From an optimization exercise on the open Yosys and OpenROAD flow, aimed at small area; shortcuts taken in it are not production practice. In this exercise RTL edits were held to simulation tests only and were not proved equivalent to the original. Some runs may be left out. An edit can pass the tests and still lose a function that they never use.

Figure 1. Local utilization (run 1).
21 x 21 tiles, from black (low) to pale yellow (high), 0 to 100% covered.
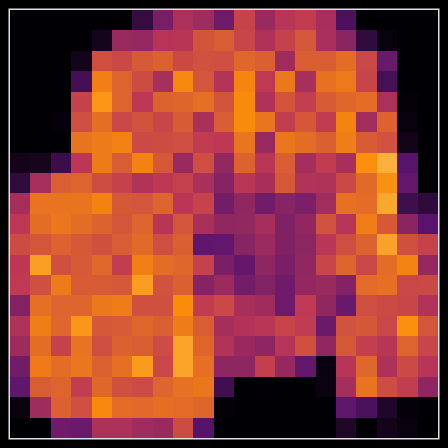
Figure 2. Layout detail (run 1).
Region (190, 108) to (220, 138) µm. Cells in gray, sequential cells in the stronger gray; small squares are vias.
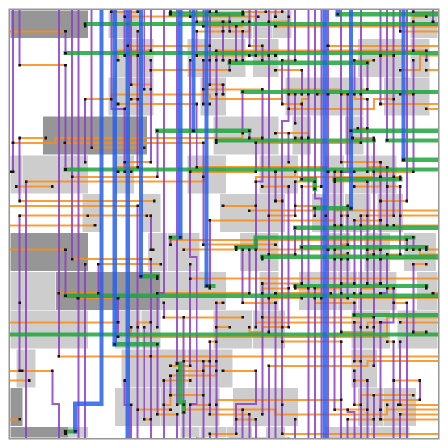
Figure 3. Sequential cells colored by instance or generate block (run 1).
Scale bar: 100 µm. Other sequential cells in the stronger gray, the rest of the logic in the fainter gray.
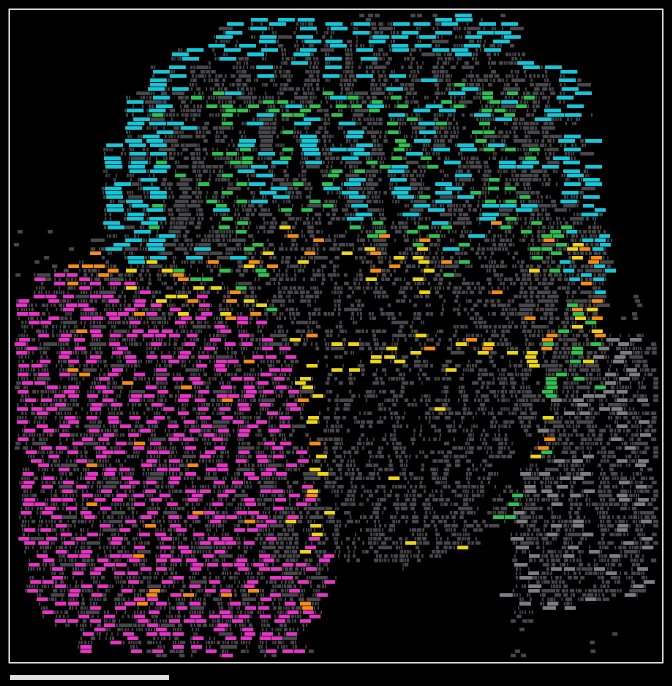
[design.v]
module vliw_top(input clk, input reset, output [31:0] imem_addr, input [31:0] imem_data, output [31:0] A, output [31:0] B);
  wire p3_memWrite, p3_regWrite1, p3_regWrite2;
  wire [31:0] p3_memOut, p3_aluOut;
  wire p3_overflow, p3_carry, p3_neg, p3_zero;
  wire p3_NFlagWrite, p3_ZFlagWrite, p3_CFlagWrite, p3_VFlagWrite;
  wire [2:0] p3_writeReg1, p3_writeReg2;
  wire [31:0] pcOut, pc_adderOut, IR;
  wire [31:0] p0_pc, p0_intr;
  wire [31:0] regOut1, regOut2, regOut3, regOut4;
  wire [1:0] pc_in, aluOp;
  wire regWrite1, regWrite2, branch,  jump,  add_shift_bar, memRead, memWrite, IF_Flush;
  wire EPCWrite1, EPCWrite2, causeWrite1, causeWrite2, exception1, exception2;
  wire NFlagWrite1, NFlagWrite2, ZFlagWrite1, ZFlagWrite2, CFlagWrite1, CFlagWrite2, VFlagWrite1, VFlagWrite2;
  wire [31:0] t0, memOffset, shiftImm, addImm;
  wire [31:0] t1, t2, bAddress, jAddress, bvalue, PC1;
  wire [31:0] PC2;
  wire p1_regWrite1, p1_regWrite2, p1_add_shift_bar, p1_memRead, p1_memWrite;
  wire [1:0] p1_aluOp;
  wire p1_EPCWrite1, p1_EPCWrite2, p1_CauseWrite1, p1_CauseWrite2, p1_NFlagWrite1, p1_NFlagWrite2, p1_ZFlagWrite1, p1_ZFlagWrite2, p1_CFlagWrite1, p1_CFlagWrite2, p1_VFlagWrite1, p1_VFlagWrite2;
  wire [31:0] p1_p0_pc, p1_regOut1, p1_regOut2, p1_regOut3, p1_regOut4;
  wire [2:0] p1_writeReg1, p1_writeReg2, p1_writeReg3, p1_rn1, p1_rn2;
  wire [31:0] p1_memOffset, p1_shiftImm, p1_addImm;
wire  hd_stall, PC_write, if_id_write;
  wire overflow_mem, carry_mem;
  wire [31:0] adder_out;
  wire [31:0] mux_aluIn1, mux_aluIn2, aluOut;
  wire overflow_r, carry_r, neg_r, zero_r;
  wire OVERFLOW;
  wire [31:0] PC_final;
  wire [1:0] pc_in_sel;
  mux2to1_2bit mux_pc_in(pc_in, 2'b11, overflow_mem | overflow_r, pc_in_sel);
  mux4to1_32bit mux_pc(pc_adderOut, PC1, PC2, 32'd60, pc_in_sel, PC_final);
  register32bit_n PC( clk, reset, PC_write, 1'b1, PC_final, pcOut );
  adder PC_add(pcOut, 32'b0000_0000_0000_0000_0000_0000_0000_0100, pc_adderOut);
  assign imem_addr = pcOut;
  assign IR = imem_data;
  IF_ID if_id( clk, reset, if_id_write, 1'b1, IF_Flush | overflow_mem | overflow_r | exception1 | exception2, pc_adderOut, IR, p0_pc, p0_intr);
  registerFile RegFile(clk, reset, p3_regWrite1, p3_regWrite2, p0_intr[15:13], p0_intr[12:10], p0_intr[31:29], p0_intr[23:21], 
	p3_writeReg1, p3_writeReg2, p3_memOut, p3_aluOut, regOut1, regOut2, regOut3, regOut4 );
  ctrlCkt Ctrlckt( p0_intr[25:16], p0_intr[9:0], pc_in, regWrite1, regWrite2, 
  branch,  jump,  add_shift_bar, aluOp, memRead, memWrite, IF_Flush, 
  EPCWrite1, EPCWrite2, causeWrite1, causeWrite2, exception1, exception2, 
  NFlagWrite1, NFlagWrite2, ZFlagWrite1, ZFlagWrite2, CFlagWrite1, CFlagWrite2, VFlagWrite1, VFlagWrite2);
  hazardDetection hd(p1_memRead, add_shift_bar, p1_writeReg1, p0_intr[23:21], p0_intr[31:29],
  p0_intr[15:13], p0_intr[12:10], memRead, memWrite,
  hd_stall, PC_write, if_id_write);
  signExt5to32 sext_1( p0_intr[9:5], t0);
  leftshift32_2 lshift_1(t0, memOffset);  
  signExt5to32 sext_2( p0_intr[25:21], shiftImm);
  signExt8to32 sext_3( p0_intr[31:24], addImm);
  signExt8to32 sext_4( p0_intr[15:8], t1);
  leftshift32_2 lshift_2(t1, bAddress);
  signExt11to32 sext_5( p0_intr[15:5], t2);
  leftshift32_2 lshift_3(t2, jAddress);
  adder branch_add(p0_pc, bAddress, bvalue);
  assign PC2 = {p0_pc[31:28],jAddress[27:0]};
  mux2to1_32bit branch_mux(p0_pc, bvalue, branch & OVERFLOW , PC1);
  wire mux_regWrite1, mux_regWrite2, mux_memRead, mux_memWrite, mux_NFlagWrite1, mux_NFlagWrite2, mux_ZFlagWrite1, mux_ZFlagWrite2, mux_CFlagWrite1, mux_CFlagWrite2, mux_VFlagWrite1, mux_VFlagWrite2; 
  mux2to1_1bit ctrl_mux_1(regWrite1, 1'b0, hd_stall | exception1 | exception2  | overflow_r | overflow_mem, mux_regWrite1);
  mux2to1_1bit ctrl_mux_2(regWrite2, 1'b0, hd_stall | exception1 | exception2 |overflow_mem | overflow_r , mux_regWrite2);
  mux2to1_1bit ctrl_mux_3(memRead, 1'b0, hd_stall | exception1 | exception2 |overflow_mem | overflow_r, mux_memRead);
  mux2to1_1bit ctrl_mux_4(memWrite, 1'b0, hd_stall | exception1 | exception2 |overflow_mem | overflow_r, mux_memWrite);
  mux2to1_1bit ctrl_mux_5(NFlagWrite1, 1'b0, hd_stall | exception1 | exception2 |overflow_mem | overflow_r, mux_NFlagWrite1);
  mux2to1_1bit ctrl_mux_6(NFlagWrite2, 1'b0, hd_stall | exception1 | exception2 |overflow_mem | overflow_r, mux_NFlagWrite2);
  mux2to1_1bit ctrl_mux_7(ZFlagWrite1, 1'b0, hd_stall | exception1 | exception2 |overflow_mem | overflow_r, mux_ZFlagWrite1);
  mux2to1_1bit ctrl_mux_8(ZFlagWrite2, 1'b0, hd_stall | exception1 | exception2 |overflow_mem | overflow_r, mux_ZFlagWrite2);
  mux2to1_1bit ctrl_mux_9(CFlagWrite1, 1'b0, hd_stall | exception1 | exception2 |overflow_mem | overflow_r, mux_CFlagWrite1);
  mux2to1_1bit ctrl_mux_10(CFlagWrite2, 1'b0, hd_stall | exception1 | exception2 |overflow_mem | overflow_r, mux_CFlagWrite2);
  mux2to1_1bit ctrl_mux_11(VFlagWrite1, 1'b0, hd_stall | exception1 | exception2 |overflow_mem | overflow_r, mux_VFlagWrite1);
  mux2to1_1bit ctrl_mux_12(VFlagWrite2, 1'b0, hd_stall | exception1 | exception2 |overflow_mem | overflow_r, mux_VFlagWrite2);
  ID_EX if_ex(clk, reset, 1'b1, 1'b1, mux_regWrite1, mux_regWrite2, add_shift_bar, aluOp, mux_memRead, mux_memWrite, 
  EPCWrite1, EPCWrite2, causeWrite1, causeWrite2, mux_NFlagWrite1, mux_NFlagWrite2, mux_ZFlagWrite1, mux_ZFlagWrite2, mux_CFlagWrite1, mux_CFlagWrite2, mux_VFlagWrite1, mux_VFlagWrite2, 
  p0_pc, regOut1, regOut2, regOut3, regOut4,
  p0_intr[15:13], p0_intr[31:29],
  p0_intr[12:10],  p0_intr[23:21],  p0_intr[28:26], memOffset, shiftImm, addImm,
  p1_regWrite1, p1_regWrite2, p1_add_shift_bar, p1_aluOp, p1_memRead, p1_memWrite, 
  p1_EPCWrite1, p1_EPCWrite2, p1_CauseWrite1, p1_CauseWrite2, p1_NFlagWrite1, p1_NFlagWrite2, p1_ZFlagWrite1, p1_ZFlagWrite2, p1_CFlagWrite1, p1_CFlagWrite2, p1_VFlagWrite1, p1_VFlagWrite2,
  p1_p0_pc, p1_regOut1, p1_regOut2, p1_regOut3, p1_regOut4,
  p1_rn1, p1_rn2,
  p1_writeReg1, p1_writeReg2, p1_writeReg3, p1_memOffset, p1_shiftImm, p1_addImm);
  wire [31:0] EPC;
  register32bit_n EPC_reg( clk, reset, p1_EPCWrite1 | p1_EPCWrite2 | overflow_mem | overflow_r, 1'b1, p1_p0_pc, EPC );
  wire cause_value;
  wire CAUSE;
  mux2to1_1bit mux_Cause(1'b0, 1'b1, overflow_mem | overflow_r, cause_value);
  register1bit CAUSE_reg( clk, reset, p1_CauseWrite1 | p1_CauseWrite2 | overflow_mem | overflow_r, 1'b1, cause_value, CAUSE );
  wire p2_regWrite1, p2_regWrite2, p2_memRead, p2_memWrite;
  wire p2_NFlagWrite, p2_ZFlagWrite, p2_CFlagWrite, p2_VFlagWrite, p2_Overflow, p2_Carry, p2_Neg, p2_Zero;
  wire [31:0] p2_adderOut, p2_AluOut, p2_str;
  wire [2:0] p2_writeReg1, p2_muxOut;
  wire [31:0] mux_fwdc, mux_fwda, mux_fwdb, mux_fwdd;
  wire [2:0] fwdc, fwda, fwdb, fwdd;
  mux4to1_32bit FwdC(p1_regOut1, p2_AluOut, p3_aluOut, p3_memOut, fwdc, mux_fwdc);
  mux4to1_32bit FwdA(p1_regOut3, p2_AluOut, p3_aluOut, p3_memOut, fwda, mux_fwda);
  mux4to1_32bit FwdB(p1_regOut4, p2_AluOut, p3_aluOut, p3_memOut, fwdb, mux_fwdb);
  mux4to1_32bit FwdD(p1_regOut2, p2_AluOut, p3_aluOut, p3_memOut, fwdd, mux_fwdd);
  adder_mem Adder_mem(mux_fwdc, p1_memOffset, overflow_mem, carry_mem, adder_out);
  mux2to1_32bit mux_alu1(mux_fwda, p1_addImm, p1_add_shift_bar, mux_aluIn1);
  mux2to1_32bit mux_alu2(p1_shiftImm, mux_fwdb, p1_add_shift_bar, mux_aluIn2);
  alu ALU(mux_aluIn1, mux_aluIn2, p1_aluOp, overflow_r, carry_r, neg_r, zero_r, aluOut);
  wire [2:0] p1_muxOut;
  mux2to1_3bit mux_writeReg(p1_writeReg3, p1_writeReg2, p1_add_shift_bar, p1_muxOut);
  wire mux_p1_regWrite1, mux_p1_regWrite2, mux_p1_memRead, mux_p1_memWrite, NFlagWrite, ZFlagWrite, CFlagWrite, VFlagWrite;
  mux2to1_1bit ctrl1_mux_1(p1_regWrite1, 1'b0, overflow_mem | overflow_r, mux_p1_regWrite1);
  mux2to1_1bit ctrl1_mux_2(p1_regWrite2, 1'b0, overflow_mem | overflow_r, mux_p1_regWrite2);
  mux2to1_1bit ctrl1_mux_3(p1_memRead, 1'b0, overflow_mem | overflow_r, mux_p1_memRead);
  mux2to1_1bit ctrl1_mux_4(p1_memWrite, 1'b0, overflow_mem | overflow_r, mux_p1_memWrite);
  mux2to1_1bit ctrl1_mux_5(p1_NFlagWrite1 | p1_NFlagWrite2, 1'b0, overflow_mem | overflow_r, NFlagWrite);
  mux2to1_1bit ctrl1_mux_6(p1_ZFlagWrite1 | p1_ZFlagWrite2, 1'b0, overflow_mem | overflow_r, ZFlagWrite);
  mux2to1_1bit ctrl1_mux_7(p1_CFlagWrite1 | p1_CFlagWrite2, 1'b0, overflow_mem | overflow_r, CFlagWrite);
  EX_MEM ex_mem(clk, reset, 1'b1, 1'b1, mux_p1_regWrite1, mux_p1_regWrite2, mux_p1_memRead, mux_p1_memWrite,
  NFlagWrite,  ZFlagWrite,  CFlagWrite, p1_VFlagWrite1 | p1_VFlagWrite2,  overflow_mem | overflow_r,  carry_mem | carry_r,  neg_r,  zero_r,  
  adder_out, aluOut,  mux_fwdd,  p1_writeReg1,  p1_muxOut,
	p2_regWrite1, p2_regWrite2, p2_memRead, p2_memWrite, p2_NFlagWrite, p2_ZFlagWrite,  
	p2_CFlagWrite, p2_VFlagWrite, p2_Overflow, p2_Carry, p2_Neg, p2_Zero,
	p2_adderOut, p2_AluOut, p2_str, p2_writeReg1, p2_muxOut );
  wire [31:0] memOut;
  DataMem Data_mem(clk, reset, p2_memWrite, p2_memRead, p2_adderOut, p2_str, memOut );
  wire Neg, Zero;
  compareAndSetFlag cmp(memOut, p2_Neg, p2_Zero, Neg, Zero);
  MEM_WB mem_wb( clk, reset, 1'b1, 1'b1, p2_memWrite, p2_regWrite1, p2_regWrite2,
  p2_Overflow, p2_Carry, Neg , Zero,
  p2_NFlagWrite, p2_ZFlagWrite, p2_CFlagWrite, p2_VFlagWrite, 
  memOut, p2_AluOut, 
  p2_writeReg1, p2_muxOut,
  p3_memWrite, p3_regWrite1, p3_regWrite2, 
  p3_overflow, p3_carry, p3_neg, p3_zero, 
  p3_NFlagWrite, p3_ZFlagWrite, p3_CFlagWrite, p3_VFlagWrite,
  p3_memOut, p3_aluOut, 
  p3_writeReg1, p3_writeReg2);
  Forwarding fwd_ckt(p2_regWrite2, p2_muxOut, p1_writeReg2, p1_rn2, p1_rn1, 
	p3_regWrite2, p3_writeReg2, p3_writeReg1, p1_writeReg1, 
	fwda, fwdb, fwdc, fwdd);
	wire NEGATIVE, ZERO, CARRY;
	register1bit_flag Overflow_reg( clk, reset, p3_VFlagWrite, 1'b1, p3_overflow, OVERFLOW );
	register1bit_flag Negative_reg( clk, reset, p3_NFlagWrite, 1'b1, p3_neg, NEGATIVE );
	register1bit_flag Zero_reg( clk, reset, p3_ZFlagWrite, 1'b1, p3_zero, ZERO );
	register1bit_flag Carry_reg( clk, reset, p3_CFlagWrite, 1'b1, p3_carry, CARRY );
 assign A = p3_memOut;
 assign B = p3_aluOut;
endmodule
module D_ff_Mem (input clk, input reset, input regWrite, input decOut1b,input init, input d, output reg q);
	always @ (negedge clk)
	begin
	if(reset==1)
		q<=init;
	else
		if(regWrite == 1 && decOut1b==1) begin q<=d; end
	end
endmodule
module register_Mem(input clk,input reset,input regWrite,input decOut1b,input [31:0]init, input [31:0] d_in, output [31:0] q_out);
	D_ff_Mem dMem0 (clk,reset,regWrite,decOut1b,init[0],d_in[0],q_out[0]);
	D_ff_Mem dMem1 (clk,reset,regWrite,decOut1b,init[1],d_in[1],q_out[1]);
	D_ff_Mem dMem2 (clk,reset,regWrite,decOut1b,init[2],d_in[2],q_out[2]);
	D_ff_Mem dMem3 (clk,reset,regWrite,decOut1b,init[3],d_in[3],q_out[3]);
	D_ff_Mem dMem4 (clk,reset,regWrite,decOut1b,init[4],d_in[4],q_out[4]);
	D_ff_Mem dMem5 (clk,reset,regWrite,decOut1b,init[5],d_in[5],q_out[5]);
	D_ff_Mem dMem6 (clk,reset,regWrite,decOut1b,init[6],d_in[6],q_out[6]);
	D_ff_Mem dMem7 (clk,reset,regWrite,decOut1b,init[7],d_in[7],q_out[7]);
	D_ff_Mem dMem8 (clk,reset,regWrite,decOut1b,init[8],d_in[8],q_out[8]);
	D_ff_Mem dMem9 (clk,reset,regWrite,decOut1b,init[9],d_in[9],q_out[9]);
	D_ff_Mem dMem10 (clk,reset,regWrite,decOut1b,init[10],d_in[10],q_out[10]);
	D_ff_Mem dMem11 (clk,reset,regWrite,decOut1b,init[11],d_in[11],q_out[11]);
	D_ff_Mem dMem12 (clk,reset,regWrite,decOut1b,init[12],d_in[12],q_out[12]);
	D_ff_Mem dMem13 (clk,reset,regWrite,decOut1b,init[13],d_in[13],q_out[13]);
	D_ff_Mem dMem14 (clk,reset,regWrite,decOut1b,init[14],d_in[14],q_out[14]);
	D_ff_Mem dMem15 (clk,reset,regWrite,decOut1b,init[15],d_in[15],q_out[15]);
	D_ff_Mem dMem16 (clk,reset,regWrite,decOut1b,init[16],d_in[16],q_out[16]);
	D_ff_Mem dMem17 (clk,reset,regWrite,decOut1b,init[17],d_in[17],q_out[17]);
	D_ff_Mem dMem18 (clk,reset,regWrite,decOut1b,init[18],d_in[18],q_out[18]);
	D_ff_Mem dMem19 (clk,reset,regWrite,decOut1b,init[19],d_in[19],q_out[19]);
	D_ff_Mem dMem20 (clk,reset,regWrite,decOut1b,init[20],d_in[20],q_out[20]);
	D_ff_Mem dMem21 (clk,reset,regWrite,decOut1b,init[21],d_in[21],q_out[21]);
	D_ff_Mem dMem22 (clk,reset,regWrite,decOut1b,init[22],d_in[22],q_out[22]);
	D_ff_Mem dMem23 (clk,reset,regWrite,decOut1b,init[23],d_in[23],q_out[23]);
	D_ff_Mem dMem24 (clk,reset,regWrite,decOut1b,init[24],d_in[24],q_out[24]);
	D_ff_Mem dMem25 (clk,reset,regWrite,decOut1b,init[25],d_in[25],q_out[25]);
	D_ff_Mem dMem26 (clk,reset,regWrite,decOut1b,init[26],d_in[26],q_out[26]);
	D_ff_Mem dMem27 (clk,reset,regWrite,decOut1b,init[27],d_in[27],q_out[27]);
	D_ff_Mem dMem28 (clk,reset,regWrite,decOut1b,init[28],d_in[28],q_out[28]);
	D_ff_Mem dMem29 (clk,reset,regWrite,decOut1b,init[29],d_in[29],q_out[29]);
	D_ff_Mem dMem30 (clk,reset,regWrite,decOut1b,init[30],d_in[30],q_out[30]);
	D_ff_Mem dMem31 (clk,reset,regWrite,decOut1b,init[31],d_in[31],q_out[31]);
endmodule
module decoder4to16( input [3:0] destReg, output reg [15:0] decOut);
	always @(*)
	case(destReg)
			4'b0000: decOut=16'b0000000000000001; 
			4'b0001: decOut=16'b0000000000000010;
			4'b0010: decOut=16'b0000000000000100;
			4'b0011: decOut=16'b0000000000001000;
			4'b0100: decOut=16'b0000000000010000;
			4'b0101: decOut=16'b0000000000100000;
			4'b0110: decOut=16'b0000000001000000;
			4'b0111: decOut=16'b0000000010000000;
			4'b1000: decOut=16'b0000000100000000; 
			4'b1001: decOut=16'b0000001000000000;
			4'b1010: decOut=16'b0000010000000000;
			4'b1011: decOut=16'b0000100000000000;
			4'b1100: decOut=16'b0001000000000000;
			4'b1101: decOut=16'b0010000000000000;
			4'b1110: decOut=16'b0100000000000000;
			4'b1111: decOut=16'b1000000000000000;
	endcase
endmodule
module mux16to1( input [31:0] outR0,outR1,outR2,outR3,outR4,outR5,outR6,outR7,outR8,outR9,outR10,outR11,outR12,outR13,outR14,outR15, input [3:0] Sel, output reg [31:0] outBus );
	always @(*)
	case (Sel)
				4'b0000: outBus=outR0;
				4'b0001: outBus=outR1;
				4'b0010: outBus=outR2;
				4'b0011: outBus=outR3;
				4'b0100: outBus=outR4;
				4'b0101: outBus=outR5;
				4'b0110: outBus=outR6;
				4'b0111: outBus=outR7;
				4'b1000: outBus=outR8;
				4'b1001: outBus=outR9;
				4'b1010: outBus=outR10;
				4'b1011: outBus=outR11;
				4'b1100: outBus=outR12;
				4'b1101: outBus=outR13;
				4'b1110: outBus=outR14;
				4'b1111: outBus=outR15;
	endcase
endmodule
module D_ff (input clk, input reset, input regWrite1, input decOut1b1, input regWrite2, input decOut1b2, input d1, input d2, output reg q);
	always @ (posedge clk)
	begin
	if(reset==1'b1)
		q<=0;
	else
		if(regWrite1 == 1'b1 && decOut1b1 ==1'b1) begin q<=d1; end
		if(regWrite2 == 1'b1 && decOut1b2 ==1'b1) begin q<=d2; end
	end
endmodule
module register32bit( input clk, input reset, input regWrite1, input decOut1b1, input regWrite2, input decOut1b2, input [31:0] writeData1, input [31:0] writeData2, output  [31:0] outR );
	D_ff d0(clk, reset, regWrite1, decOut1b1, regWrite2, decOut1b2, writeData1[0], writeData2[0], outR[0]);
	D_ff d1(clk, reset, regWrite1, decOut1b1, regWrite2, decOut1b2, writeData1[1], writeData2[1], outR[1]);
	D_ff d2(clk, reset, regWrite1, decOut1b1, regWrite2, decOut1b2, writeData1[2], writeData2[2], outR[2]);
	D_ff d3(clk, reset, regWrite1, decOut1b1, regWrite2, decOut1b2, writeData1[3], writeData2[3], outR[3]);
	D_ff d4(clk, reset, regWrite1, decOut1b1, regWrite2, decOut1b2, writeData1[4], writeData2[4], outR[4]);
	D_ff d5(clk, reset, regWrite1, decOut1b1, regWrite2, decOut1b2, writeData1[5], writeData2[5], outR[5]);
	D_ff d6(clk, reset, regWrite1, decOut1b1, regWrite2, decOut1b2, writeData1[6], writeData2[6], outR[6]);
	D_ff d7(clk, reset, regWrite1, decOut1b1, regWrite2, decOut1b2, writeData1[7], writeData2[7], outR[7]);
	D_ff d8(clk, reset, regWrite1, decOut1b1, regWrite2, decOut1b2, writeData1[8], writeData2[8], outR[8]);
	D_ff d9(clk, reset, regWrite1, decOut1b1, regWrite2, decOut1b2, writeData1[9], writeData2[9], outR[9]);
	D_ff d10(clk, reset, regWrite1, decOut1b1, regWrite2, decOut1b2, writeData1[10], writeData2[10], outR[10]);
	D_ff d11(clk, reset, regWrite1, decOut1b1, regWrite2, decOut1b2, writeData1[11], writeData2[11], outR[11]);
	D_ff d12(clk, reset, regWrite1, decOut1b1, regWrite2, decOut1b2, writeData1[12], writeData2[12], outR[12]);
	D_ff d13(clk, reset, regWrite1, decOut1b1, regWrite2, decOut1b2, writeData1[13], writeData2[13], outR[13]);
	D_ff d14(clk, reset, regWrite1, decOut1b1, regWrite2, decOut1b2, writeData1[14], writeData2[14], outR[14]);
	D_ff d15(clk, reset, regWrite1, decOut1b1, regWrite2, decOut1b2, writeData1[15], writeData2[15], outR[15]);
  D_ff d16(clk, reset, regWrite1, decOut1b1, regWrite2, decOut1b2, writeData1[16], writeData2[16], outR[16]);
	D_ff d17(clk, reset, regWrite1, decOut1b1, regWrite2, decOut1b2, writeData1[17], writeData2[17], outR[17]);
	D_ff d18(clk, reset, regWrite1, decOut1b1, regWrite2, decOut1b2, writeData1[18], writeData2[18], outR[18]);
	D_ff d19(clk, reset, regWrite1, decOut1b1, regWrite2, decOut1b2, writeData1[19], writeData2[19], outR[19]);
	D_ff d20(clk, reset, regWrite1, decOut1b1, regWrite2, decOut1b2, writeData1[20], writeData2[20], outR[20]);
	D_ff d21(clk, reset, regWrite1, decOut1b1, regWrite2, decOut1b2, writeData1[21], writeData2[21], outR[21]);
	D_ff d22(clk, reset, regWrite1, decOut1b1, regWrite2, decOut1b2, writeData1[22], writeData2[22], outR[22]);
	D_ff d23(clk, reset, regWrite1, decOut1b1, regWrite2, decOut1b2, writeData1[23], writeData2[23], outR[23]);
  D_ff d24(clk, reset, regWrite1, decOut1b1, regWrite2, decOut1b2, writeData1[24], writeData2[24], outR[24]);
	D_ff d25(clk, reset, regWrite1, decOut1b1, regWrite2, decOut1b2, writeData1[25], writeData2[25], outR[25]);
	D_ff d26(clk, reset, regWrite1, decOut1b1, regWrite2, decOut1b2, writeData1[26], writeData2[26], outR[26]);
	D_ff d27(clk, reset, regWrite1, decOut1b1, regWrite2, decOut1b2, writeData1[27], writeData2[27], outR[27]);
	D_ff d28(clk, reset, regWrite1, decOut1b1, regWrite2, decOut1b2, writeData1[28], writeData2[28], outR[28]);
	D_ff d29(clk, reset, regWrite1, decOut1b1, regWrite2, decOut1b2, writeData1[29], writeData2[29], outR[29]);
	D_ff d30(clk, reset, regWrite1, decOut1b1, regWrite2, decOut1b2, writeData1[30], writeData2[30], outR[30]);
	D_ff d31(clk, reset, regWrite1, decOut1b1, regWrite2, decOut1b2, writeData1[31], writeData2[31], outR[31]);
endmodule
module registerSet( input clk, input reset, input regWrite1, input [7:0] decOut1, input regWrite2, input [7:0] decOut2, input [31:0] writeData1, input [31:0] writeData2, output [31:0] outR0,outR1,outR2,outR3,outR4,outR5,outR6,outR7 );
		register32bit r0( clk, reset, regWrite1, decOut1[0], regWrite2, decOut2[0], writeData1, writeData2, outR0 );
		register32bit r1( clk, reset, regWrite1, decOut1[1], regWrite2, decOut2[1], writeData1, writeData2, outR1 );
		register32bit r2( clk, reset, regWrite1, decOut1[2], regWrite2, decOut2[2], writeData1, writeData2, outR2 );
		register32bit r3( clk, reset, regWrite1, decOut1[3], regWrite2, decOut2[3], writeData1, writeData2, outR3 );
		register32bit r4( clk, reset, regWrite1, decOut1[4], regWrite2, decOut2[4], writeData1, writeData2, outR4 );
		register32bit r5( clk, reset, regWrite1, decOut1[5], regWrite2, decOut2[5], writeData1, writeData2, outR5 );
		register32bit r6( clk, reset, regWrite1, decOut1[6], regWrite2, decOut2[6], writeData1, writeData2, outR6 );
		register32bit r7( clk, reset, regWrite1, decOut1[7], regWrite2, decOut2[7], writeData1, writeData2, outR7 );
endmodule
module decoder3to8( input [2:0] destReg, output reg [7:0] decOut);
  always @(*)
    begin
      case(destReg)
        3'b000: decOut = 8'b00000001;
        3'b001: decOut = 8'b00000010;
        3'b010: decOut = 8'b00000100;
        3'b011: decOut = 8'b00001000;
        3'b100: decOut = 8'b00010000;
        3'b101: decOut = 8'b00100000;
        3'b110: decOut = 8'b01000000;
        3'b111: decOut = 8'b10000000;
    endcase
  end
endmodule
module mux8to1(input [31:0] outR0,outR1,outR2,outR3,outR4,outR5,outR6,outR7, input [2:0] Sel, output reg [31:0] muxOut );
  always @(*)
  begin
    case(Sel)
      3'b000 : muxOut = outR0;
      3'b001 : muxOut = outR1;
      3'b010 : muxOut = outR2;
      3'b011 : muxOut = outR3;
      3'b100 : muxOut = outR4;
      3'b101 : muxOut = outR5;
      3'b110 : muxOut = outR6;
      3'b111 : muxOut = outR7;
  endcase
end
endmodule
module registerFile(input clk, input reset, input regWrite1, input regWrite2, input [2:0] srcRegA, input [2:0] srcRegB, input [2:0] srcRegC, input [2:0] srcRegD, 
	input [2:0] writeReg1,  input [2:0] writeReg2, input [31:0] writeData1, input [31:0] writeData2, output [31:0] outBusA, output [31:0] outBusB, output [31:0] outBusC, output [31:0] outBusD );
 	wire [7:0] decOut1;
 	wire [7:0] decOut2;
	wire [31:0] outR0,outR1,outR2,outR3,outR4,outR5,outR6,outR7; 
	decoder3to8 decoder1_insideRegisterFile(writeReg1, decOut1);
	decoder3to8 decoder2_insideRegisterFile(writeReg2, decOut2);
  registerSet rSet0(clk, reset, regWrite1, decOut1, regWrite2, decOut2, writeData1, writeData2, outR0,outR1,outR2,outR3,outR4,outR5,outR6,outR7);
 	mux8to1 m1_insideRegisterFile(outR0,outR1,outR2,outR3,outR4,outR5,outR6,outR7,srcRegA,outBusA);
 	mux8to1 m2_insideRegisterFile(outR0,outR1,outR2,outR3,outR4,outR5,outR6,outR7,srcRegB,outBusB);
 	mux8to1 m3_insideRegisterFile(outR0,outR1,outR2,outR3,outR4,outR5,outR6,outR7,srcRegC,outBusC);
 	mux8to1 m4_insideRegisterFile(outR0,outR1,outR2,outR3,outR4,outR5,outR6,outR7,srcRegD,outBusD);
endmodule
module D_ff_n(input clk, input reset, input regWrite, input decOut1b, input d, output reg q);
	always @ (negedge clk)
	begin
	if(reset==1'b1)
		q<=0;
	else
		if(regWrite == 1'b1 && decOut1b==1'b1) begin q<=d; end
	end
endmodule
module D_ff_n_1(input clk, input reset, input flush, input regWrite, input decOut1b, input d, output reg q);
	always @ (negedge clk)
	begin
	if(reset==1'b1 || flush==1'b1)
		q<=0;
	else
		if(regWrite == 1'b1 && decOut1b==1'b1) begin q<=d; end
	end
endmodule
module register32bit_n( input clk, input reset, input regWrite, input decOut1b, input [31:0] writeData, output  [31:0] outR );
	D_ff_n d0(clk, reset, regWrite, decOut1b, writeData[0], outR[0]);
	D_ff_n d1(clk, reset, regWrite, decOut1b, writeData[1], outR[1]);
	D_ff_n d2(clk, reset, regWrite, decOut1b, writeData[2], outR[2]);
	D_ff_n d3(clk, reset, regWrite, decOut1b, writeData[3], outR[3]);
	D_ff_n d4(clk, reset, regWrite, decOut1b, writeData[4], outR[4]);
	D_ff_n d5(clk, reset, regWrite, decOut1b, writeData[5], outR[5]);
	D_ff_n d6(clk, reset, regWrite, decOut1b, writeData[6], outR[6]);
	D_ff_n d7(clk, reset, regWrite, decOut1b, writeData[7], outR[7]);
	D_ff_n d8(clk, reset, regWrite, decOut1b, writeData[8], outR[8]);
	D_ff_n d9(clk, reset, regWrite, decOut1b, writeData[9], outR[9]);
	D_ff_n d10(clk, reset, regWrite, decOut1b, writeData[10], outR[10]);
	D_ff_n d11(clk, reset, regWrite, decOut1b, writeData[11], outR[11]);
	D_ff_n d12(clk, reset, regWrite, decOut1b, writeData[12], outR[12]);
	D_ff_n d13(clk, reset, regWrite, decOut1b, writeData[13], outR[13]);
	D_ff_n d14(clk, reset, regWrite, decOut1b, writeData[14], outR[14]);
	D_ff_n d15(clk, reset, regWrite, decOut1b, writeData[15], outR[15]);
	D_ff_n d16(clk, reset, regWrite, decOut1b, writeData[16], outR[16]);
	D_ff_n d17(clk, reset, regWrite, decOut1b, writeData[17], outR[17]);
	D_ff_n d18(clk, reset, regWrite, decOut1b, writeData[18], outR[18]);
	D_ff_n d19(clk, reset, regWrite, decOut1b, writeData[19], outR[19]);
	D_ff_n d20(clk, reset, regWrite, decOut1b, writeData[20], outR[20]);
	D_ff_n d21(clk, reset, regWrite, decOut1b, writeData[21], outR[21]);
	D_ff_n d22(clk, reset, regWrite, decOut1b, writeData[22], outR[22]);
	D_ff_n d23(clk, reset, regWrite, decOut1b, writeData[23], outR[23]);
	D_ff_n d24(clk, reset, regWrite, decOut1b, writeData[24], outR[24]);
	D_ff_n d25(clk, reset, regWrite, decOut1b, writeData[25], outR[25]);
	D_ff_n d26(clk, reset, regWrite, decOut1b, writeData[26], outR[26]);
	D_ff_n d27(clk, reset, regWrite, decOut1b, writeData[27], outR[27]);
	D_ff_n d28(clk, reset, regWrite, decOut1b, writeData[28], outR[28]);
	D_ff_n d29(clk, reset, regWrite, decOut1b, writeData[29], outR[29]);
	D_ff_n d30(clk, reset, regWrite, decOut1b, writeData[30], outR[30]);
	D_ff_n d31(clk, reset, regWrite, decOut1b, writeData[31], outR[31]);
endmodule
module register32bit_n_1( input clk, input reset, input flush, input regWrite, input decOut1b, input [31:0] writeData, output  [31:0] outR );
	D_ff_n_1 d0(clk, reset, flush, regWrite, decOut1b, writeData[0], outR[0]);
	D_ff_n_1 d1(clk, reset, flush, regWrite, decOut1b, writeData[1], outR[1]);
	D_ff_n_1 d2(clk, reset, flush, regWrite, decOut1b, writeData[2], outR[2]);
	D_ff_n_1 d3(clk, reset, flush, regWrite, decOut1b, writeData[3], outR[3]);
	D_ff_n_1 d4(clk, reset, flush, regWrite, decOut1b, writeData[4], outR[4]);
	D_ff_n_1 d5(clk, reset, flush, regWrite, decOut1b, writeData[5], outR[5]);
	D_ff_n_1 d6(clk, reset, flush, regWrite, decOut1b, writeData[6], outR[6]);
	D_ff_n_1 d7(clk, reset, flush, regWrite, decOut1b, writeData[7], outR[7]);
	D_ff_n_1 d8(clk, reset, flush, regWrite, decOut1b, writeData[8], outR[8]);
	D_ff_n_1 d9(clk, reset, flush, regWrite, decOut1b, writeData[9], outR[9]);
	D_ff_n_1 d10(clk, reset, flush, regWrite, decOut1b, writeData[10], outR[10]);
	D_ff_n_1 d11(clk, reset, flush, regWrite, decOut1b, writeData[11], outR[11]);
	D_ff_n_1 d12(clk, reset, flush, regWrite, decOut1b, writeData[12], outR[12]);
	D_ff_n_1 d13(clk, reset, flush, regWrite, decOut1b, writeData[13], outR[13]);
	D_ff_n_1 d14(clk, reset, flush, regWrite, decOut1b, writeData[14], outR[14]);
	D_ff_n_1 d15(clk, reset, flush, regWrite, decOut1b, writeData[15], outR[15]);
	D_ff_n_1 d16(clk, reset, flush, regWrite, decOut1b, writeData[16], outR[16]);
	D_ff_n_1 d17(clk, reset, flush, regWrite, decOut1b, writeData[17], outR[17]);
	D_ff_n_1 d18(clk, reset, flush, regWrite, decOut1b, writeData[18], outR[18]);
	D_ff_n_1 d19(clk, reset, flush, regWrite, decOut1b, writeData[19], outR[19]);
	D_ff_n_1 d20(clk, reset, flush, regWrite, decOut1b, writeData[20], outR[20]);
	D_ff_n_1 d21(clk, reset, flush, regWrite, decOut1b, writeData[21], outR[21]);
	D_ff_n_1 d22(clk, reset, flush, regWrite, decOut1b, writeData[22], outR[22]);
	D_ff_n_1 d23(clk, reset, flush, regWrite, decOut1b, writeData[23], outR[23]);
	D_ff_n_1 d24(clk, reset, flush, regWrite, decOut1b, writeData[24], outR[24]);
	D_ff_n_1 d25(clk, reset, flush, regWrite, decOut1b, writeData[25], outR[25]);
	D_ff_n_1 d26(clk, reset, flush, regWrite, decOut1b, writeData[26], outR[26]);
	D_ff_n_1 d27(clk, reset, flush, regWrite, decOut1b, writeData[27], outR[27]);
	D_ff_n_1 d28(clk, reset, flush, regWrite, decOut1b, writeData[28], outR[28]);
	D_ff_n_1 d29(clk, reset, flush, regWrite, decOut1b, writeData[29], outR[29]);
	D_ff_n_1 d30(clk, reset, flush, regWrite, decOut1b, writeData[30], outR[30]);
	D_ff_n_1 d31(clk, reset, flush, regWrite, decOut1b, writeData[31], outR[31]);
endmodule
module register1bit( input clk, input reset, input regWrite, input decOut1b, input writeData, output outR );
	D_ff_n d0(clk, reset, regWrite, decOut1b, writeData, outR);
endmodule
module D_ff_flag(input clk, input reset, input regWrite, input decOut1b, input d, output reg q);
	always @ (posedge clk)
	begin
	if(reset==1'b1)
		q<=0;
	else
		if(regWrite == 1'b1 && decOut1b==1'b1) begin q<=d; end
	end
endmodule
module register1bit_flag( input clk, input reset, input regWrite, input decOut1b, input writeData, output outR );
	D_ff_flag d0(clk, reset, regWrite, decOut1b, writeData, outR);
endmodule
module register2bit( input clk, input reset, input regWrite, input decOut1b, input [1:0]writeData, output [1:0] outR );
	D_ff_n d0(clk, reset, regWrite, decOut1b, writeData[0], outR[0]);
	D_ff_n d1(clk, reset, regWrite, decOut1b, writeData[1], outR[1]);
endmodule
module register3bit( input clk, input reset, input regWrite, input decOut1b, input [2:0]writeData, output [2:0] outR );
	D_ff_n d0(clk, reset, regWrite, decOut1b, writeData[0], outR[0]);
	D_ff_n d1(clk, reset, regWrite, decOut1b, writeData[1], outR[1]);
	D_ff_n d2(clk, reset, regWrite, decOut1b, writeData[2], outR[2]);
endmodule
module adder(input [31:0] in1, input [31:0] in2, output reg [31:0] adder_out);
	always @(*)
		adder_out = in1 +in2;
endmodule  
module signExt5to32( input [4:0] offset, output reg [31:0] signExtOffset);
	always @(*)
	begin
			signExtOffset={{27{offset[4]}},offset[4:0]};
	end
endmodule
module signExt8to32( input [7:0] offset, output reg [31:0] signExtOffset);
	always @(*)
	begin
			signExtOffset={{24{offset[7]}},offset[7:0]};
	end
endmodule
module signExt11to32( input [10:0] offset, output reg [31:0] signExtOffset);
	always @(*)
	begin
			signExtOffset={{21{offset[10]}},offset[10:0]};
	end
endmodule
module leftshift32_1(input [31:0] offset, output reg [31:0] leftShiftOffset);
  always @(*)
  begin
    leftShiftOffset = offset << 1;
  end
endmodule  
module leftshift32_2(input [31:0] offset, output reg [31:0] leftShiftOffset);
  always @(*)
  begin
    leftShiftOffset = offset << 2;
  end
endmodule  
module mux2to1_2bit(input [1:0] in1, input [1:0] in2, input sel, output reg [1:0] muxout);
	 always @(*)
	 begin
		case(sel)
			1'b0 : muxout = in1;
			1'b1 : muxout = in2;			
		endcase
	 end
endmodule
module mux4to1_32bit(input [31:0] in1, input [31:0] in2, input [31:0] in3,input [31:0] in4, input [1:0] sel, output reg [31:0] muxout);
	 always @(*)
	 begin
		case(sel)
			2'b00 : muxout = in1;
			2'b01 : muxout = in2;
			2'b10 : muxout = in3;
			2'b11 : muxout = in4;
		endcase
	 end
endmodule
module mux2to1_1bit(input in1, input in2, input sel, output reg muxout);
	 always @(*)
	 begin
		case(sel)
			1'b0 : muxout = in1;
			1'b1 : muxout = in2;			
		endcase
	 end
endmodule
module mux2to1_3bit(input [2:0] in1, input [2:0] in2, input sel, output reg [2:0] muxout);
	 always @(*)
	 begin
		case(sel)
			1'b0 : muxout = in1;
			1'b1 : muxout = in2;			
		endcase
	 end
endmodule
module mux2to1_32bit(input [31:0] in1, input [31:0] in2, input sel, output reg [31:0] muxout);
	 always @(*)
	 begin
		case(sel)
			1'b0 : muxout = in1;
			1'b1 : muxout = in2;			
		endcase
	 end
endmodule
module alu(input [31:0] aluIn1, input [31:0] aluIn2, input [1:0] aluOp, output reg overflow, output reg carry, output reg neg, output reg zero, output reg [31:0] aluOut);
 reg [32:0] temp;
 reg [31:0] overflow_check;
 wire overflow1;
	always @(*)
	begin
		temp = 33'd0;
		overflow_check = 32'd0;
		case(aluOp)
			2'b00: begin
			       aluOut = aluIn1 + aluIn2;
			       temp = aluIn1 + aluIn2;
			       if((aluIn1[31]==aluIn2[31]) && (aluIn1[31]!=aluOut[31]))  overflow = 1'b1;
			       else                                                      overflow = 1'b0;
			       if(temp[32] == 1) carry = 1'b1;
			       else              carry = 1'b0;
			       if(aluOut[31] == 1)    neg = 1'b1;
			       else              neg = 1'b0;
			       if(aluOut == 0)   zero = 1'b1;
			       else              zero = 1'b0;
			       end	
			2'b01: begin
			       aluOut = aluIn2 - aluIn1;
			       overflow_check = ~(aluIn1) + 1;
			       if(aluIn1 < aluIn2) carry = 1'b1; 
			       else                carry = 1'b0;
			       if((aluIn1[31]==overflow_check[31]) && (aluIn1[31]!=aluOut[31]))  overflow = 1'b1;
			       else                                                      overflow = 1'b0;
			       if(aluIn1 == 32'b1000_0000_0000_0000_0000_0000_0000_0000 && aluIn2 == 32'd0) overflow = 1'b1;
			       if(aluOut[31] == 1)    neg = 1'b1;
			       else              neg = 1'b0;
			       if(aluOut == 0)   zero = 1'b1;
			       else              zero = 1'b0;
			       end
			2'b10: begin
			       aluOut = aluIn1 >> aluIn2;
			       if(aluIn2 >= 32)  carry = aluIn1[31];
			       else              carry = aluIn1[aluIn2-1];
			       if(aluOut[31] == 1)    neg = 1'b1;
			       else              neg = 1'b0;
			       if(aluOut == 0)   zero = 1'b1;
			       else              zero = 1'b0;
			       overflow = 1'b0;
			       end
			2'b11: begin
			       aluOut = ~(aluIn1) + 1;
			       if( ((aluOut[31]==0) && (aluIn1[31]!=aluOut[31])) || aluIn1 == 32'b1000_0000_0000_0000_0000_0000_0000_0000 )  
			         overflow = 1'b1;
			       else    
			         overflow = 1'b0;
			       if(aluIn1 != 0)   carry = 1'b1;
			       else              carry = 1'b0;
			       if(aluOut[31] == 1)    neg = 1'b1;
			       else              neg = 1'b0;
			       if(aluOut == 0)   zero = 1'b1;
			       else              zero = 1'b0;  
			       end  
		endcase
	end
	assign overflow1 = overflow;
endmodule
module adder_mem(input [31:0] in1, input [31:0] in2, output reg overflow, output reg carry, output reg [31:0] adder_out);
reg [32:0] temp;
always @(*)
  begin
		adder_out = in1 +in2;
		temp = in1 + in2;
	  if((in1[31]==in2[31]) && (in1[31]!=adder_out[31]))  overflow = 1'b1;
	  else                                                overflow = 1'b0;
	  if(temp[32] == 1) carry = 1'b1;
		else              carry = 1'b0;
	end		
endmodule  
module compareAndSetFlag(input [31:0] memOut, input neg_prev, input zero_prev, output reg N_Final, output reg Z_Final);
    always @(*)
    begin
        if(memOut<0)
        begin
            N_Final = 1;
            Z_Final = zero_prev;
        end
        else if(memOut==0)
        begin
            N_Final = neg_prev;
            Z_Final = 1;
        end
        else
        begin 
            Z_Final = zero_prev;
            N_Final = neg_prev;
        end            
    end
endmodule
module ctrlCkt( input [9:0] opcode_rtype, input [9:0] opcode_memtype, output reg [1:0] pc_in, output reg regWrite1, output reg regWrite2, 
output reg branch, output reg jump, output reg add_shift_bar, output reg[1:0] aluOp, output reg memRead, output reg memWrite, output reg IF_Flush, 
output reg EPCWrite1, output reg EPCWrite2, output reg causeWrite1, output reg causeWrite2, output reg exception1, output reg exception2, 
output reg NFlagWrite1, output reg NFlagWrite2, output reg ZFlagWrite1, output reg ZFlagWrite2, output reg CFlagWrite1, output reg CFlagWrite2, output reg VFlagWrite1, output reg VFlagWrite2);
  reg[1:0] pc_in1;
  reg[1:0] pc_in2;
 always @(*)
  begin
      pc_in1 = 2'b00; pc_in2 = 2'b00;
      regWrite1 = 1'b0; regWrite2 = 1'b0; branch = 1'b0; jump = 1'b0;
      add_shift_bar = 1'b0; aluOp = 2'b00; memRead = 1'b0; memWrite = 1'b0; IF_Flush = 1'b0;
      EPCWrite1 = 1'b0; EPCWrite2 = 1'b0; causeWrite1 = 1'b0; causeWrite2 = 1'b0;
      exception1 = 1'b0; exception2 = 1'b0;
      NFlagWrite1 = 1'b0; NFlagWrite2 = 1'b0; ZFlagWrite1 = 1'b0; ZFlagWrite2 = 1'b0;
      CFlagWrite1 = 1'b0; CFlagWrite2 = 1'b0; VFlagWrite1 = 1'b0; VFlagWrite2 = 1'b0;
      case(opcode_memtype[4:0])  
        5'b10001:      
          begin
            pc_in1 = 2'b00;
            regWrite1 = 1'b1;
            branch = 0;
            jump = 0;
            memRead = 1'b1;
            memWrite = 1'b0;
            IF_Flush = 1'b0;
            EPCWrite1 = 1'b0;
            causeWrite1 = 1'b0;
            exception1 = 1'b0;
            NFlagWrite1 = 1'b1;
            ZFlagWrite1 = 1'b1;
            CFlagWrite1 = 1'b1;
            VFlagWrite1 = 1'b1;
          end
         5'b10000:   
          begin
            pc_in1 = 2'b00;
            regWrite1 = 1'b0;
            branch = 0;
            jump = 0;
            memRead = 1'b0;
            memWrite = 1'b1;
            IF_Flush = 1'b0;
            EPCWrite1 = 1'b0;
            causeWrite1 = 1'b0;
            exception1 = 1'b0;
            NFlagWrite1 = 1'b0;
            ZFlagWrite1 = 1'b0;
            CFlagWrite1 = 1'b1;
            VFlagWrite1 = 1'b1;
          end 
        5'b11100:  
          begin 
            pc_in1 = 2'b10;
            regWrite1 = 1'b0;
            branch = 0;
            jump = 1;
            memRead = 1'b0;
            memWrite = 1'b0;
            IF_Flush = 1'b1;
            EPCWrite1 = 1'b0;
            causeWrite1 = 1'b0;
            exception1 = 1'b0;
            NFlagWrite1 = 1'b0;
            ZFlagWrite1 = 1'b0;
            CFlagWrite1 = 1'b0;
            VFlagWrite1 = 1'b0;
          end
        5'b11011:  
          begin
            pc_in1 = 2'b01;
            regWrite1 = 1'b0;
            branch = 1;
            jump = 0;
            memRead = 1'b0;
            memWrite = 1'b0;
            IF_Flush = 1'b1;
            case(opcode_memtype[7:5])
              3'b001:
              begin
                EPCWrite1 = 1'b0;
                causeWrite1 = 1'b0;
                exception1 = 1'b0;
              end
              default:
              begin
                pc_in1 = 2'b11;
                EPCWrite1 = 1'b1;
                causeWrite1 = 1'b1;
                exception1 = 1'b1;
              end
            endcase
            NFlagWrite1 = 1'b0;
            ZFlagWrite1 = 1'b0;
            CFlagWrite1 = 1'b0;
            VFlagWrite1 = 1'b0;
          end
          5'b00000:
          begin
                pc_in1 = 2'b00;
                VFlagWrite1 = 1'b0;
                IF_Flush = 1'b0; 
                exception1 = 1'b0; 
                NFlagWrite1 = 1'b0;
                ZFlagWrite1 = 1'b0;
                CFlagWrite1 = 1'b0;
                EPCWrite1 = 1'b0;
                causeWrite1 = 1'b0;             
          end      
          default:
          begin
            pc_in1 = 2'b11;
            IF_Flush = 1'b0;
            EPCWrite1 = 1'b1;
            causeWrite1 = 1'b1;
            exception1 = 1'b1;
          end
      endcase  
      case(opcode_rtype[4:0])
        5'b00100:      
          begin
            pc_in2 = 2'b00;
            regWrite2 = 1'b1;
            add_shift_bar = 1'b1;
            aluOp = 2'b00;
            EPCWrite2 = 1'b0;
            causeWrite2 = 1'b0;
            exception2 = 1'b0;
            NFlagWrite2 = 1'b1;
            ZFlagWrite2 = 1'b1;
            CFlagWrite2 = 1'b1;
            VFlagWrite2 = 1'b1;
          end
        5'b00101:      
          begin
            pc_in2 = 2'b00;
            regWrite2 = 1'b1;
            add_shift_bar = 1'b1;
            aluOp = 2'b01;
            EPCWrite2 = 1'b0;
            causeWrite2 = 1'b0;
            exception2 = 1'b0;
            NFlagWrite2 = 1'b1;
            ZFlagWrite2 = 1'b1;
            CFlagWrite2 = 1'b1;
            VFlagWrite2 = 1'b1;
          end
        5'b00010:      
          begin
            pc_in2 = 2'b00;
            regWrite2 = 1'b1;
            add_shift_bar = 1'b0;
            aluOp = 2'b10;
            EPCWrite2 = 1'b0;
            causeWrite2 = 1'b0;
            exception2 = 1'b0;
            NFlagWrite2 = 1'b1;
            ZFlagWrite2 = 1'b1;
            CFlagWrite2 = 1'b1;
            VFlagWrite2 = 1'b0;
          end
        5'b01000:      
          begin
            pc_in2 = 2'b00;
            regWrite2 = 1'b1;
            add_shift_bar = 1'b0;
            aluOp = 2'b11;
            case(opcode_rtype[9:5])
              5'b00110: 
              begin
                EPCWrite2 = 1'b0;
                causeWrite2 = 1'b0;
                exception2 = 1'b0;
              end
              default:
              begin
                EPCWrite2 = 1'b1;
                causeWrite2 = 1'b1;
                exception2 = 1'b1;
              end
            endcase         
            NFlagWrite2 = 1'b1;
            ZFlagWrite2 = 1'b1;
            CFlagWrite2 = 1'b1;
            VFlagWrite2 = 1'b1;
          end  
          5'b00000:
          begin
                pc_in2 = 2'b00;
                VFlagWrite2 = 1'b0;
                exception2 = 1'b0;     
                NFlagWrite2 = 1'b0;
                ZFlagWrite2 = 1'b0;
                CFlagWrite2 = 1'b0;    
                EPCWrite2 = 1'b0;
                causeWrite2 = 1'b0;
          end
          default:
              begin
                pc_in2 = 2'b11;
                EPCWrite2 = 1'b1;
                causeWrite2 = 1'b1;
                exception2 = 1'b1;
              end
      endcase
      pc_in = pc_in1 | pc_in2;
  end
endmodule
module IF_ID(input clk, input reset,input regWrite, input decOut1b, input flush, input [31:0] pc, input [31:0] instr, output [31:0] p0_pc, output [31:0] p0_intr);
	register32bit_n_1 r0( clk, reset, flush, regWrite, decOut1b, pc, p0_pc);
	register32bit_n_1 r1( clk, reset, flush, regWrite, decOut1b,  instr	, p0_intr);
endmodule
module ID_EX(input clk, input reset,input regWrite, input decOut1b, input regWrite1, input regWrite2, input add_shift_bar, input [1:0] aluOp, input memRead, input memWrite, 
  input EPCWrite1, input EPCWrite2, input CauseWrite1, input CauseWrite2, input NFlagWrite1, input NFlagWrite2, input ZFlagWrite1, input ZFlagWrite2, input CFlagWrite1, input CFlagWrite2, input VFlagWrite1, input VFlagWrite2, 
  input [31:0] p0_pc, input [31:0] regOut1, input [31:0] regOut2, input [31:0] regOut3, input [31:0] regOut4,
  input [2:0] rn1, input [2:0] rn2,
  input [2:0] writeReg1, input [2:0] writeReg2, input [2:0] writeReg3, input [31:0] memOffset, input [31:0] shiftImm, input [31:0] addImm,
  output p1_regWrite1, output p1_regWrite2, output p1_add_shift_bar, output [1:0] p1_aluOp, output p1_memRead, output p1_memWrite, 
  output p1_EPCWrite1, output p1_EPCWrite2, output p1_CauseWrite1, output p1_CauseWrite2, output p1_NFlagWrite1, output p1_NFlagWrite2, output p1_ZFlagWrite1, output p1_ZFlagWrite2, output p1_CFlagWrite1, output p1_CFlagWrite2, output p1_VFlagWrite1, output p1_VFlagWrite2,
  output [31:0] p1_p0_pc, output [31:0] p1_regOut1, output [31:0] p1_regOut2, output [31:0] p1_regOut3, output [31:0] p1_regOut4,
  output [2:0] p1_rn1, output [2:0] p1_rn2,
  output [2:0] p1_writeReg1, output [2:0] p1_writeReg2, output [2:0] p1_writeReg3, output [31:0] p1_memOffset, output [31:0] p1_shiftImm, output [31:0] p1_addImm);
  register1bit r0(clk, reset, regWrite, decOut1b, regWrite1, p1_regWrite1 );
  register1bit r1(clk, reset, regWrite, decOut1b, regWrite2, p1_regWrite2 );
  register1bit r2(clk, reset, regWrite, decOut1b, add_shift_bar, p1_add_shift_bar );
  register2bit r3(clk, reset, regWrite, decOut1b, aluOp, p1_aluOp );
  register1bit r4(clk, reset, regWrite, decOut1b, memRead, p1_memRead );
  register1bit r5(clk, reset, regWrite, decOut1b, memWrite, p1_memWrite );
  register1bit r6(clk, reset, regWrite, decOut1b, EPCWrite1, p1_EPCWrite1 );
  register1bit r7(clk, reset, regWrite, decOut1b, EPCWrite2, p1_EPCWrite2 );
  register1bit r8(clk, reset, regWrite, decOut1b, CauseWrite1, p1_CauseWrite1 );
  register1bit r9(clk, reset, regWrite, decOut1b, CauseWrite2, p1_CauseWrite2 );
  register1bit r10(clk, reset, regWrite, decOut1b, NFlagWrite1, p1_NFlagWrite1 );
  register1bit r11(clk, reset, regWrite, decOut1b, NFlagWrite2, p1_NFlagWrite2 );
  register1bit r12(clk, reset, regWrite, decOut1b, ZFlagWrite1, p1_ZFlagWrite1 );
  register1bit r13(clk, reset, regWrite, decOut1b, ZFlagWrite2, p1_ZFlagWrite2 );
  register1bit r14(clk, reset, regWrite, decOut1b, CFlagWrite1, p1_CFlagWrite1 );
  register1bit r15(clk, reset, regWrite, decOut1b, CFlagWrite2, p1_CFlagWrite2 );
  register1bit r16(clk, reset, regWrite, decOut1b, VFlagWrite1, p1_VFlagWrite1 );
  register1bit r17(clk, reset, regWrite, decOut1b, VFlagWrite2, p1_VFlagWrite2 );
  register32bit_n r18(clk, reset, regWrite, decOut1b, p0_pc, p1_p0_pc );
  register32bit_n r19(clk, reset, regWrite, decOut1b, regOut1, p1_regOut1 );
  register32bit_n r20(clk, reset, regWrite, decOut1b, regOut2, p1_regOut2 );
  register32bit_n r21(clk, reset, regWrite, decOut1b, regOut3, p1_regOut3 );
  register32bit_n r22(clk, reset, regWrite, decOut1b, regOut4, p1_regOut4 );
  register3bit r23(clk, reset, regWrite, decOut1b, writeReg1, p1_writeReg1 );
  register3bit r24(clk, reset, regWrite, decOut1b, writeReg2, p1_writeReg2 );
  register3bit r25(clk, reset, regWrite, decOut1b, writeReg3, p1_writeReg3 );
  register32bit_n r26(clk, reset, regWrite, decOut1b, memOffset, p1_memOffset );
  register32bit_n r27(clk, reset, regWrite, decOut1b, shiftImm, p1_shiftImm );
  register32bit_n r28(clk, reset, regWrite, decOut1b, addImm, p1_addImm );
  register3bit r29(clk, reset, regWrite, decOut1b, rn1, p1_rn1 );
  register3bit r30(clk, reset, regWrite, decOut1b, rn2, p1_rn2 );
endmodule
module EX_MEM(input clk, input reset, input regWrite, input decOut1b, input p1_regWrite1, input p1_regWrite2, input p1_memRead, input p1_memWrite,
   input p1_NFlagWrite,  input p1_ZFlagWrite,  input p1_CFlagWrite,  input p1_VFlagWrite,  input p1_Overflow,  input p1_Carry,  input p1_Neg,  input p1_Zero,  
   input [31:0] p1_adderOut, input [31:0] p1_AluOut,  input [31:0] p1_str,  input [2:0] p1_writeReg1,  input [2:0] p1_muxOut,
	output p2_regWrite1, output p2_regWrite2, output p2_memRead, output p2_memWrite, output p2_NFlagWrite, output p2_ZFlagWrite,  
	output p2_CFlagWrite, output p2_VFlagWrite, output p2_Overflow, output p2_Carry, output p2_Neg, output p2_Zero, output [31:0] p2_adderOut, 
	output [31:0] p2_AluOut, output [31:0] p2_str, output [2:0] p2_writeReg1, output [2:0] p2_muxOut );
	register1bit rp2_regWrite1 ( clk, reset, regWrite, decOut1b, p1_regWrite1, p2_regWrite1 );
	register1bit rp2_regWrite2 ( clk, reset, regWrite, decOut1b, p1_regWrite2, p2_regWrite2 );
	register1bit rp2_memRead ( clk, reset, regWrite, decOut1b, p1_memRead, p2_memRead );
	register1bit rp2_memWrite ( clk, reset, regWrite, decOut1b, p1_memWrite, p2_memWrite );
	register1bit rp2_NFlagWrite ( clk, reset, regWrite, decOut1b, p1_NFlagWrite, p2_NFlagWrite );
  register1bit rp2_ZFlagWrite ( clk, reset, regWrite, decOut1b, p1_ZFlagWrite, p2_ZFlagWrite );
  register1bit rp2_CFlagWrite ( clk, reset, regWrite, decOut1b, p1_CFlagWrite, p2_CFlagWrite );
  register1bit rp2_VFlagWrite ( clk, reset, regWrite, decOut1b, p1_VFlagWrite, p2_VFlagWrite );
  register1bit rp2_Overflow ( clk, reset, regWrite, decOut1b, p1_Overflow, p2_Overflow );
  register1bit rp2_Carry ( clk, reset, regWrite, decOut1b, p1_Carry, p2_Carry );
  register1bit rp2_Neg ( clk, reset, regWrite, decOut1b, p1_Neg, p2_Neg );
  register1bit rp2_Zero ( clk, reset, regWrite, decOut1b, p1_Zero, p2_Zero );
  register32bit_n rp2_adderOut ( clk, reset, regWrite, decOut1b, p1_adderOut, p2_adderOut );
  register32bit_n rp2_AluOut ( clk, reset, regWrite, decOut1b, p1_AluOut, p2_AluOut );
  register32bit_n rp2_str ( clk, reset, regWrite, decOut1b, p1_str, p2_str );
  register3bit rp2_writeReg1 ( clk, reset, regWrite, decOut1b, p1_writeReg1, p2_writeReg1 );
  register3bit rp2_muxOut ( clk, reset, regWrite, decOut1b, p1_muxOut, p2_muxOut );
endmodule  
module MEM_WB(input clk, input reset,input regWrite, input decOut1b, input p2_memWrite, input p2_regWrite1, input p2_regWrite2,
 input p2_overflow, input p2_carry, input p2_neg, input p2_zero, 
 input p2_NFlagWrite, input p2_ZFlagWrite, input p2_CFlagWrite, input p2_VFlagWrite,
 input [31:0] memOut, input [31:0] p2_aluOut, 
 input [2:0] p2_writeReg1, input [2:0] p2_muxOut,
 output p3_memWrite, output p3_regWrite1, output p3_regWrite2, 
 output p3_overflow, output p3_carry, output p3_neg, output p3_zero,
 output p3_NFlagWrite, output p3_ZFlagWrite, output p3_CFlagWrite, output p3_VFlagWrite,
 output [31:0] p3_memOut, output [31:0] p3_aluOut, 
 output [2:0] p3_writeReg1, output [2:0] p3_writeReg2);
  register1bit r0(clk, reset, regWrite, decOut1b, p2_memWrite, p3_memWrite );
  register1bit r1(clk, reset, regWrite, decOut1b, p2_regWrite1, p3_regWrite1 );
  register1bit r2(clk, reset, regWrite, decOut1b, p2_regWrite2, p3_regWrite2 );
  register1bit r3(clk, reset, regWrite, decOut1b, p2_overflow, p3_overflow );
  register1bit r4(clk, reset, regWrite, decOut1b, p2_carry, p3_carry );
  register1bit r5(clk, reset, regWrite, decOut1b, p2_neg, p3_neg );
  register1bit r6(clk, reset, regWrite, decOut1b, p2_zero, p3_zero );
  register32bit_n r7(clk, reset, regWrite, decOut1b, memOut, p3_memOut );
  register32bit_n r8(clk, reset, regWrite, decOut1b, p2_aluOut, p3_aluOut );
  register3bit r9(clk, reset, regWrite, decOut1b, p2_writeReg1, p3_writeReg1 );
  register3bit r10(clk, reset, regWrite, decOut1b, p2_muxOut, p3_writeReg2 );
  register1bit r11(clk, reset, regWrite, decOut1b, p2_NFlagWrite, p3_NFlagWrite );
  register1bit r12(clk, reset, regWrite, decOut1b, p2_ZFlagWrite, p3_ZFlagWrite );
  register1bit r13(clk, reset, regWrite, decOut1b, p2_CFlagWrite, p3_CFlagWrite );
  register1bit r14(clk, reset, regWrite, decOut1b, p2_VFlagWrite, p3_VFlagWrite );
 endmodule
module Forwarding (input Ex_Mem_Regwrite, input [2:0] Ex_Mem_RegRd_2, input [2:0] Id_Ex_RegRd2, input [2:0] Id_Ex_RegRn2, input [2:0] Id_Ex_RegRn1, 
					input Mem_Wb_Regwrite, input [2:0] Mem_Wb_RegRd_3, input [2:0] Mem_Wb_RegRd_3_ld_wb, input [2:0] Id_Ex_RegRd1, output reg [1:0] FwdA, output reg [1:0] FwdB,
					output reg [1:0] FwdC, output reg [1:0] FwdD);
	always @(*)
		begin
			if(Ex_Mem_Regwrite && Ex_Mem_RegRd_2 != 3'b000 && Ex_Mem_RegRd_2 == Id_Ex_RegRd2)
				FwdB=2'b01;
			else if(Mem_Wb_Regwrite && Mem_Wb_RegRd_3 != 3'b000 && Mem_Wb_RegRd_3 == Id_Ex_RegRd2)
				FwdB=2'b10;
			else if(Mem_Wb_Regwrite && Mem_Wb_RegRd_3 != 3'b000 && Mem_Wb_RegRd_3_ld_wb == Id_Ex_RegRd2)   
		    FwdB = 2'b11;
			else		
				FwdB=2'b00;
			if(Ex_Mem_Regwrite && Ex_Mem_RegRd_2 != 3'b000 && Ex_Mem_RegRd_2 == Id_Ex_RegRn2)
				FwdA=2'b01;
			else if(Mem_Wb_Regwrite && Mem_Wb_RegRd_3 != 3'b000 && Mem_Wb_RegRd_3 == Id_Ex_RegRn2)
				FwdA=2'b10;
		  else if(Mem_Wb_Regwrite && Mem_Wb_RegRd_3 != 3'b000 && Mem_Wb_RegRd_3_ld_wb == Id_Ex_RegRn2)   
		    FwdA = 2'b11;
			else
				FwdA=2'b00;
			if(Ex_Mem_Regwrite && Ex_Mem_RegRd_2 != 3'b000 && Ex_Mem_RegRd_2 == Id_Ex_RegRn1)
				FwdC=2'b01;
			else if(Mem_Wb_Regwrite && Mem_Wb_RegRd_3 != 3'b000 && Mem_Wb_RegRd_3 == Id_Ex_RegRn1)
				FwdC=2'b10;
		  else if(Mem_Wb_Regwrite && Mem_Wb_RegRd_3 != 3'b000 && Mem_Wb_RegRd_3_ld_wb == Id_Ex_RegRn1)   
		    FwdC = 2'b11;
			else
				FwdC=2'b00;
			if(Ex_Mem_Regwrite && Ex_Mem_RegRd_2 != 3'b000 && Ex_Mem_RegRd_2 == Id_Ex_RegRd1)
				FwdD=2'b01;
			else if(Mem_Wb_Regwrite && Mem_Wb_RegRd_3 != 3'b000 && Mem_Wb_RegRd_3 == Id_Ex_RegRd1)
				FwdD=2'b10;
			else if(Mem_Wb_Regwrite && Mem_Wb_RegRd_3 != 3'b000 && Mem_Wb_RegRd_3_ld_wb == Id_Ex_RegRd1)   
		    FwdD = 2'b11;
			else
				FwdD=2'b00;
		end
endmodule
module hazardDetection(input id_ex_memread1, input add_shift_bar, input [2:0] id_ex_regRd_load_5, input [2:0] if_id_regRd_add_6, input [2:0] if_id_regRm_shift, 
input [2:0] if_id_rn1, input [2:0] if_id_rd1, input memRead, input memWrite,
output reg id_ex_control_value, output reg pc_write, output reg if_id_write);
    always @(*)
    begin
        if (id_ex_memread1==1 && ( (add_shift_bar==1 && (id_ex_regRd_load_5==if_id_regRd_add_6)) || (add_shift_bar==0 && (id_ex_regRd_load_5==if_id_regRm_shift)) ) )
            begin
                id_ex_control_value=1;
                pc_write=0;
                if_id_write=0;
            end
      else if(id_ex_memread1==1 && ( ((memRead | memWrite)&&(id_ex_regRd_load_5 == if_id_rn1)) | ( memWrite && (id_ex_regRd_load_5 == if_id_rd1) ) ))
            begin
                id_ex_control_value=1;
                pc_write=0;
                if_id_write=0;
            end
        else
            begin
                id_ex_control_value=0;
                pc_write=1;
                if_id_write=1;
            end  
    end
endmodule
module DataMem(input clk, input reset,input memWrite,input memRead, input [31:0] pc, input [31:0] dataIn,output [31:0] IR );
	wire [31:0] Qout0, Qout1, Qout2, Qout3, Qout4, Qout5, Qout6, Qout7,
					Qout8, Qout9, Qout10, Qout11, Qout12, Qout13, Qout14, Qout15;
	wire [15:0]	decOut;
	decoder4to16 dec0( pc[5:2], decOut);
	register_Mem r0(clk,reset,memWrite,decOut[0],32'd1,dataIn,Qout0);
	register_Mem r1(clk,reset,memWrite,decOut[1],32'd3,dataIn,Qout1); 
	register_Mem r2(clk,reset,memWrite,decOut[2],32'd7,dataIn,Qout2); 
	register_Mem r3(clk,reset,memWrite,decOut[3],32'd6,dataIn,Qout3); 
	register_Mem r4(clk,reset,memWrite,decOut[4],32'd15,dataIn,Qout4);
	register_Mem r5(clk,reset,memWrite,decOut[5],32'd2,dataIn,Qout5); 
	register_Mem r6(clk,reset,memWrite,decOut[6],32'd0,dataIn,Qout6); 
	register_Mem r7(clk,reset,memWrite,decOut[7],32'd23,dataIn,Qout7); 
	register_Mem r8(clk,reset,memWrite,decOut[8],32'd1,dataIn,Qout8); 
	register_Mem r9(clk,reset,memWrite,decOut[9],32'd4,dataIn,Qout9);
	register_Mem r10(clk,reset,memWrite,decOut[10],32'd9,dataIn,Qout10); 
	register_Mem r11(clk,reset,memWrite,decOut[11],32'd8,dataIn,Qout11);
	register_Mem r12(clk,reset,memWrite,decOut[12],32'd0,dataIn,Qout12); 
	register_Mem r13(clk,reset,memWrite,decOut[13],32'd5,dataIn,Qout13); 
	register_Mem r14(clk,reset,memWrite,decOut[14],32'd4,dataIn,Qout14); 
	register_Mem r15(clk,reset,memWrite,decOut[15],32'b1000_0000_0000_0000_0000_0000_0000_0000,dataIn,Qout15);  
	mux16to1 mMem (Qout0,Qout1,Qout2,Qout3,Qout4,Qout5,Qout6,Qout7,Qout8,Qout9,Qout10,Qout11,Qout12,Qout13,Qout14,Qout15,pc[5:2],IR);
endmodule
[run.sh]
#!/bin/bash
# synth_recipe.tcl (not shown) runs the flow's synth.tcl, then flattens the netlist and writes it again
# the make line also repeats each setting of config.mk as NAME=value (left out here)
make -C /OpenROAD-flow-scripts/flow DESIGN_CONFIG=/design/flow/config.mk WORK_HOME=/design/flow/orfs CLKGATE_MAP_FILE= SYNTH_SCRIPT=/design/flow/synth_recipe.tcl finish
[config.mk]
export PLATFORM = sky130hd
export DESIGN_NAME = vliw_top
export DESIGN_NICKNAME = vliw_top
export VERILOG_FILES = /design/flow/design.v
export SDC_FILE = /design/flow/constraint.sdc
export NUM_CORES = 4
export LEC_CHECK = 0
export CAP_MARGIN = 20
export CORE_MARGIN = 2
export CORE_UTILIZATION = 40
export PLACE_DENSITY = 0.6
export SLEW_MARGIN = 20
[constraint.sdc]
create_clock -name core_clock -period 10.0 [get_ports {clk}]
set_input_delay 2.0000 -clock core_clock [delete_from_list [all_inputs] [get_ports {clk}]]
set_output_delay 2.0000 -clock core_clock [all_outputs]
set_load 0.01 [all_outputs]
==> results_dict.tcl, run 1 <==
set metrics [dict create \
    fillers 16169 \
    ys_seq_elements 1207 \
    cap_violations 0 \
    dp_hpwl_um 196000 \
    place_ws_ps 1162 \
    clkSinkCount 1207 \
    nNetsFinal 8943 \
    grtUsageMet2_pct 51.87 \
    drive_gt1_share_pct 8.752 \
    path_buf_inv 1 \
    gr-max-usage-layer "met2" \
    crit_fanout 13 \
    hold_viol_final 0 \
    dominantRegCellSynth "dfxtp_1" \
    multi_input_gates 5988 \
    critical_path.top_delay_family "buffers and inverters" \
    cts_setup_buffers 0 \
    rsz0062_at_grt "false" \
    arrival_ps 7440 \
    largest_reg_flops 16 \
    postRouteAntennaNets 0 \
    ys_async_sr_fraction_pct 0 \
    buffers_excl_clock 355 \
    synth-simple-area-share_pct 18.07 \
    grt_use_met1_pct 44.14 \
    synth.most_common_cell "nand2_1" \
    reg2reg_depth 20 \
    rows 149 \
    ff_latch_area_mm2 0.02676 \
    path_clk_slew_ps 50 \
    clock_area_share_pct 11.17 \
    status "timing/DRC/antenna clean" \
    min_path_type "flip-flop to flip-flop" \
    place.gp.congestion 1.022 \
    synthMuxAreaShare_pct 5.564 \
    finalSetupViolCount 0 \
    ys_seq_area_share_pct 40.52 \
    seq_cell_count 1207 \
    antenna_found_initial 13 \
    path_cells "clkdlybuf4s50_1" \
    cts_resized 0 \
    diodes 9 \
    met1_length_um 116500 \
    slew_headroom_pct 11.19 \
    tns_ps 0 \
]
About Figure 1:
mean over tiles: 44%
fullest tile: 83%
tiles over 75% full: 3.2%
fin util: 46.86%
core area: 0.1644 mm²
Initial Util: 40.11%

About Figure 2:
legend:
  blue:
    layer: metal 4
  orange:
    layer: metal 1
  green:
    layer: metal 3
  purple:
    layer: metal 2
cells with their middle in the window: 63
most frequent: inv_1 (7), nor2_1 (7), ha_1 (7)
sequential cells in the window: 4

About Figure 3:
legend:
  orange:
    scope: `mem_wb`
    placed_flops: 74
  yellow:
    scope: `ex_mem`
    placed_flops: 79
  green:
    scope: `if_ex`
    placed_flops: 157
  magenta:
    scope: `Data_mem`
    placed_flops: 528
  cyan:
    scope: `RegFile`
    placed_flops: 272
not colored: 97
die area: 0.1682 mm²
non-filler cells, final: 11099

--- run 2 (changed files replaced; the others as in run 1) ---
==> design.v <==
module vliw_top(input clk, input reset, output [31:0] imem_addr, input [31:0] imem_data, output [31:0] A, output [31:0] B);
  reg [29:0] pc;                        
  reg [31:0] ir;                        
  reg        e_ld, e_rw2, e_st, e_vw, e_asb;
  reg  [1:0] e_op;
  reg  [2:0] e_rn1, e_rd1;
  reg  [4:0] e_off;
  reg [10:0] e_s2;                      
  reg        rst_q;                     
  reg        m_rw1, m_rw2, m_st, m_vw, m_ov;
  reg  [3:0] m_addr;
  reg [31:0] m_alu, m_str;
  reg  [2:0] m_wr1, m_wr2;
  reg        w_rw1, w_rw2, w_ov, w_vw;
  reg [31:0] w_mem, w_alu;
  reg  [2:0] w_wr1, w_wr2;
  reg        vflag;
  reg [255:0] rf;
  reg [511:0] dm;
  assign imem_addr = {pc, 2'b00};
  assign A = w_mem;
  assign B = w_alu;
  wire [4:0] op1 = ir[4:0];
  wire [4:0] op2 = ir[20:16];
  wire d_ld  = op1 == 5'b10001;
  wire d_st  = op1 == 5'b10000;
  wire d_j   = op1 == 5'b11100;
  wire d_br  = op1 == 5'b11011;
  wire d_n1  = op1 == 5'b00000;
  wire br_ok = ir[7:5] == 3'b001;
  wire exc1  = (d_br & ~br_ok) | ~(d_ld | d_st | d_j | d_br | d_n1);
  wire d_add = op2 == 5'b00100;
  wire d_sub = op2 == 5'b00101;
  wire d_sh  = op2 == 5'b00010;
  wire d_neg = op2 == 5'b01000;
  wire d_n2  = op2 == 5'b00000;
  wire und2  = ~(d_add | d_sub | d_sh | d_neg | d_n2);
  wire exc2  = und2 | (d_neg & (ir[25:21] != 5'b00110));
  wire d_asb = d_add | d_sub;
  wire [1:0] d_op = {d_sh | d_neg, d_sub | d_neg};
  wire d_rw2 = d_add | d_sub | d_sh | d_neg;
  wire d_vw  = d_ld | d_st | d_add | d_sub | d_neg;
  wire stall = e_ld & ( (d_asb ? (e_rd1 == ir[23:21]) : (e_rd1 == ir[31:29]))
                      | ((d_ld | d_st) & (e_rd1 == ir[15:13]))
                      | (d_st & (e_rd1 == ir[12:10])) );
  wire ovf;                             
  wire kill  = stall | exc1 | exc2 | ovf;
  wire flush = d_j | d_br | exc1 | exc2 | ovf;
  wire p_exc = exc1 | und2;             
  wire p_br  = d_br & br_ok;            
  wire [29:0] inc = p_br ? (vflag ? {{22{ir[15]}}, ir[15:8]} : 30'd0) : 30'd1;
  wire [29:0] pc_sum = pc + inc;
  wire [29:0] pc_next = (ovf | p_exc) ? 30'd15 :
                        d_j ? {pc[29:26], {15{ir[15]}}, ir[15:5]} : pc_sum;
  always @(negedge clk) begin
    if (reset) pc <= 30'd0;
    else if (!stall) pc <= pc_next;
    if (reset | flush) ir <= 32'd0;
    else if (!stall) ir <= imem_data;
    rst_q <= reset;
  end
  always @(negedge clk) begin
    if (reset) begin
      e_ld <= 1'b0; e_rw2 <= 1'b0; e_st <= 1'b0; e_vw <= 1'b0; e_asb <= 1'b0; e_op <= 2'b00;
      e_off <= 5'd0; e_s2 <= 11'd0;
    end else begin
      e_ld  <= d_ld & ~kill;
      e_rw2 <= d_rw2 & ~kill;
      e_st  <= d_st & ~kill;
      e_vw  <= d_vw & ~kill;
      e_asb <= d_asb;
      e_op  <= d_op;
      e_off <= ir[9:5];
      e_s2  <= ir[31:21];
    end
    e_rn1 <= ir[15:13];
    e_rd1 <= ir[12:10];
  end
  function [31:0] rsel(input [255:0] r, input [2:0] a);
    rsel = r[a*32 +: 32];
  endfunction
  wire m_fwd_ok = m_rw2 & (m_wr2 != 3'd0);
  wire w_fwd_ok = w_rw2 & (w_wr2 != 3'd0);
  function [31:0] fwd(input [2:0] a, input [31:0] rv);
    if (m_fwd_ok && m_wr2 == a)      fwd = m_alu;
    else if (w_fwd_ok && w_wr2 == a) fwd = w_alu;
    else if (w_fwd_ok && w_wr1 == a) fwd = w_mem;
    else                             fwd = rv;
  endfunction
  wire [2:0]  a_x = e_asb ? e_s2[2:0] : e_s2[10:8];
  wire [31:0] r_c = rst_q ? 32'd0 : rsel(rf, e_rn1);
  wire [31:0] r_d = rst_q ? 32'd0 : rsel(rf, e_rd1);
  wire [31:0] r_x = rst_q ? 32'd0 : rsel(rf, a_x);
  wire [31:0] C = fwd(e_rn1, r_c);
  wire [31:0] D = fwd(e_rd1, r_d);
  wire [31:0] X = fwd(a_x, r_x);
  wire [31:0] O = {{25{e_off[4]}}, e_off, 2'b00};
  wire [31:0] asum = C + O;
  wire ovf_m = (C[31] == O[31]) & (asum[31] != C[31]);
  wire [31:0] Y = e_asb ? {{24{e_s2[10]}}, e_s2[10:3]} : {{27{e_s2[4]}}, e_s2[4:0]};
  wire is_sub = e_op == 2'b01;
  wire is_neg = e_op == 2'b11;
  wire [31:0] ax = is_neg ? 32'd0 : X;
  wire [31:0] by = is_neg ? ~X : (is_sub ? ~Y : Y);
  wire [31:0] sum = ax + by + {31'd0, is_sub | is_neg};
  wire [31:0] shr = e_s2[4] ? 32'd0 : (X >> e_s2[3:0]);
  wire [31:0] alu = (e_op == 2'b10) ? shr : sum;
  reg ovf_r;
  always @(*) begin
    case (e_op)
      2'b00: ovf_r = (X[31] == Y[31]) & (sum[31] != X[31]);
      2'b01: ovf_r = (e_s2[10:3] == 8'd0) & X[31];
      2'b10: ovf_r = 1'b0;
      default: ovf_r = X[31];
    endcase
  end
  assign ovf = ovf_m | ovf_r;
  always @(negedge clk) begin
    if (reset) begin
      m_rw1 <= 1'b0; m_rw2 <= 1'b0; m_st <= 1'b0; m_vw <= 1'b0; m_ov <= 1'b0;
      m_addr <= 4'd0; m_alu <= 32'd0;
    end else begin
      m_rw1 <= e_ld & ~ovf;
      m_rw2 <= e_rw2 & ~ovf;
      m_st  <= e_st & ~ovf;
      m_vw  <= e_vw;
      m_ov  <= ovf;
      m_addr <= asum[5:2];
      m_alu <= alu;
    end
    m_str <= D;
    m_wr1 <= e_rd1;
    m_wr2 <= e_asb ? e_s2[2:0] : e_s2[7:5];
  end
  function [31:0] dinit(input integer w);
    case (w)
      0: dinit = 32'd1;   1: dinit = 32'd3;   2: dinit = 32'd7;   3: dinit = 32'd6;
      4: dinit = 32'd15;  5: dinit = 32'd2;   6: dinit = 32'd0;   7: dinit = 32'd23;
      8: dinit = 32'd1;   9: dinit = 32'd4;  10: dinit = 32'd9;  11: dinit = 32'd8;
     12: dinit = 32'd0;  13: dinit = 32'd5;  14: dinit = 32'd4;
      default: dinit = 32'h8000_0000;
    endcase
  endfunction
  wire [31:0] wd0 = m_str & {32{~reset}};
  wire [31:0] wd1 = m_str | {32{reset}};
  genvar gw, gb;
  generate
    for (gw = 0; gw < 16; gw = gw + 1) begin : g_dm
      wire en = reset | (m_st & (m_addr == gw));
      for (gb = 0; gb < 32; gb = gb + 1) begin : g_b
        always @(negedge clk)
          if (en) dm[gw*32 + gb] <= dinit(gw) >> gb & 1 ? wd1[gb] : wd0[gb];
      end
    end
  endgenerate
  wire [31:0] mem_out = dm[m_addr*32 +: 32];
  always @(negedge clk) begin
    if (reset) begin
      w_rw1 <= 1'b0; w_rw2 <= 1'b0; w_ov <= 1'b0; w_vw <= 1'b0;
      w_mem <= 32'd0; w_alu <= 32'd0;
    end else begin
      w_rw1 <= m_rw1; w_rw2 <= m_rw2; w_ov <= m_ov; w_vw <= m_vw;
      w_mem <= mem_out; w_alu <= m_alu;
    end
    w_wr1 <= m_wr1;
    w_wr2 <= m_wr2;
  end
  wire [31:0] wd_1 = w_mem & {32{~rst_q}};
  genvar gr;
  generate
    for (gr = 0; gr < 8; gr = gr + 1) begin : g_rf
      wire we2 = w_rw2 & (w_wr2 == gr);
      wire we1 = rst_q | (w_rw1 & (w_wr1 == gr));
      always @(negedge clk)
        if (we2) rf[gr*32 +: 32] <= w_alu;
        else if (we1) rf[gr*32 +: 32] <= wd_1;
    end
  endgenerate
  always @(posedge clk)
    if (reset) vflag <= 1'b0;
    else if (w_vw) vflag <= w_ov;
endmodule
Figure 4. Full-chip view from the flow's report step (run 2).
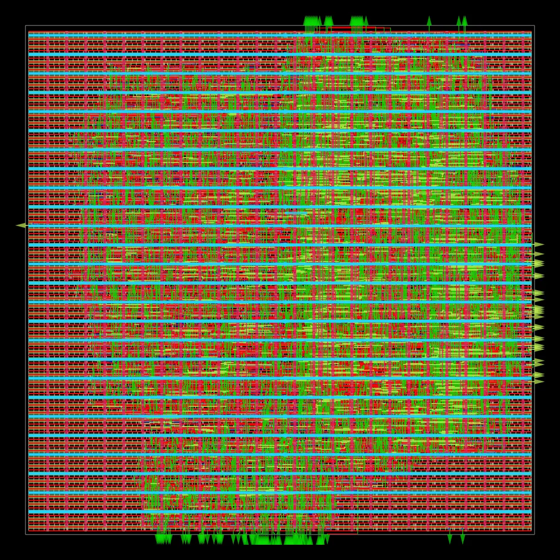
# rows: 131
drt total wl: 163900 µm

Figure 5. Local utilization (run 2).
36 x 36 tiles, from black (low) to pale yellow (high), 0 to 100% covered.
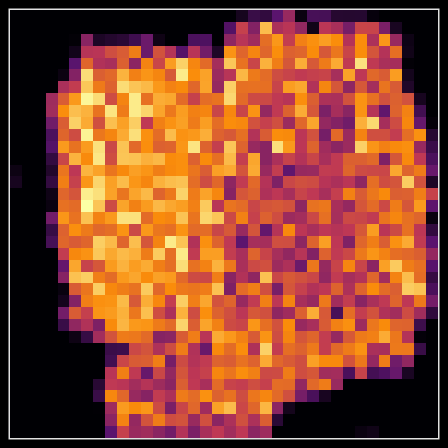
Initial Util: 40.41%
core area: 0.1278 mm²
fin util: 49.03%

==> run 2 against run 1 <==
Non-clock buffer count fell by 133. Via count down 43%. Die area is 21% lower. Largest cell class is now flip-flops and latches. Critical endpoint is now B[28]. Critical path type unchanged.
==> results_dict.tcl, run 2 <==
set metrics [dict create \
    path_clk_slew_ps 30 \
    multi_input_gates 2700 \
    cap_violations 0 \
    drive_gt1_share_pct 15.78 \
    rsz0062_at_grt "false" \
    tns_ps 0 \
    final_cells 6849 \
    synth-simple-area-share_pct 9.516 \
    dominantRegCellSynth "edfxtp_1" \
    worstSetupPathDepth 1 \
    arrival_ps 7150 \
    path_buf_inv 1 \
    seq_cell_count 1014 \
    gr-max-usage-layer "met2" \
    crit_fanout 12 \
    largest_reg_flops 512 \
    dp_hpwl_um 102000 \
    critical_path.top_delay_family "buffers and inverters" \
    met1_length_um 67660 \
    reg2reg_depth 15 \
    crit_type "flip-flop to output port" \
    synthMuxAreaShare_pct 18.55 \
    slew_headroom_pct 29.49 \
    clkSinkCount 1014 \
    dr.pass1.iters 8 \
    status "timing/DRC/antenna clean" \
    postRouteAntennaNets 0 \
    ys_seq_elements 1014 \
    hold_buffers 0 \
    finalSetupViolCount 0 \
    cts_setup_buffers 0 \
    buffers_excl_clock 222 \
    diodes 3 \
    path_cells "clkdlybuf4s50_1" \
    cts_resized 0 \
    antenna_found_initial 8 \
    ys_async_sr_fraction_pct 0 \
    ys_seq_area_share_pct 54.17 \
]
Figure 6. Floorplan with the power grid (run 2).
Pins as bars on the die edge. Tap cells in gray.
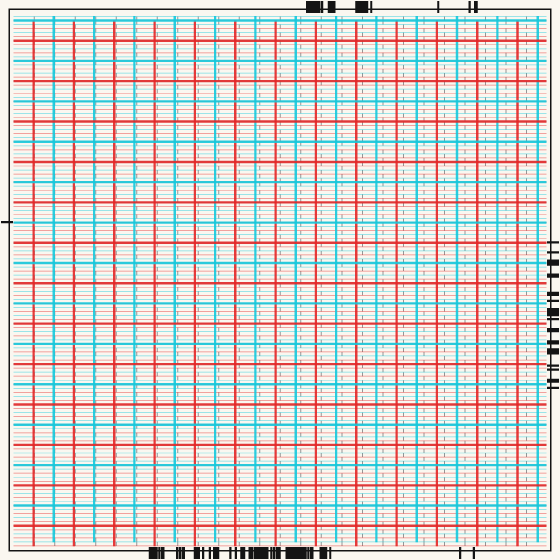
legend:
  red:
    net: VSS
  cyan:
    net: VDD
met1 rails: 132
rows: 131
die height: 363.4 µm
Die Width: 363.4 µm

--- run 3 (diff from run 2) ---
--- a/design.v
+++ b/design.v
@@ -11,7 +11,7 @@
   reg  [3:0] m_addr;
   reg [31:0] m_alu, m_str;
   reg  [2:0] m_wr1, m_wr2;
-  reg        w_rw1, w_rw2, w_ov, w_vw;
+  reg        w_rw1, w_rw2;
   reg [31:0] w_mem, w_alu;
   reg  [2:0] w_wr1, w_wr2;
   reg        vflag;
@@ -52,14 +52,14 @@
   wire [29:0] pc_sum = pc + inc;
   wire [29:0] pc_next = (ovf | p_exc) ? 30'd15 :
                         d_j ? {pc[29:26], {15{ir[15]}}, ir[15:5]} : pc_sum;
-  always @(negedge clk) begin
+  always @(posedge clk) begin
     if (reset) pc <= 30'd0;
     else if (!stall) pc <= pc_next;
     if (reset | flush) ir <= 32'd0;
     else if (!stall) ir <= imem_data;
     rst_q <= reset;
   end
-  always @(negedge clk) begin
+  always @(posedge clk) begin
     if (reset) begin
       e_ld <= 1'b0; e_rw2 <= 1'b0; e_st <= 1'b0; e_vw <= 1'b0; e_asb <= 1'b0; e_op <= 2'b00;
       e_off <= 5'd0; e_s2 <= 11'd0;
@@ -76,8 +76,15 @@
     e_rn1 <= ir[15:13];
     e_rd1 <= ir[12:10];
   end
-  function [31:0] rsel(input [255:0] r, input [2:0] a);
-    rsel = r[a*32 +: 32];
+  function [31:0] rsel(input [255:0] r, input [7:0] s);
+    integer i;
+    begin
+      rsel = 32'd0;
+      for (i = 0; i < 8; i = i + 1) rsel = rsel | (r[i*32 +: 32] & {32{s[i]}});
+    end
+  endfunction
+  function [7:0] dec8(input [2:0] a);
+    dec8 = 8'd1 << a;
   endfunction
   wire m_fwd_ok = m_rw2 & (m_wr2 != 3'd0);
   wire w_fwd_ok = w_rw2 & (w_wr2 != 3'd0);
@@ -88,9 +95,9 @@
     else                             fwd = rv;
   endfunction
   wire [2:0]  a_x = e_asb ? e_s2[2:0] : e_s2[10:8];
-  wire [31:0] r_c = rst_q ? 32'd0 : rsel(rf, e_rn1);
-  wire [31:0] r_d = rst_q ? 32'd0 : rsel(rf, e_rd1);
-  wire [31:0] r_x = rst_q ? 32'd0 : rsel(rf, a_x);
+  wire [31:0] r_c = rsel(rf, dec8(e_rn1) & {8{~rst_q}});
+  wire [31:0] r_d = rsel(rf, dec8(e_rd1) & {8{~rst_q}});
+  wire [31:0] r_x = rsel(rf, dec8(a_x) & {8{~rst_q}});
   wire [31:0] C = fwd(e_rn1, r_c);
   wire [31:0] D = fwd(e_rd1, r_d);
   wire [31:0] X = fwd(a_x, r_x);
@@ -115,7 +122,7 @@
     endcase
   end
   assign ovf = ovf_m | ovf_r;
-  always @(negedge clk) begin
+  always @(posedge clk) begin
     if (reset) begin
       m_rw1 <= 1'b0; m_rw2 <= 1'b0; m_st <= 1'b0; m_vw <= 1'b0; m_ov <= 1'b0;
       m_addr <= 4'd0; m_alu <= 32'd0;
@@ -148,18 +155,24 @@
     for (gw = 0; gw < 16; gw = gw + 1) begin : g_dm
       wire en = reset | (m_st & (m_addr == gw));
       for (gb = 0; gb < 32; gb = gb + 1) begin : g_b
-        always @(negedge clk)
+        always @(posedge clk)
           if (en) dm[gw*32 + gb] <= dinit(gw) >> gb & 1 ? wd1[gb] : wd0[gb];
       end
     end
   endgenerate
-  wire [31:0] mem_out = dm[m_addr*32 +: 32];
-  always @(negedge clk) begin
+  reg [31:0] mem_out;
+  integer mi;
+  always @(*) begin
+    mem_out = 32'd0;
+    for (mi = 0; mi < 16; mi = mi + 1)
+      mem_out = mem_out | (dm[mi*32 +: 32] & {32{m_addr == mi}});
+  end
+  always @(posedge clk) begin
     if (reset) begin
-      w_rw1 <= 1'b0; w_rw2 <= 1'b0; w_ov <= 1'b0; w_vw <= 1'b0;
+      w_rw1 <= 1'b0; w_rw2 <= 1'b0;
       w_mem <= 32'd0; w_alu <= 32'd0;
     end else begin
-      w_rw1 <= m_rw1; w_rw2 <= m_rw2; w_ov <= m_ov; w_vw <= m_vw;
+      w_rw1 <= m_rw1; w_rw2 <= m_rw2;
       w_mem <= mem_out; w_alu <= m_alu;
     end
     w_wr1 <= m_wr1;
@@ -171,12 +184,12 @@
     for (gr = 0; gr < 8; gr = gr + 1) begin : g_rf
       wire we2 = w_rw2 & (w_wr2 == gr);
       wire we1 = rst_q | (w_rw1 & (w_wr1 == gr));
-      always @(negedge clk)
+      always @(posedge clk)
         if (we2) rf[gr*32 +: 32] <= w_alu;
         else if (we1) rf[gr*32 +: 32] <= wd_1;
     end
   endgenerate
   always @(posedge clk)
     if (reset) vflag <= 1'b0;
-    else if (w_vw) vflag <= w_ov;
+    else if (m_vw) vflag <= m_ov;
 endmodule
Figure 7. Floorplan with the power grid (run 3).
Pins as bars on the die edge. Tap cells in gray.
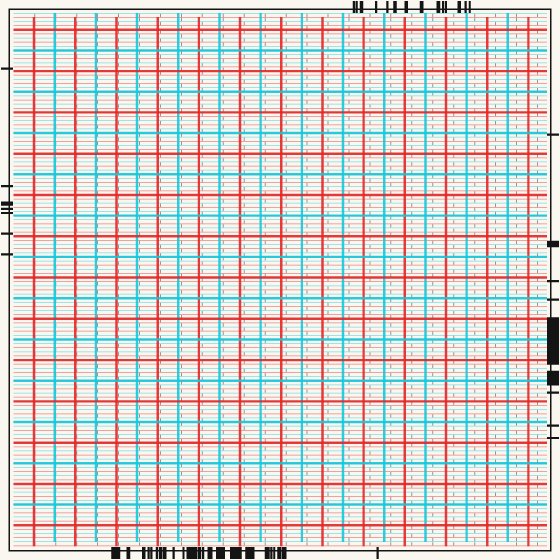
legend:
  red:
    net: VSS
  cyan:
    net: VDD
met4 straps: 25
signal pins: 130
rows: 129
met1 rails: 130
tap cells: 1637
die height: 355.8 µm
Die Width: 355.8 µm

Figure 8. Layout detail (run 3).
Region (163, 92) to (193, 122) µm. Cells in gray, sequential cells in the stronger gray; small squares are vias.
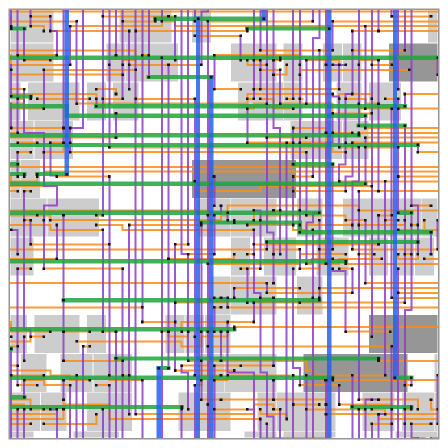

==> run 3 against run 2 <==
Still clean on timing, DRC and antenna. First-iteration DRC count grew 28%. Area after synthesis shrank 4.2%. Sequential share of layout area is 4.6 points higher. Count of clock-buffer cells in the layout up 12. Worst hold slack gained 8.2 ps. Final cell count decreased by 8.5%. Global-route usage is 5.5 points higher.
==> results_dict.tcl, run 3 <==
set metrics [dict create \
    buffers_excl_clock 250 \
    arrival_ps 8820 \
    dominantRegCellSynth "edfxtp_1" \
    path_buf_inv 2 \
    largest_reg_flops 512 \
    hold_buffers 0 \
    initial_core_util_pct 40.14 \
    ys_seq_area_share_pct 56.46 \
    path_clk_slew_ps 60 \
    crit_fanout 34 \
    path_cells "mux2i_4 > buf_4 > xnor2_1 > or4_1 > buf_4 > nand3_1 > a31oi_1 > a21oi_1 > o21ai_0 > nor2_1 > a211oi_1 > ha_1 > o211ai_1 > o21ai_0 > o21ai_0 > a31oi_1 > a211o_1 > nand2_1 > o21ai_0 > a211oi_4 > nor3_2 > nand2_1 > a21oi_1" \
    synthMuxAreaShare_pct 4.646 \
    status "timing/DRC/antenna clean" \
    ys_async_sr_fraction_pct 0 \
    cap_violations 0 \
    drive_gt1_share_pct 10.36 \
    rsz0062_at_grt "false" \
    antenna_found_initial 13 \
    finalSetupViolCount 0 \
    gr-max-usage-layer "met2" \
    cts_resized 0 \
    met1_length_um 75490 \
    ys_seq_elements 1012 \
    synth-simple-area-share_pct 11.54 \
    slew_headroom_pct 23.61 \
    final_cells 6270 \
    critical_path.top_delay_family "compound AO/OA/AOI/OAI gates" \
    clkSinkCount 1012 \
    reg2reg_depth 23 \
    crit_type "flip-flop to flip-flop" \
    dr.pass1.iters 14 \
    diodes 2 \
]
Figure 9. M3 wires (run 3).
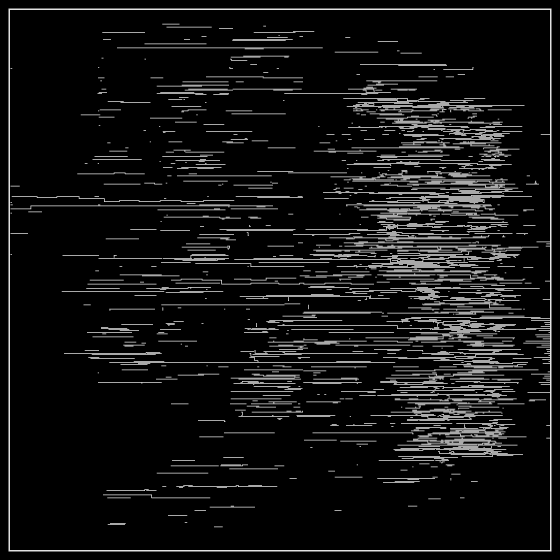
main direction: horizontal
wire length on this layer: 20.6 mm
drt total wl: 195400 µm
GR met3 Demand/Resource: 6.161%

--- run 4 (diff from run 3) ---
--- a/design.v
+++ b/design.v
@@ -88,28 +88,32 @@
   endfunction
   wire m_fwd_ok = m_rw2 & (m_wr2 != 3'd0);
   wire w_fwd_ok = w_rw2 & (w_wr2 != 3'd0);
-  function [31:0] fwd(input [2:0] a, input [31:0] rv);
-    if (m_fwd_ok && m_wr2 == a)      fwd = m_alu;
-    else if (w_fwd_ok && w_wr2 == a) fwd = w_alu;
-    else if (w_fwd_ok && w_wr1 == a) fwd = w_mem;
-    else                             fwd = rv;
+  function [31:0] rdf(input [2:0] a);
+    reg fm, fw, fl;
+    reg [7:0] sel;
+    begin
+      fm  = m_fwd_ok & (m_wr2 == a);
+      fw  = ~fm & w_fwd_ok & (w_wr2 == a);
+      fl  = ~fm & ~(w_fwd_ok & (w_wr2 == a)) & w_fwd_ok & (w_wr1 == a);
+      sel = dec8(a) & {8{~rst_q & ~fm & ~fw & ~fl}};
+      rdf = rsel(rf, sel) | (m_alu & {32{fm}}) | (w_alu & {32{fw}}) | (w_mem & {32{fl}});
+    end
   endfunction
   wire [2:0]  a_x = e_asb ? e_s2[2:0] : e_s2[10:8];
-  wire [31:0] r_c = rsel(rf, dec8(e_rn1) & {8{~rst_q}});
-  wire [31:0] r_d = rsel(rf, dec8(e_rd1) & {8{~rst_q}});
-  wire [31:0] r_x = rsel(rf, dec8(a_x) & {8{~rst_q}});
-  wire [31:0] C = fwd(e_rn1, r_c);
-  wire [31:0] D = fwd(e_rd1, r_d);
-  wire [31:0] X = fwd(a_x, r_x);
-  wire [31:0] O = {{25{e_off[4]}}, e_off, 2'b00};
-  wire [31:0] asum = C + O;
-  wire ovf_m = (C[31] == O[31]) & (asum[31] != C[31]);
+  wire [31:0] C = rdf(e_rn1);
+  wire [31:0] D = rdf(e_rd1);
+  wire [31:0] X = rdf(a_x);
+  wire [5:0] alo = {1'b0, C[6:2]} + {1'b0, e_off};
+  wire c7 = alo[5];
+  wire ovf_m = e_off[4] ? (C[31] & ~c7 & ~|C[30:7]) : (~C[31] & c7 & &C[30:7]);
+  wire [3:0] a_mem = alo[3:0];
   wire [31:0] Y = e_asb ? {{24{e_s2[10]}}, e_s2[10:3]} : {{27{e_s2[4]}}, e_s2[4:0]};
   wire is_sub = e_op == 2'b01;
   wire is_neg = e_op == 2'b11;
-  wire [31:0] ax = is_neg ? 32'd0 : X;
-  wire [31:0] by = is_neg ? ~X : (is_sub ? ~Y : Y);
-  wire [31:0] sum = ax + by + {31'd0, is_sub | is_neg};
+  wire [31:0] ax = X ^ {32{is_neg}};
+  wire [31:0] by = (Y ^ {32{is_sub}}) & {32{~is_neg}};
+  wire [32:0] sum_c = {ax, 1'b1} + {by, is_sub | is_neg};
+  wire [31:0] sum = sum_c[32:1];
   wire [31:0] shr = e_s2[4] ? 32'd0 : (X >> e_s2[3:0]);
   wire [31:0] alu = (e_op == 2'b10) ? shr : sum;
   reg ovf_r;
@@ -132,7 +136,7 @@
       m_st  <= e_st & ~ovf;
       m_vw  <= e_vw;
       m_ov  <= ovf;
-      m_addr <= asum[5:2];
+      m_addr <= a_mem;
       m_alu <= alu;
     end
     m_str <= D;
@@ -148,16 +152,14 @@
       default: dinit = 32'h8000_0000;
     endcase
   endfunction
-  wire [31:0] wd0 = m_str & {32{~reset}};
-  wire [31:0] wd1 = m_str | {32{reset}};
-  genvar gw, gb;
+  genvar gw;
   generate
     for (gw = 0; gw < 16; gw = gw + 1) begin : g_dm
-      wire en = reset | (m_st & (m_addr == gw));
-      for (gb = 0; gb < 32; gb = gb + 1) begin : g_b
-        always @(posedge clk)
-          if (en) dm[gw*32 + gb] <= dinit(gw) >> gb & 1 ? wd1[gb] : wd0[gb];
-      end
+      wire hit  = m_st & (m_addr == gw);
+      wire we   = ~reset & hit;
+      wire hold = ~reset & ~hit;
+      always @(posedge clk)
+        dm[gw*32 +: 32] <= (m_str & {32{we}}) | (dinit(gw) & {32{reset}}) | (dm[gw*32 +: 32] & {32{hold}});
     end
   endgenerate
   reg [31:0] mem_out;
@@ -182,11 +184,11 @@
   genvar gr;
   generate
     for (gr = 0; gr < 8; gr = gr + 1) begin : g_rf
-      wire we2 = w_rw2 & (w_wr2 == gr);
-      wire we1 = rst_q | (w_rw1 & (w_wr1 == gr));
+      wire we2  = w_rw2 & (w_wr2 == gr);
+      wire we1  = ~we2 & (rst_q | (w_rw1 & (w_wr1 == gr)));
+      wire hold = ~we2 & ~we1;
       always @(posedge clk)
-        if (we2) rf[gr*32 +: 32] <= w_alu;
-        else if (we1) rf[gr*32 +: 32] <= wd_1;
+        rf[gr*32 +: 32] <= (w_alu & {32{we2}}) | (wd_1 & {32{we1}}) | (rf[gr*32 +: 32] & {32{hold}});
     end
   endgenerate
   always @(posedge clk)
==> flow/run.sh (new file) <==
#!/bin/bash
# Layout flow for this design: the standard layout (standard.sh), changed in three ways:
#  - synthesis maps the logic with an area-oriented abc script (flow/area.abc) in place of
#    ORFS's delay-oriented one; everything else in synth_recipe.tcl is kept, so the registers
#    and their names and cell types are those of the standard synthesis;
#  - the port buffers are sky130_fd_sc_hd__buf_1;
#  - the clock tree uses clkbuf_8 buffers (at most 16 sinks each, 60 um across) and no dummy loads.
# Each tool's full output goes to ORFS's logs under orfs/logs/; this script's own output goes to
# run_flow.log.
set -euo pipefail
W=$(pwd)
F="$W/flow"
{
  head -n 1 synth_recipe.tcl
  echo "proc abc {args} { set i [lsearch -exact \$args -script]; if {\$i >= 0} { lset args [expr {\$i + 1}] {$F/area.abc} }; yosys abc {*}\$args }"
  tail -n +2 synth_recipe.tcl
} > my_synth.tcl
sed "s|$W/synth_recipe.tcl|$W/my_synth.tcl|g" standard.sh > my_standard.sh
grep -q "my_synth.tcl" my_standard.sh || { echo "run.sh: could not swap the synthesis script" >&2; exit 1; }
export BUFFER_PORTS_ARGS="-buffer_cell sky130_fd_sc_hd__buf_1"
export CTS_ARGS="-sink_clustering_enable -repair_clock_nets -dont_use_dummy_load -buf_list sky130_fd_sc_hd__clkbuf_8 -sink_clustering_size 16 -sink_clustering_max_diameter 60"
bash my_standard.sh > run_flow.log 2>&1
==> flow/area.abc (new file) <==
&get -n
&st
&dch
&nf -R 1000 -F 8 -A 4 -a
&st
&dch
&nf -R 1000 -F 8 -A 4 -a
&put
==> standard.sh (new file) <==
#!/bin/bash
# synth_recipe.tcl (not shown) runs the flow's synth.tcl, then flattens the netlist and writes it again
# the make line also repeats each setting of config.mk as NAME=value (left out here)
make -C /OpenROAD-flow-scripts/flow DESIGN_CONFIG=/design/flow/config.mk WORK_HOME=/design/flow/orfs CLKGATE_MAP_FILE= SYNTH_SCRIPT=/design/flow/synth_recipe.tcl "${@:-finish}"
removed: run.sh
Figure 10. Local utilization (run 4).
33 x 33 tiles, from black (low) to pale yellow (high), 0 to 100% covered.
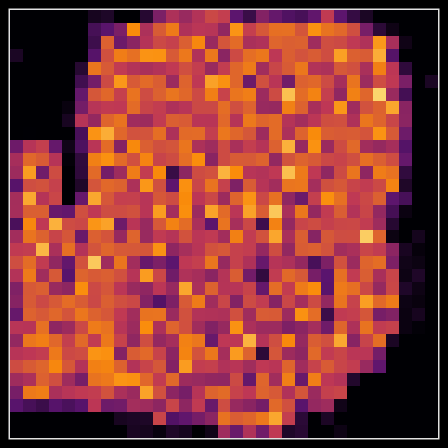
core area: 0.1068 mm²
fin util: 45.28%
Initial Util: 40.23%

Figure 11. Floorplan with the power grid (run 4).
Pins as bars on the die edge. Tap cells in gray.
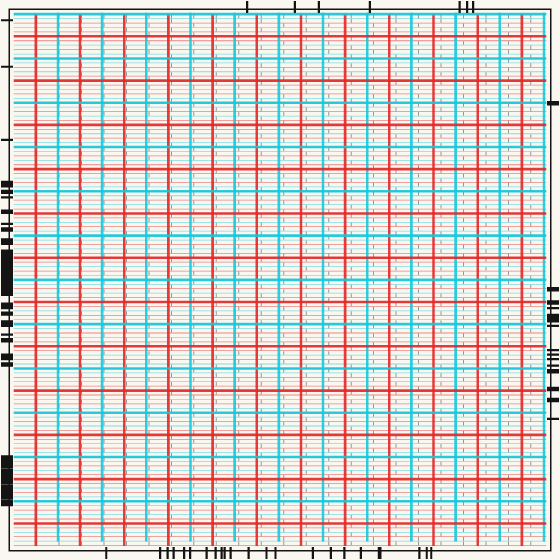
legend:
  red:
    net: VSS
  cyan:
    net: VDD
rows: 120
met4 straps: 24
signal pins: 130
Die Width: 331.7 µm
die height: 331.7 µm

==> run 4 against run 3 <==
Setup slack worse by 1100 ps. Maximum frequency down 11%. Flip-flop and latch count unchanged. Worst hold slack better by 3.9 ps. Design area down 15%. Via count up 6.0%. Clock skew up 90 ps. Register-to-register slack worse by 1100 ps. First-iteration DRC count up 92%. Sequential share of layout area down 7.4 points. Largest cell class is now multi-input gates.
==> results_dict.tcl, run 4 <==
set metrics [dict create \
    status "timing/DRC/antenna clean" \
    gr-max-usage-layer "met2" \
    worst_slew_pin_slew_ps 1223 \
    clkSinkCount 1012 \
    hold_depth 0 \
    cap_violations 0 \
    critical_path.top_delay_family "simple AND/OR/NAND/NOR gates" \
    crit_type "flip-flop to flip-flop" \
    layout_commonest_cell "dfxtp_1" \
    hold_buffers 0 \
    ys_seq_elements 1012 \
    dr.pass1.iters 23 \
    finalSetupViolCount 0 \
    rsz0062_at_grt "false" \
    arrival_ps 9980 \
    dominantRegCellSynth "dfxtp_1" \
    path_clk_slew_ps 100 \
    met1_length_um 75800 \
    buffers_excl_clock 266 \
    drive_gt1_share_pct 7.736 \
    cts_resized 0 \
    synth-simple-area-share_pct 10.20 \
    path_buf_inv 2 \
    diodes 4 \
    antenna_found_initial 4 \
    ys_seq_area_share_pct 47.17 \
]
Figure 12. Full-chip view from the flow's report step (run 4).
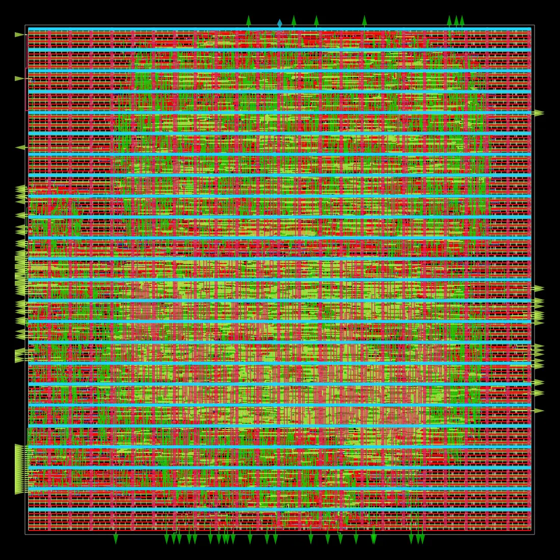
drt total wl: 198200 µm
# rows: 120
IO Count: 130
non-filler cells, final: 5957
Final Cell Area: 0.04834 mm²

--- run 5 (diff from run 4) ---
==> config.mk (replaced) <==
export PLATFORM = sky130hd
export DESIGN_NAME = vliw_top
export DESIGN_NICKNAME = vliw_top
export VERILOG_FILES = /design/flow/design.v
export SDC_FILE = /design/flow/constraint.sdc
export NUM_CORES = 4
export LEC_CHECK = 0
export CAP_MARGIN = 10
export CORE_MARGIN = 2
export CORE_UTILIZATION = 45
export PLACE_DENSITY = 0.62
export SLEW_MARGIN = 10
Figure 13. M3 wires (run 5).
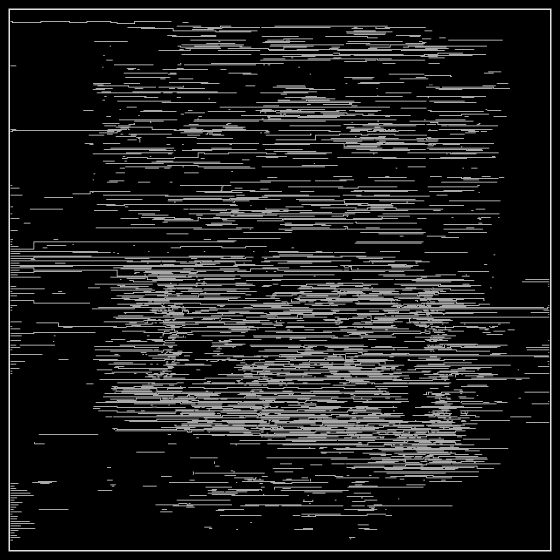
nets with wire on the layer: 762
longest straight run: 148 µm
wire length on this layer: 30.6 mm
share of all routed wire: 16%
GR met3 Demand/Resource: 12.93%
detailed-route via count: 43309
drt total wl: 193100 µm

Figure 14. Local utilization (run 5).
31 x 31 tiles, from black (low) to pale yellow (high), 0 to 100% covered.
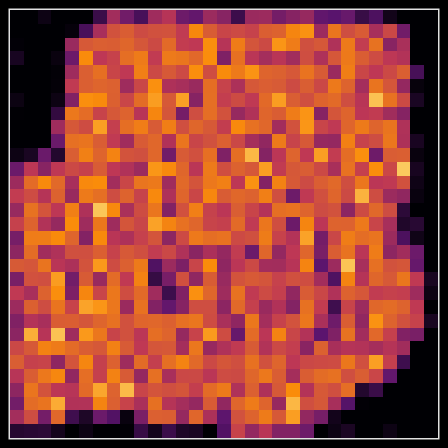
core area: 0.09473 mm²
Initial Util: 45.34%

==> run 5 against run 4 <==
Area after synthesis unchanged. Global-route usage rose by 3.6 points. Register-to-register slack about the same. Die area shrank 11%. Maximum frequency about the same. Count of clock-buffer cells in the layout increased by 2. Critical endpoint unchanged.
==> results_dict.tcl, run 5 <==
set metrics [dict create \
    status "timing/DRC/antenna clean" \
    hold_depth 0 \
    critical_path.top_delay_family "compound AO/OA/AOI/OAI gates" \
    layout_commonest_cell "dfxtp_1" \
    dieHeight_um 312.9 \
    ys_seq_elements 1012 \
    seq-cell-share_pct 42.11 \
    io_pins 130 \
    inverters_excl_clock 262 \
    antenna_found_initial 8 \
    rows 113 \
    largest_cell_class "multi-input gates" \
    drive_gt1_share_pct 7.547 \
    synth-simple-area-share_pct 10.20 \
    path_clk_slew_ps 100 \
    critPathCaptureType "flip-flop" \
    grtUsageMet2_pct 53.12 \
    hold_buffers 0 \
    path_buf_inv 1 \
    arrival_ps 9960 \
    fin_util_pct 50.80 \
    clkSinkCount 1012 \
    h-tree-depth 3 \
    cap_violations 0 \
    grt_use_met1_pct 51.14 \
    gr-max-usage-layer "met2" \
    crit_type "flip-flop to flip-flop" \
    dominantRegCellSynth "dfxtp_1" \
    dr.pass1.iters 17 \
    worst_slew_pin_slew_ps 1267 \
    cp-start-kind "flip-flop" \
    buffers_excl_clock 259 \
    grt_pass1_vias 40768 \
    cts_buffer_depth 3 \
    finish.instance_area_mm2 0.04812 \
    met1_length_um 73370 \
    synth-compound-area-share_pct 33.13 \
    synth_commonest_cells "dfxtp_1 (1012), a222oi_1 (573), a22o_1 (543), nand2_1 (347), clkinv_1 (262)" \
    synth_warnings 1 \
    die-width_um 312.9 \
    finalSetupViolCount 0 \
    cts_resized 0 \
    final_cells 5814 \
]
Figure 15. Layout detail (run 5).
Region (141, 79) to (171, 109) µm. Cells in gray, sequential cells in the stronger gray; small squares are vias.
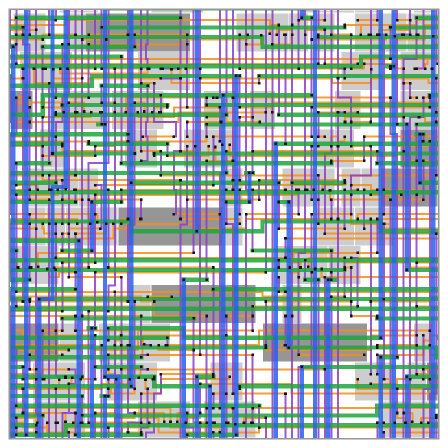
legend:
  orange:
    layer: metal 1
  purple:
    layer: metal 2
  blue:
    layer: metal 4
  green:
    layer: metal 3
sequential cells in the window: 5
cells with their middle in the window: 58
netlist names of flops here include: `rf` (5)
most frequent: a222oi_1 (21), nand2_1 (13), clkinv_1 (6)

--- run 6 (diff from run 5) ---
--- a/design.v
+++ b/design.v
@@ -52,11 +52,13 @@
   wire [29:0] pc_sum = pc + inc;
   wire [29:0] pc_next = (ovf | p_exc) ? 30'd15 :
                         d_j ? {pc[29:26], {15{ir[15]}}, ir[15:5]} : pc_sum;
+  wire pc_ld = ~reset & ~stall;
+  wire pc_hd = ~reset & stall;
+  wire ir_ld = ~reset & ~flush & ~stall;
+  wire ir_hd = ~reset & ~flush & stall;
   always @(posedge clk) begin
-    if (reset) pc <= 30'd0;
-    else if (!stall) pc <= pc_next;
-    if (reset | flush) ir <= 32'd0;
-    else if (!stall) ir <= imem_data;
+    pc <= (pc_next & {30{pc_ld}}) | (pc & {30{pc_hd}});
+    ir <= (imem_data & {32{ir_ld}}) | (ir & {32{ir_hd}});
     rst_q <= reset;
   end
   always @(posedge clk) begin
==> config.mk (replaced) <==
export PLATFORM = sky130hd
export DESIGN_NAME = vliw_top
export DESIGN_NICKNAME = vliw_top
export VERILOG_FILES = /design/flow/design.v
export SDC_FILE = /design/flow/constraint.sdc
export NUM_CORES = 4
export LEC_CHECK = 0
export CAP_MARGIN = 5
export CORE_MARGIN = 2
export CORE_UTILIZATION = 48
export PLACE_DENSITY = 0.65
export SLEW_MARGIN = 5
Figure 16. Full-chip view from the flow's report step (run 6).
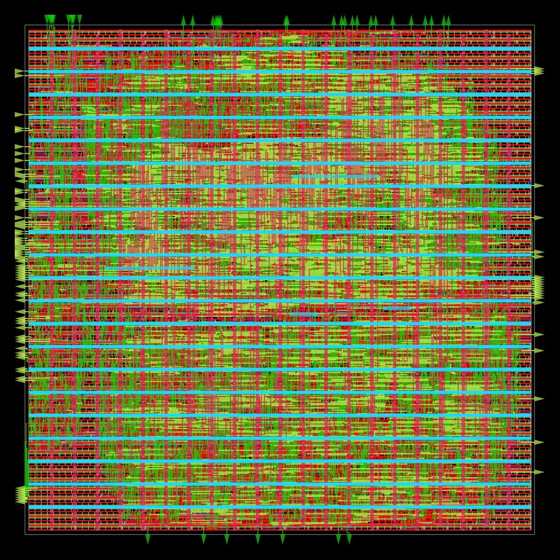
drt total wl: 194300 µm
fin util: 54.04%
Final Cell Area: 0.04775 mm²

Figure 17. Local utilization (run 6).
30 x 30 tiles, from black (low) to pale yellow (high), 0 to 100% covered.
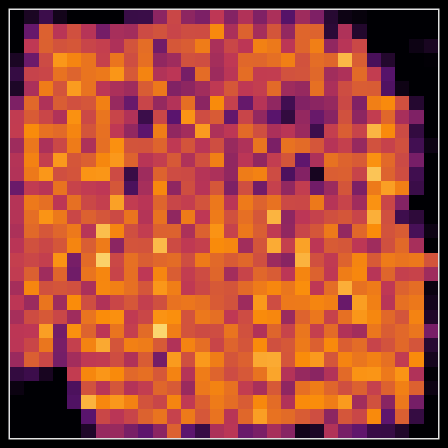
Initial Util: 48.36%
core area: 0.08837 mm²

==> run 6 against run 5 <==
Die area shrank 6.6%. Non-clock buffer count grew 6. Critical endpoint is now pc[4]. Core utilization grew 3.2 points. Maximum frequency grew 1.7%. Final cell count shrank 2.9%.
==> results_dict.tcl, run 6 <==
set metrics [dict create \
    met1_length_um 72240 \
    path_clk_slew_ps 100 \
    io_pins 130 \
    h-tree-depth 3 \
    grtUsageMet2_pct 56.53 \
    largest_cell_class "multi-input gates" \
    finalSetupViolCount 0 \
    synth_commonest_cells "dfxtp_1 (1012), a222oi_1 (603), a22o_1 (591), nand2_1 (301), clkinv_1 (281)" \
    final_cells 5643 \
    hold_depth 0 \
    buffers_excl_clock 265 \
    synth-simple-area-share_pct 9.224 \
    status "timing/DRC/antenna clean" \
    grt_pass1_vias 40624 \
    critical_path.top_delay_family "compound AO/OA/AOI/OAI gates" \
    die-width_um 302.4 \
    hold_buffers 0 \
    layout_commonest_cell "dfxtp_1" \
    crit_type "flip-flop to flip-flop" \
    synth-compound-area-share_pct 34.49 \
    ys_seq_elements 1012 \
    cap_violations 0 \
    path_buf_inv 2 \
    grtUsageMet3_pct 14.21 \
    arrival_ps 9840 \
    clkSinkCount 1012 \
    worst_slew_pin_slew_ps 1342 \
]
Figure 18. Layout detail (run 6).
Region (136, 76) to (166, 106) µm. Cells in gray, sequential cells in the stronger gray; small squares are vias.
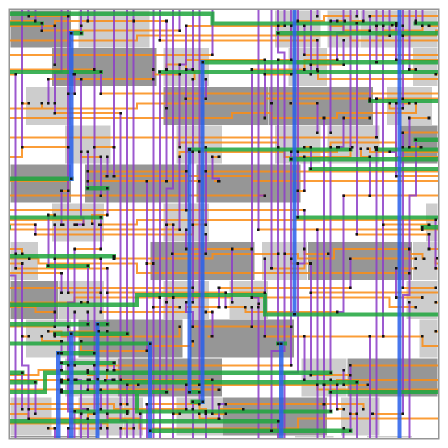
legend:
  purple:
    layer: metal 2
  orange:
    layer: metal 1
  green:
    layer: metal 3
  blue:
    layer: metal 4
sequential cells in the window: 14
cells with their middle in the window: 44
most frequent: a22o_1 (16), dfxtp_1 (14), a22oi_1 (5)
netlist names of flops here include: `dm` (14)


==> screenshots <==
M3 wires.
shot_01.png
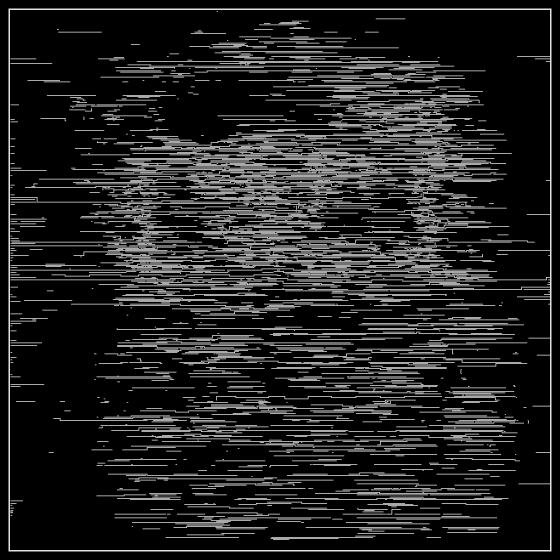
shot_02.png
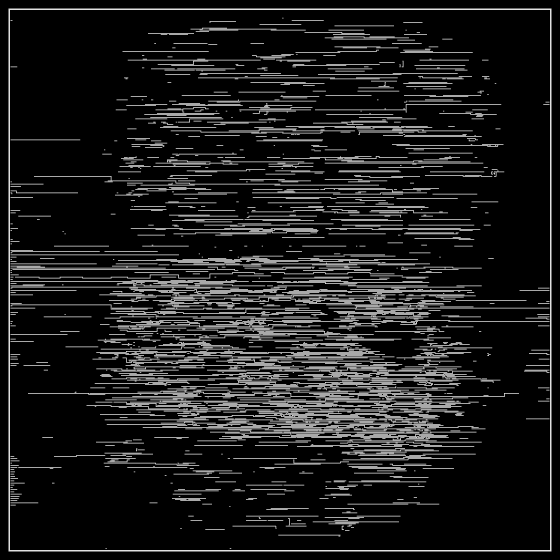
| picture | from |
|---|---|
| shot_01.png | run 6 |
| shot_02.png | run 4 |

Key to shot_01.png:
nets with wire on the layer: 766
wire length on this layer: 32.3 mm
longest straight run: 171 µm
main direction: horizontal
share of all routed wire: 17%


==> screenshots <==
Full-chip view from the flow's report step.
image #1
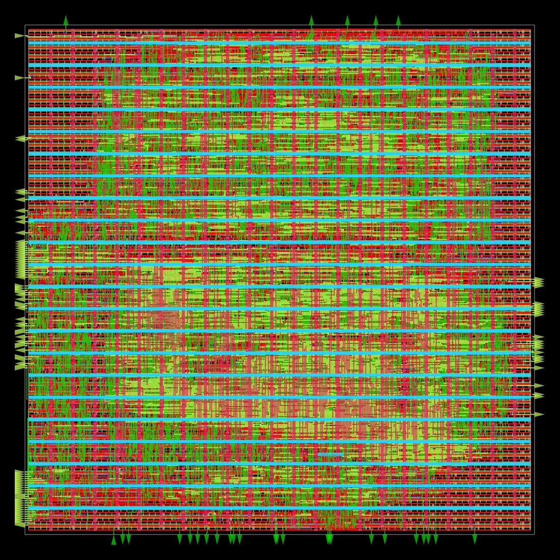
image #2
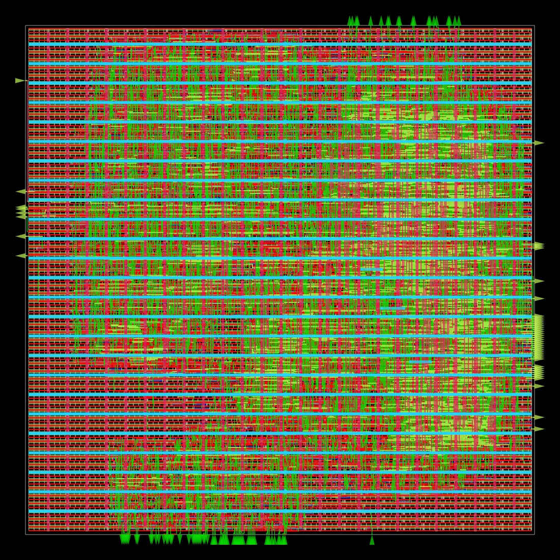
image #3
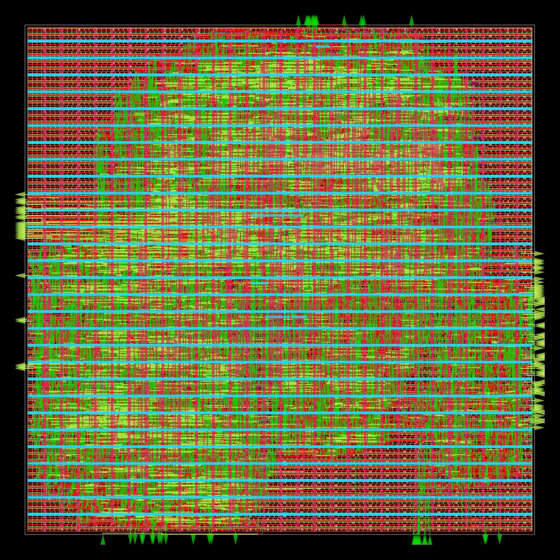
Run 5 is image #1.
Run 3 is image #2.
Run 1 is image #3.

static timing again, ports no longer ideal:
The flow's constraints put no driver on any port. The routed layouts listed below were extracted and timed again, unchanged, in two steps.
Step 1 sets driving cells, clkbuf_16 on the clock port and buf_2 on the other inputs (assumed; they add their load-dependent delay and slew).
Step 2 times the ports against the registers' clock, not the clock port: input delays grow and output delays shrink by t, the midpoint of the rising clock arrivals with the driver on.
Slacks: no drivers / after step 1 / after step 2; pairs: no drivers / after step 1.
| run | t, ns | setup WS [ns] | worst data-port slew with drivers (ns) |
|---|---|---|---|
| run 3 | 0.788 | 1.772 / 1.772 / 1.772 | 0.04 |
| run 4 | 0.838 | 0.715 / 0.715 / 0.715 | 0.04 |
| run 5 | 0.838 | 0.706 / 0.706 / 0.706 | 0.05 |
| run 6 | 0.807 | 0.862 / 0.862 / 0.862 | 0.04 |
After both steps every run listed still meets setup and hold.
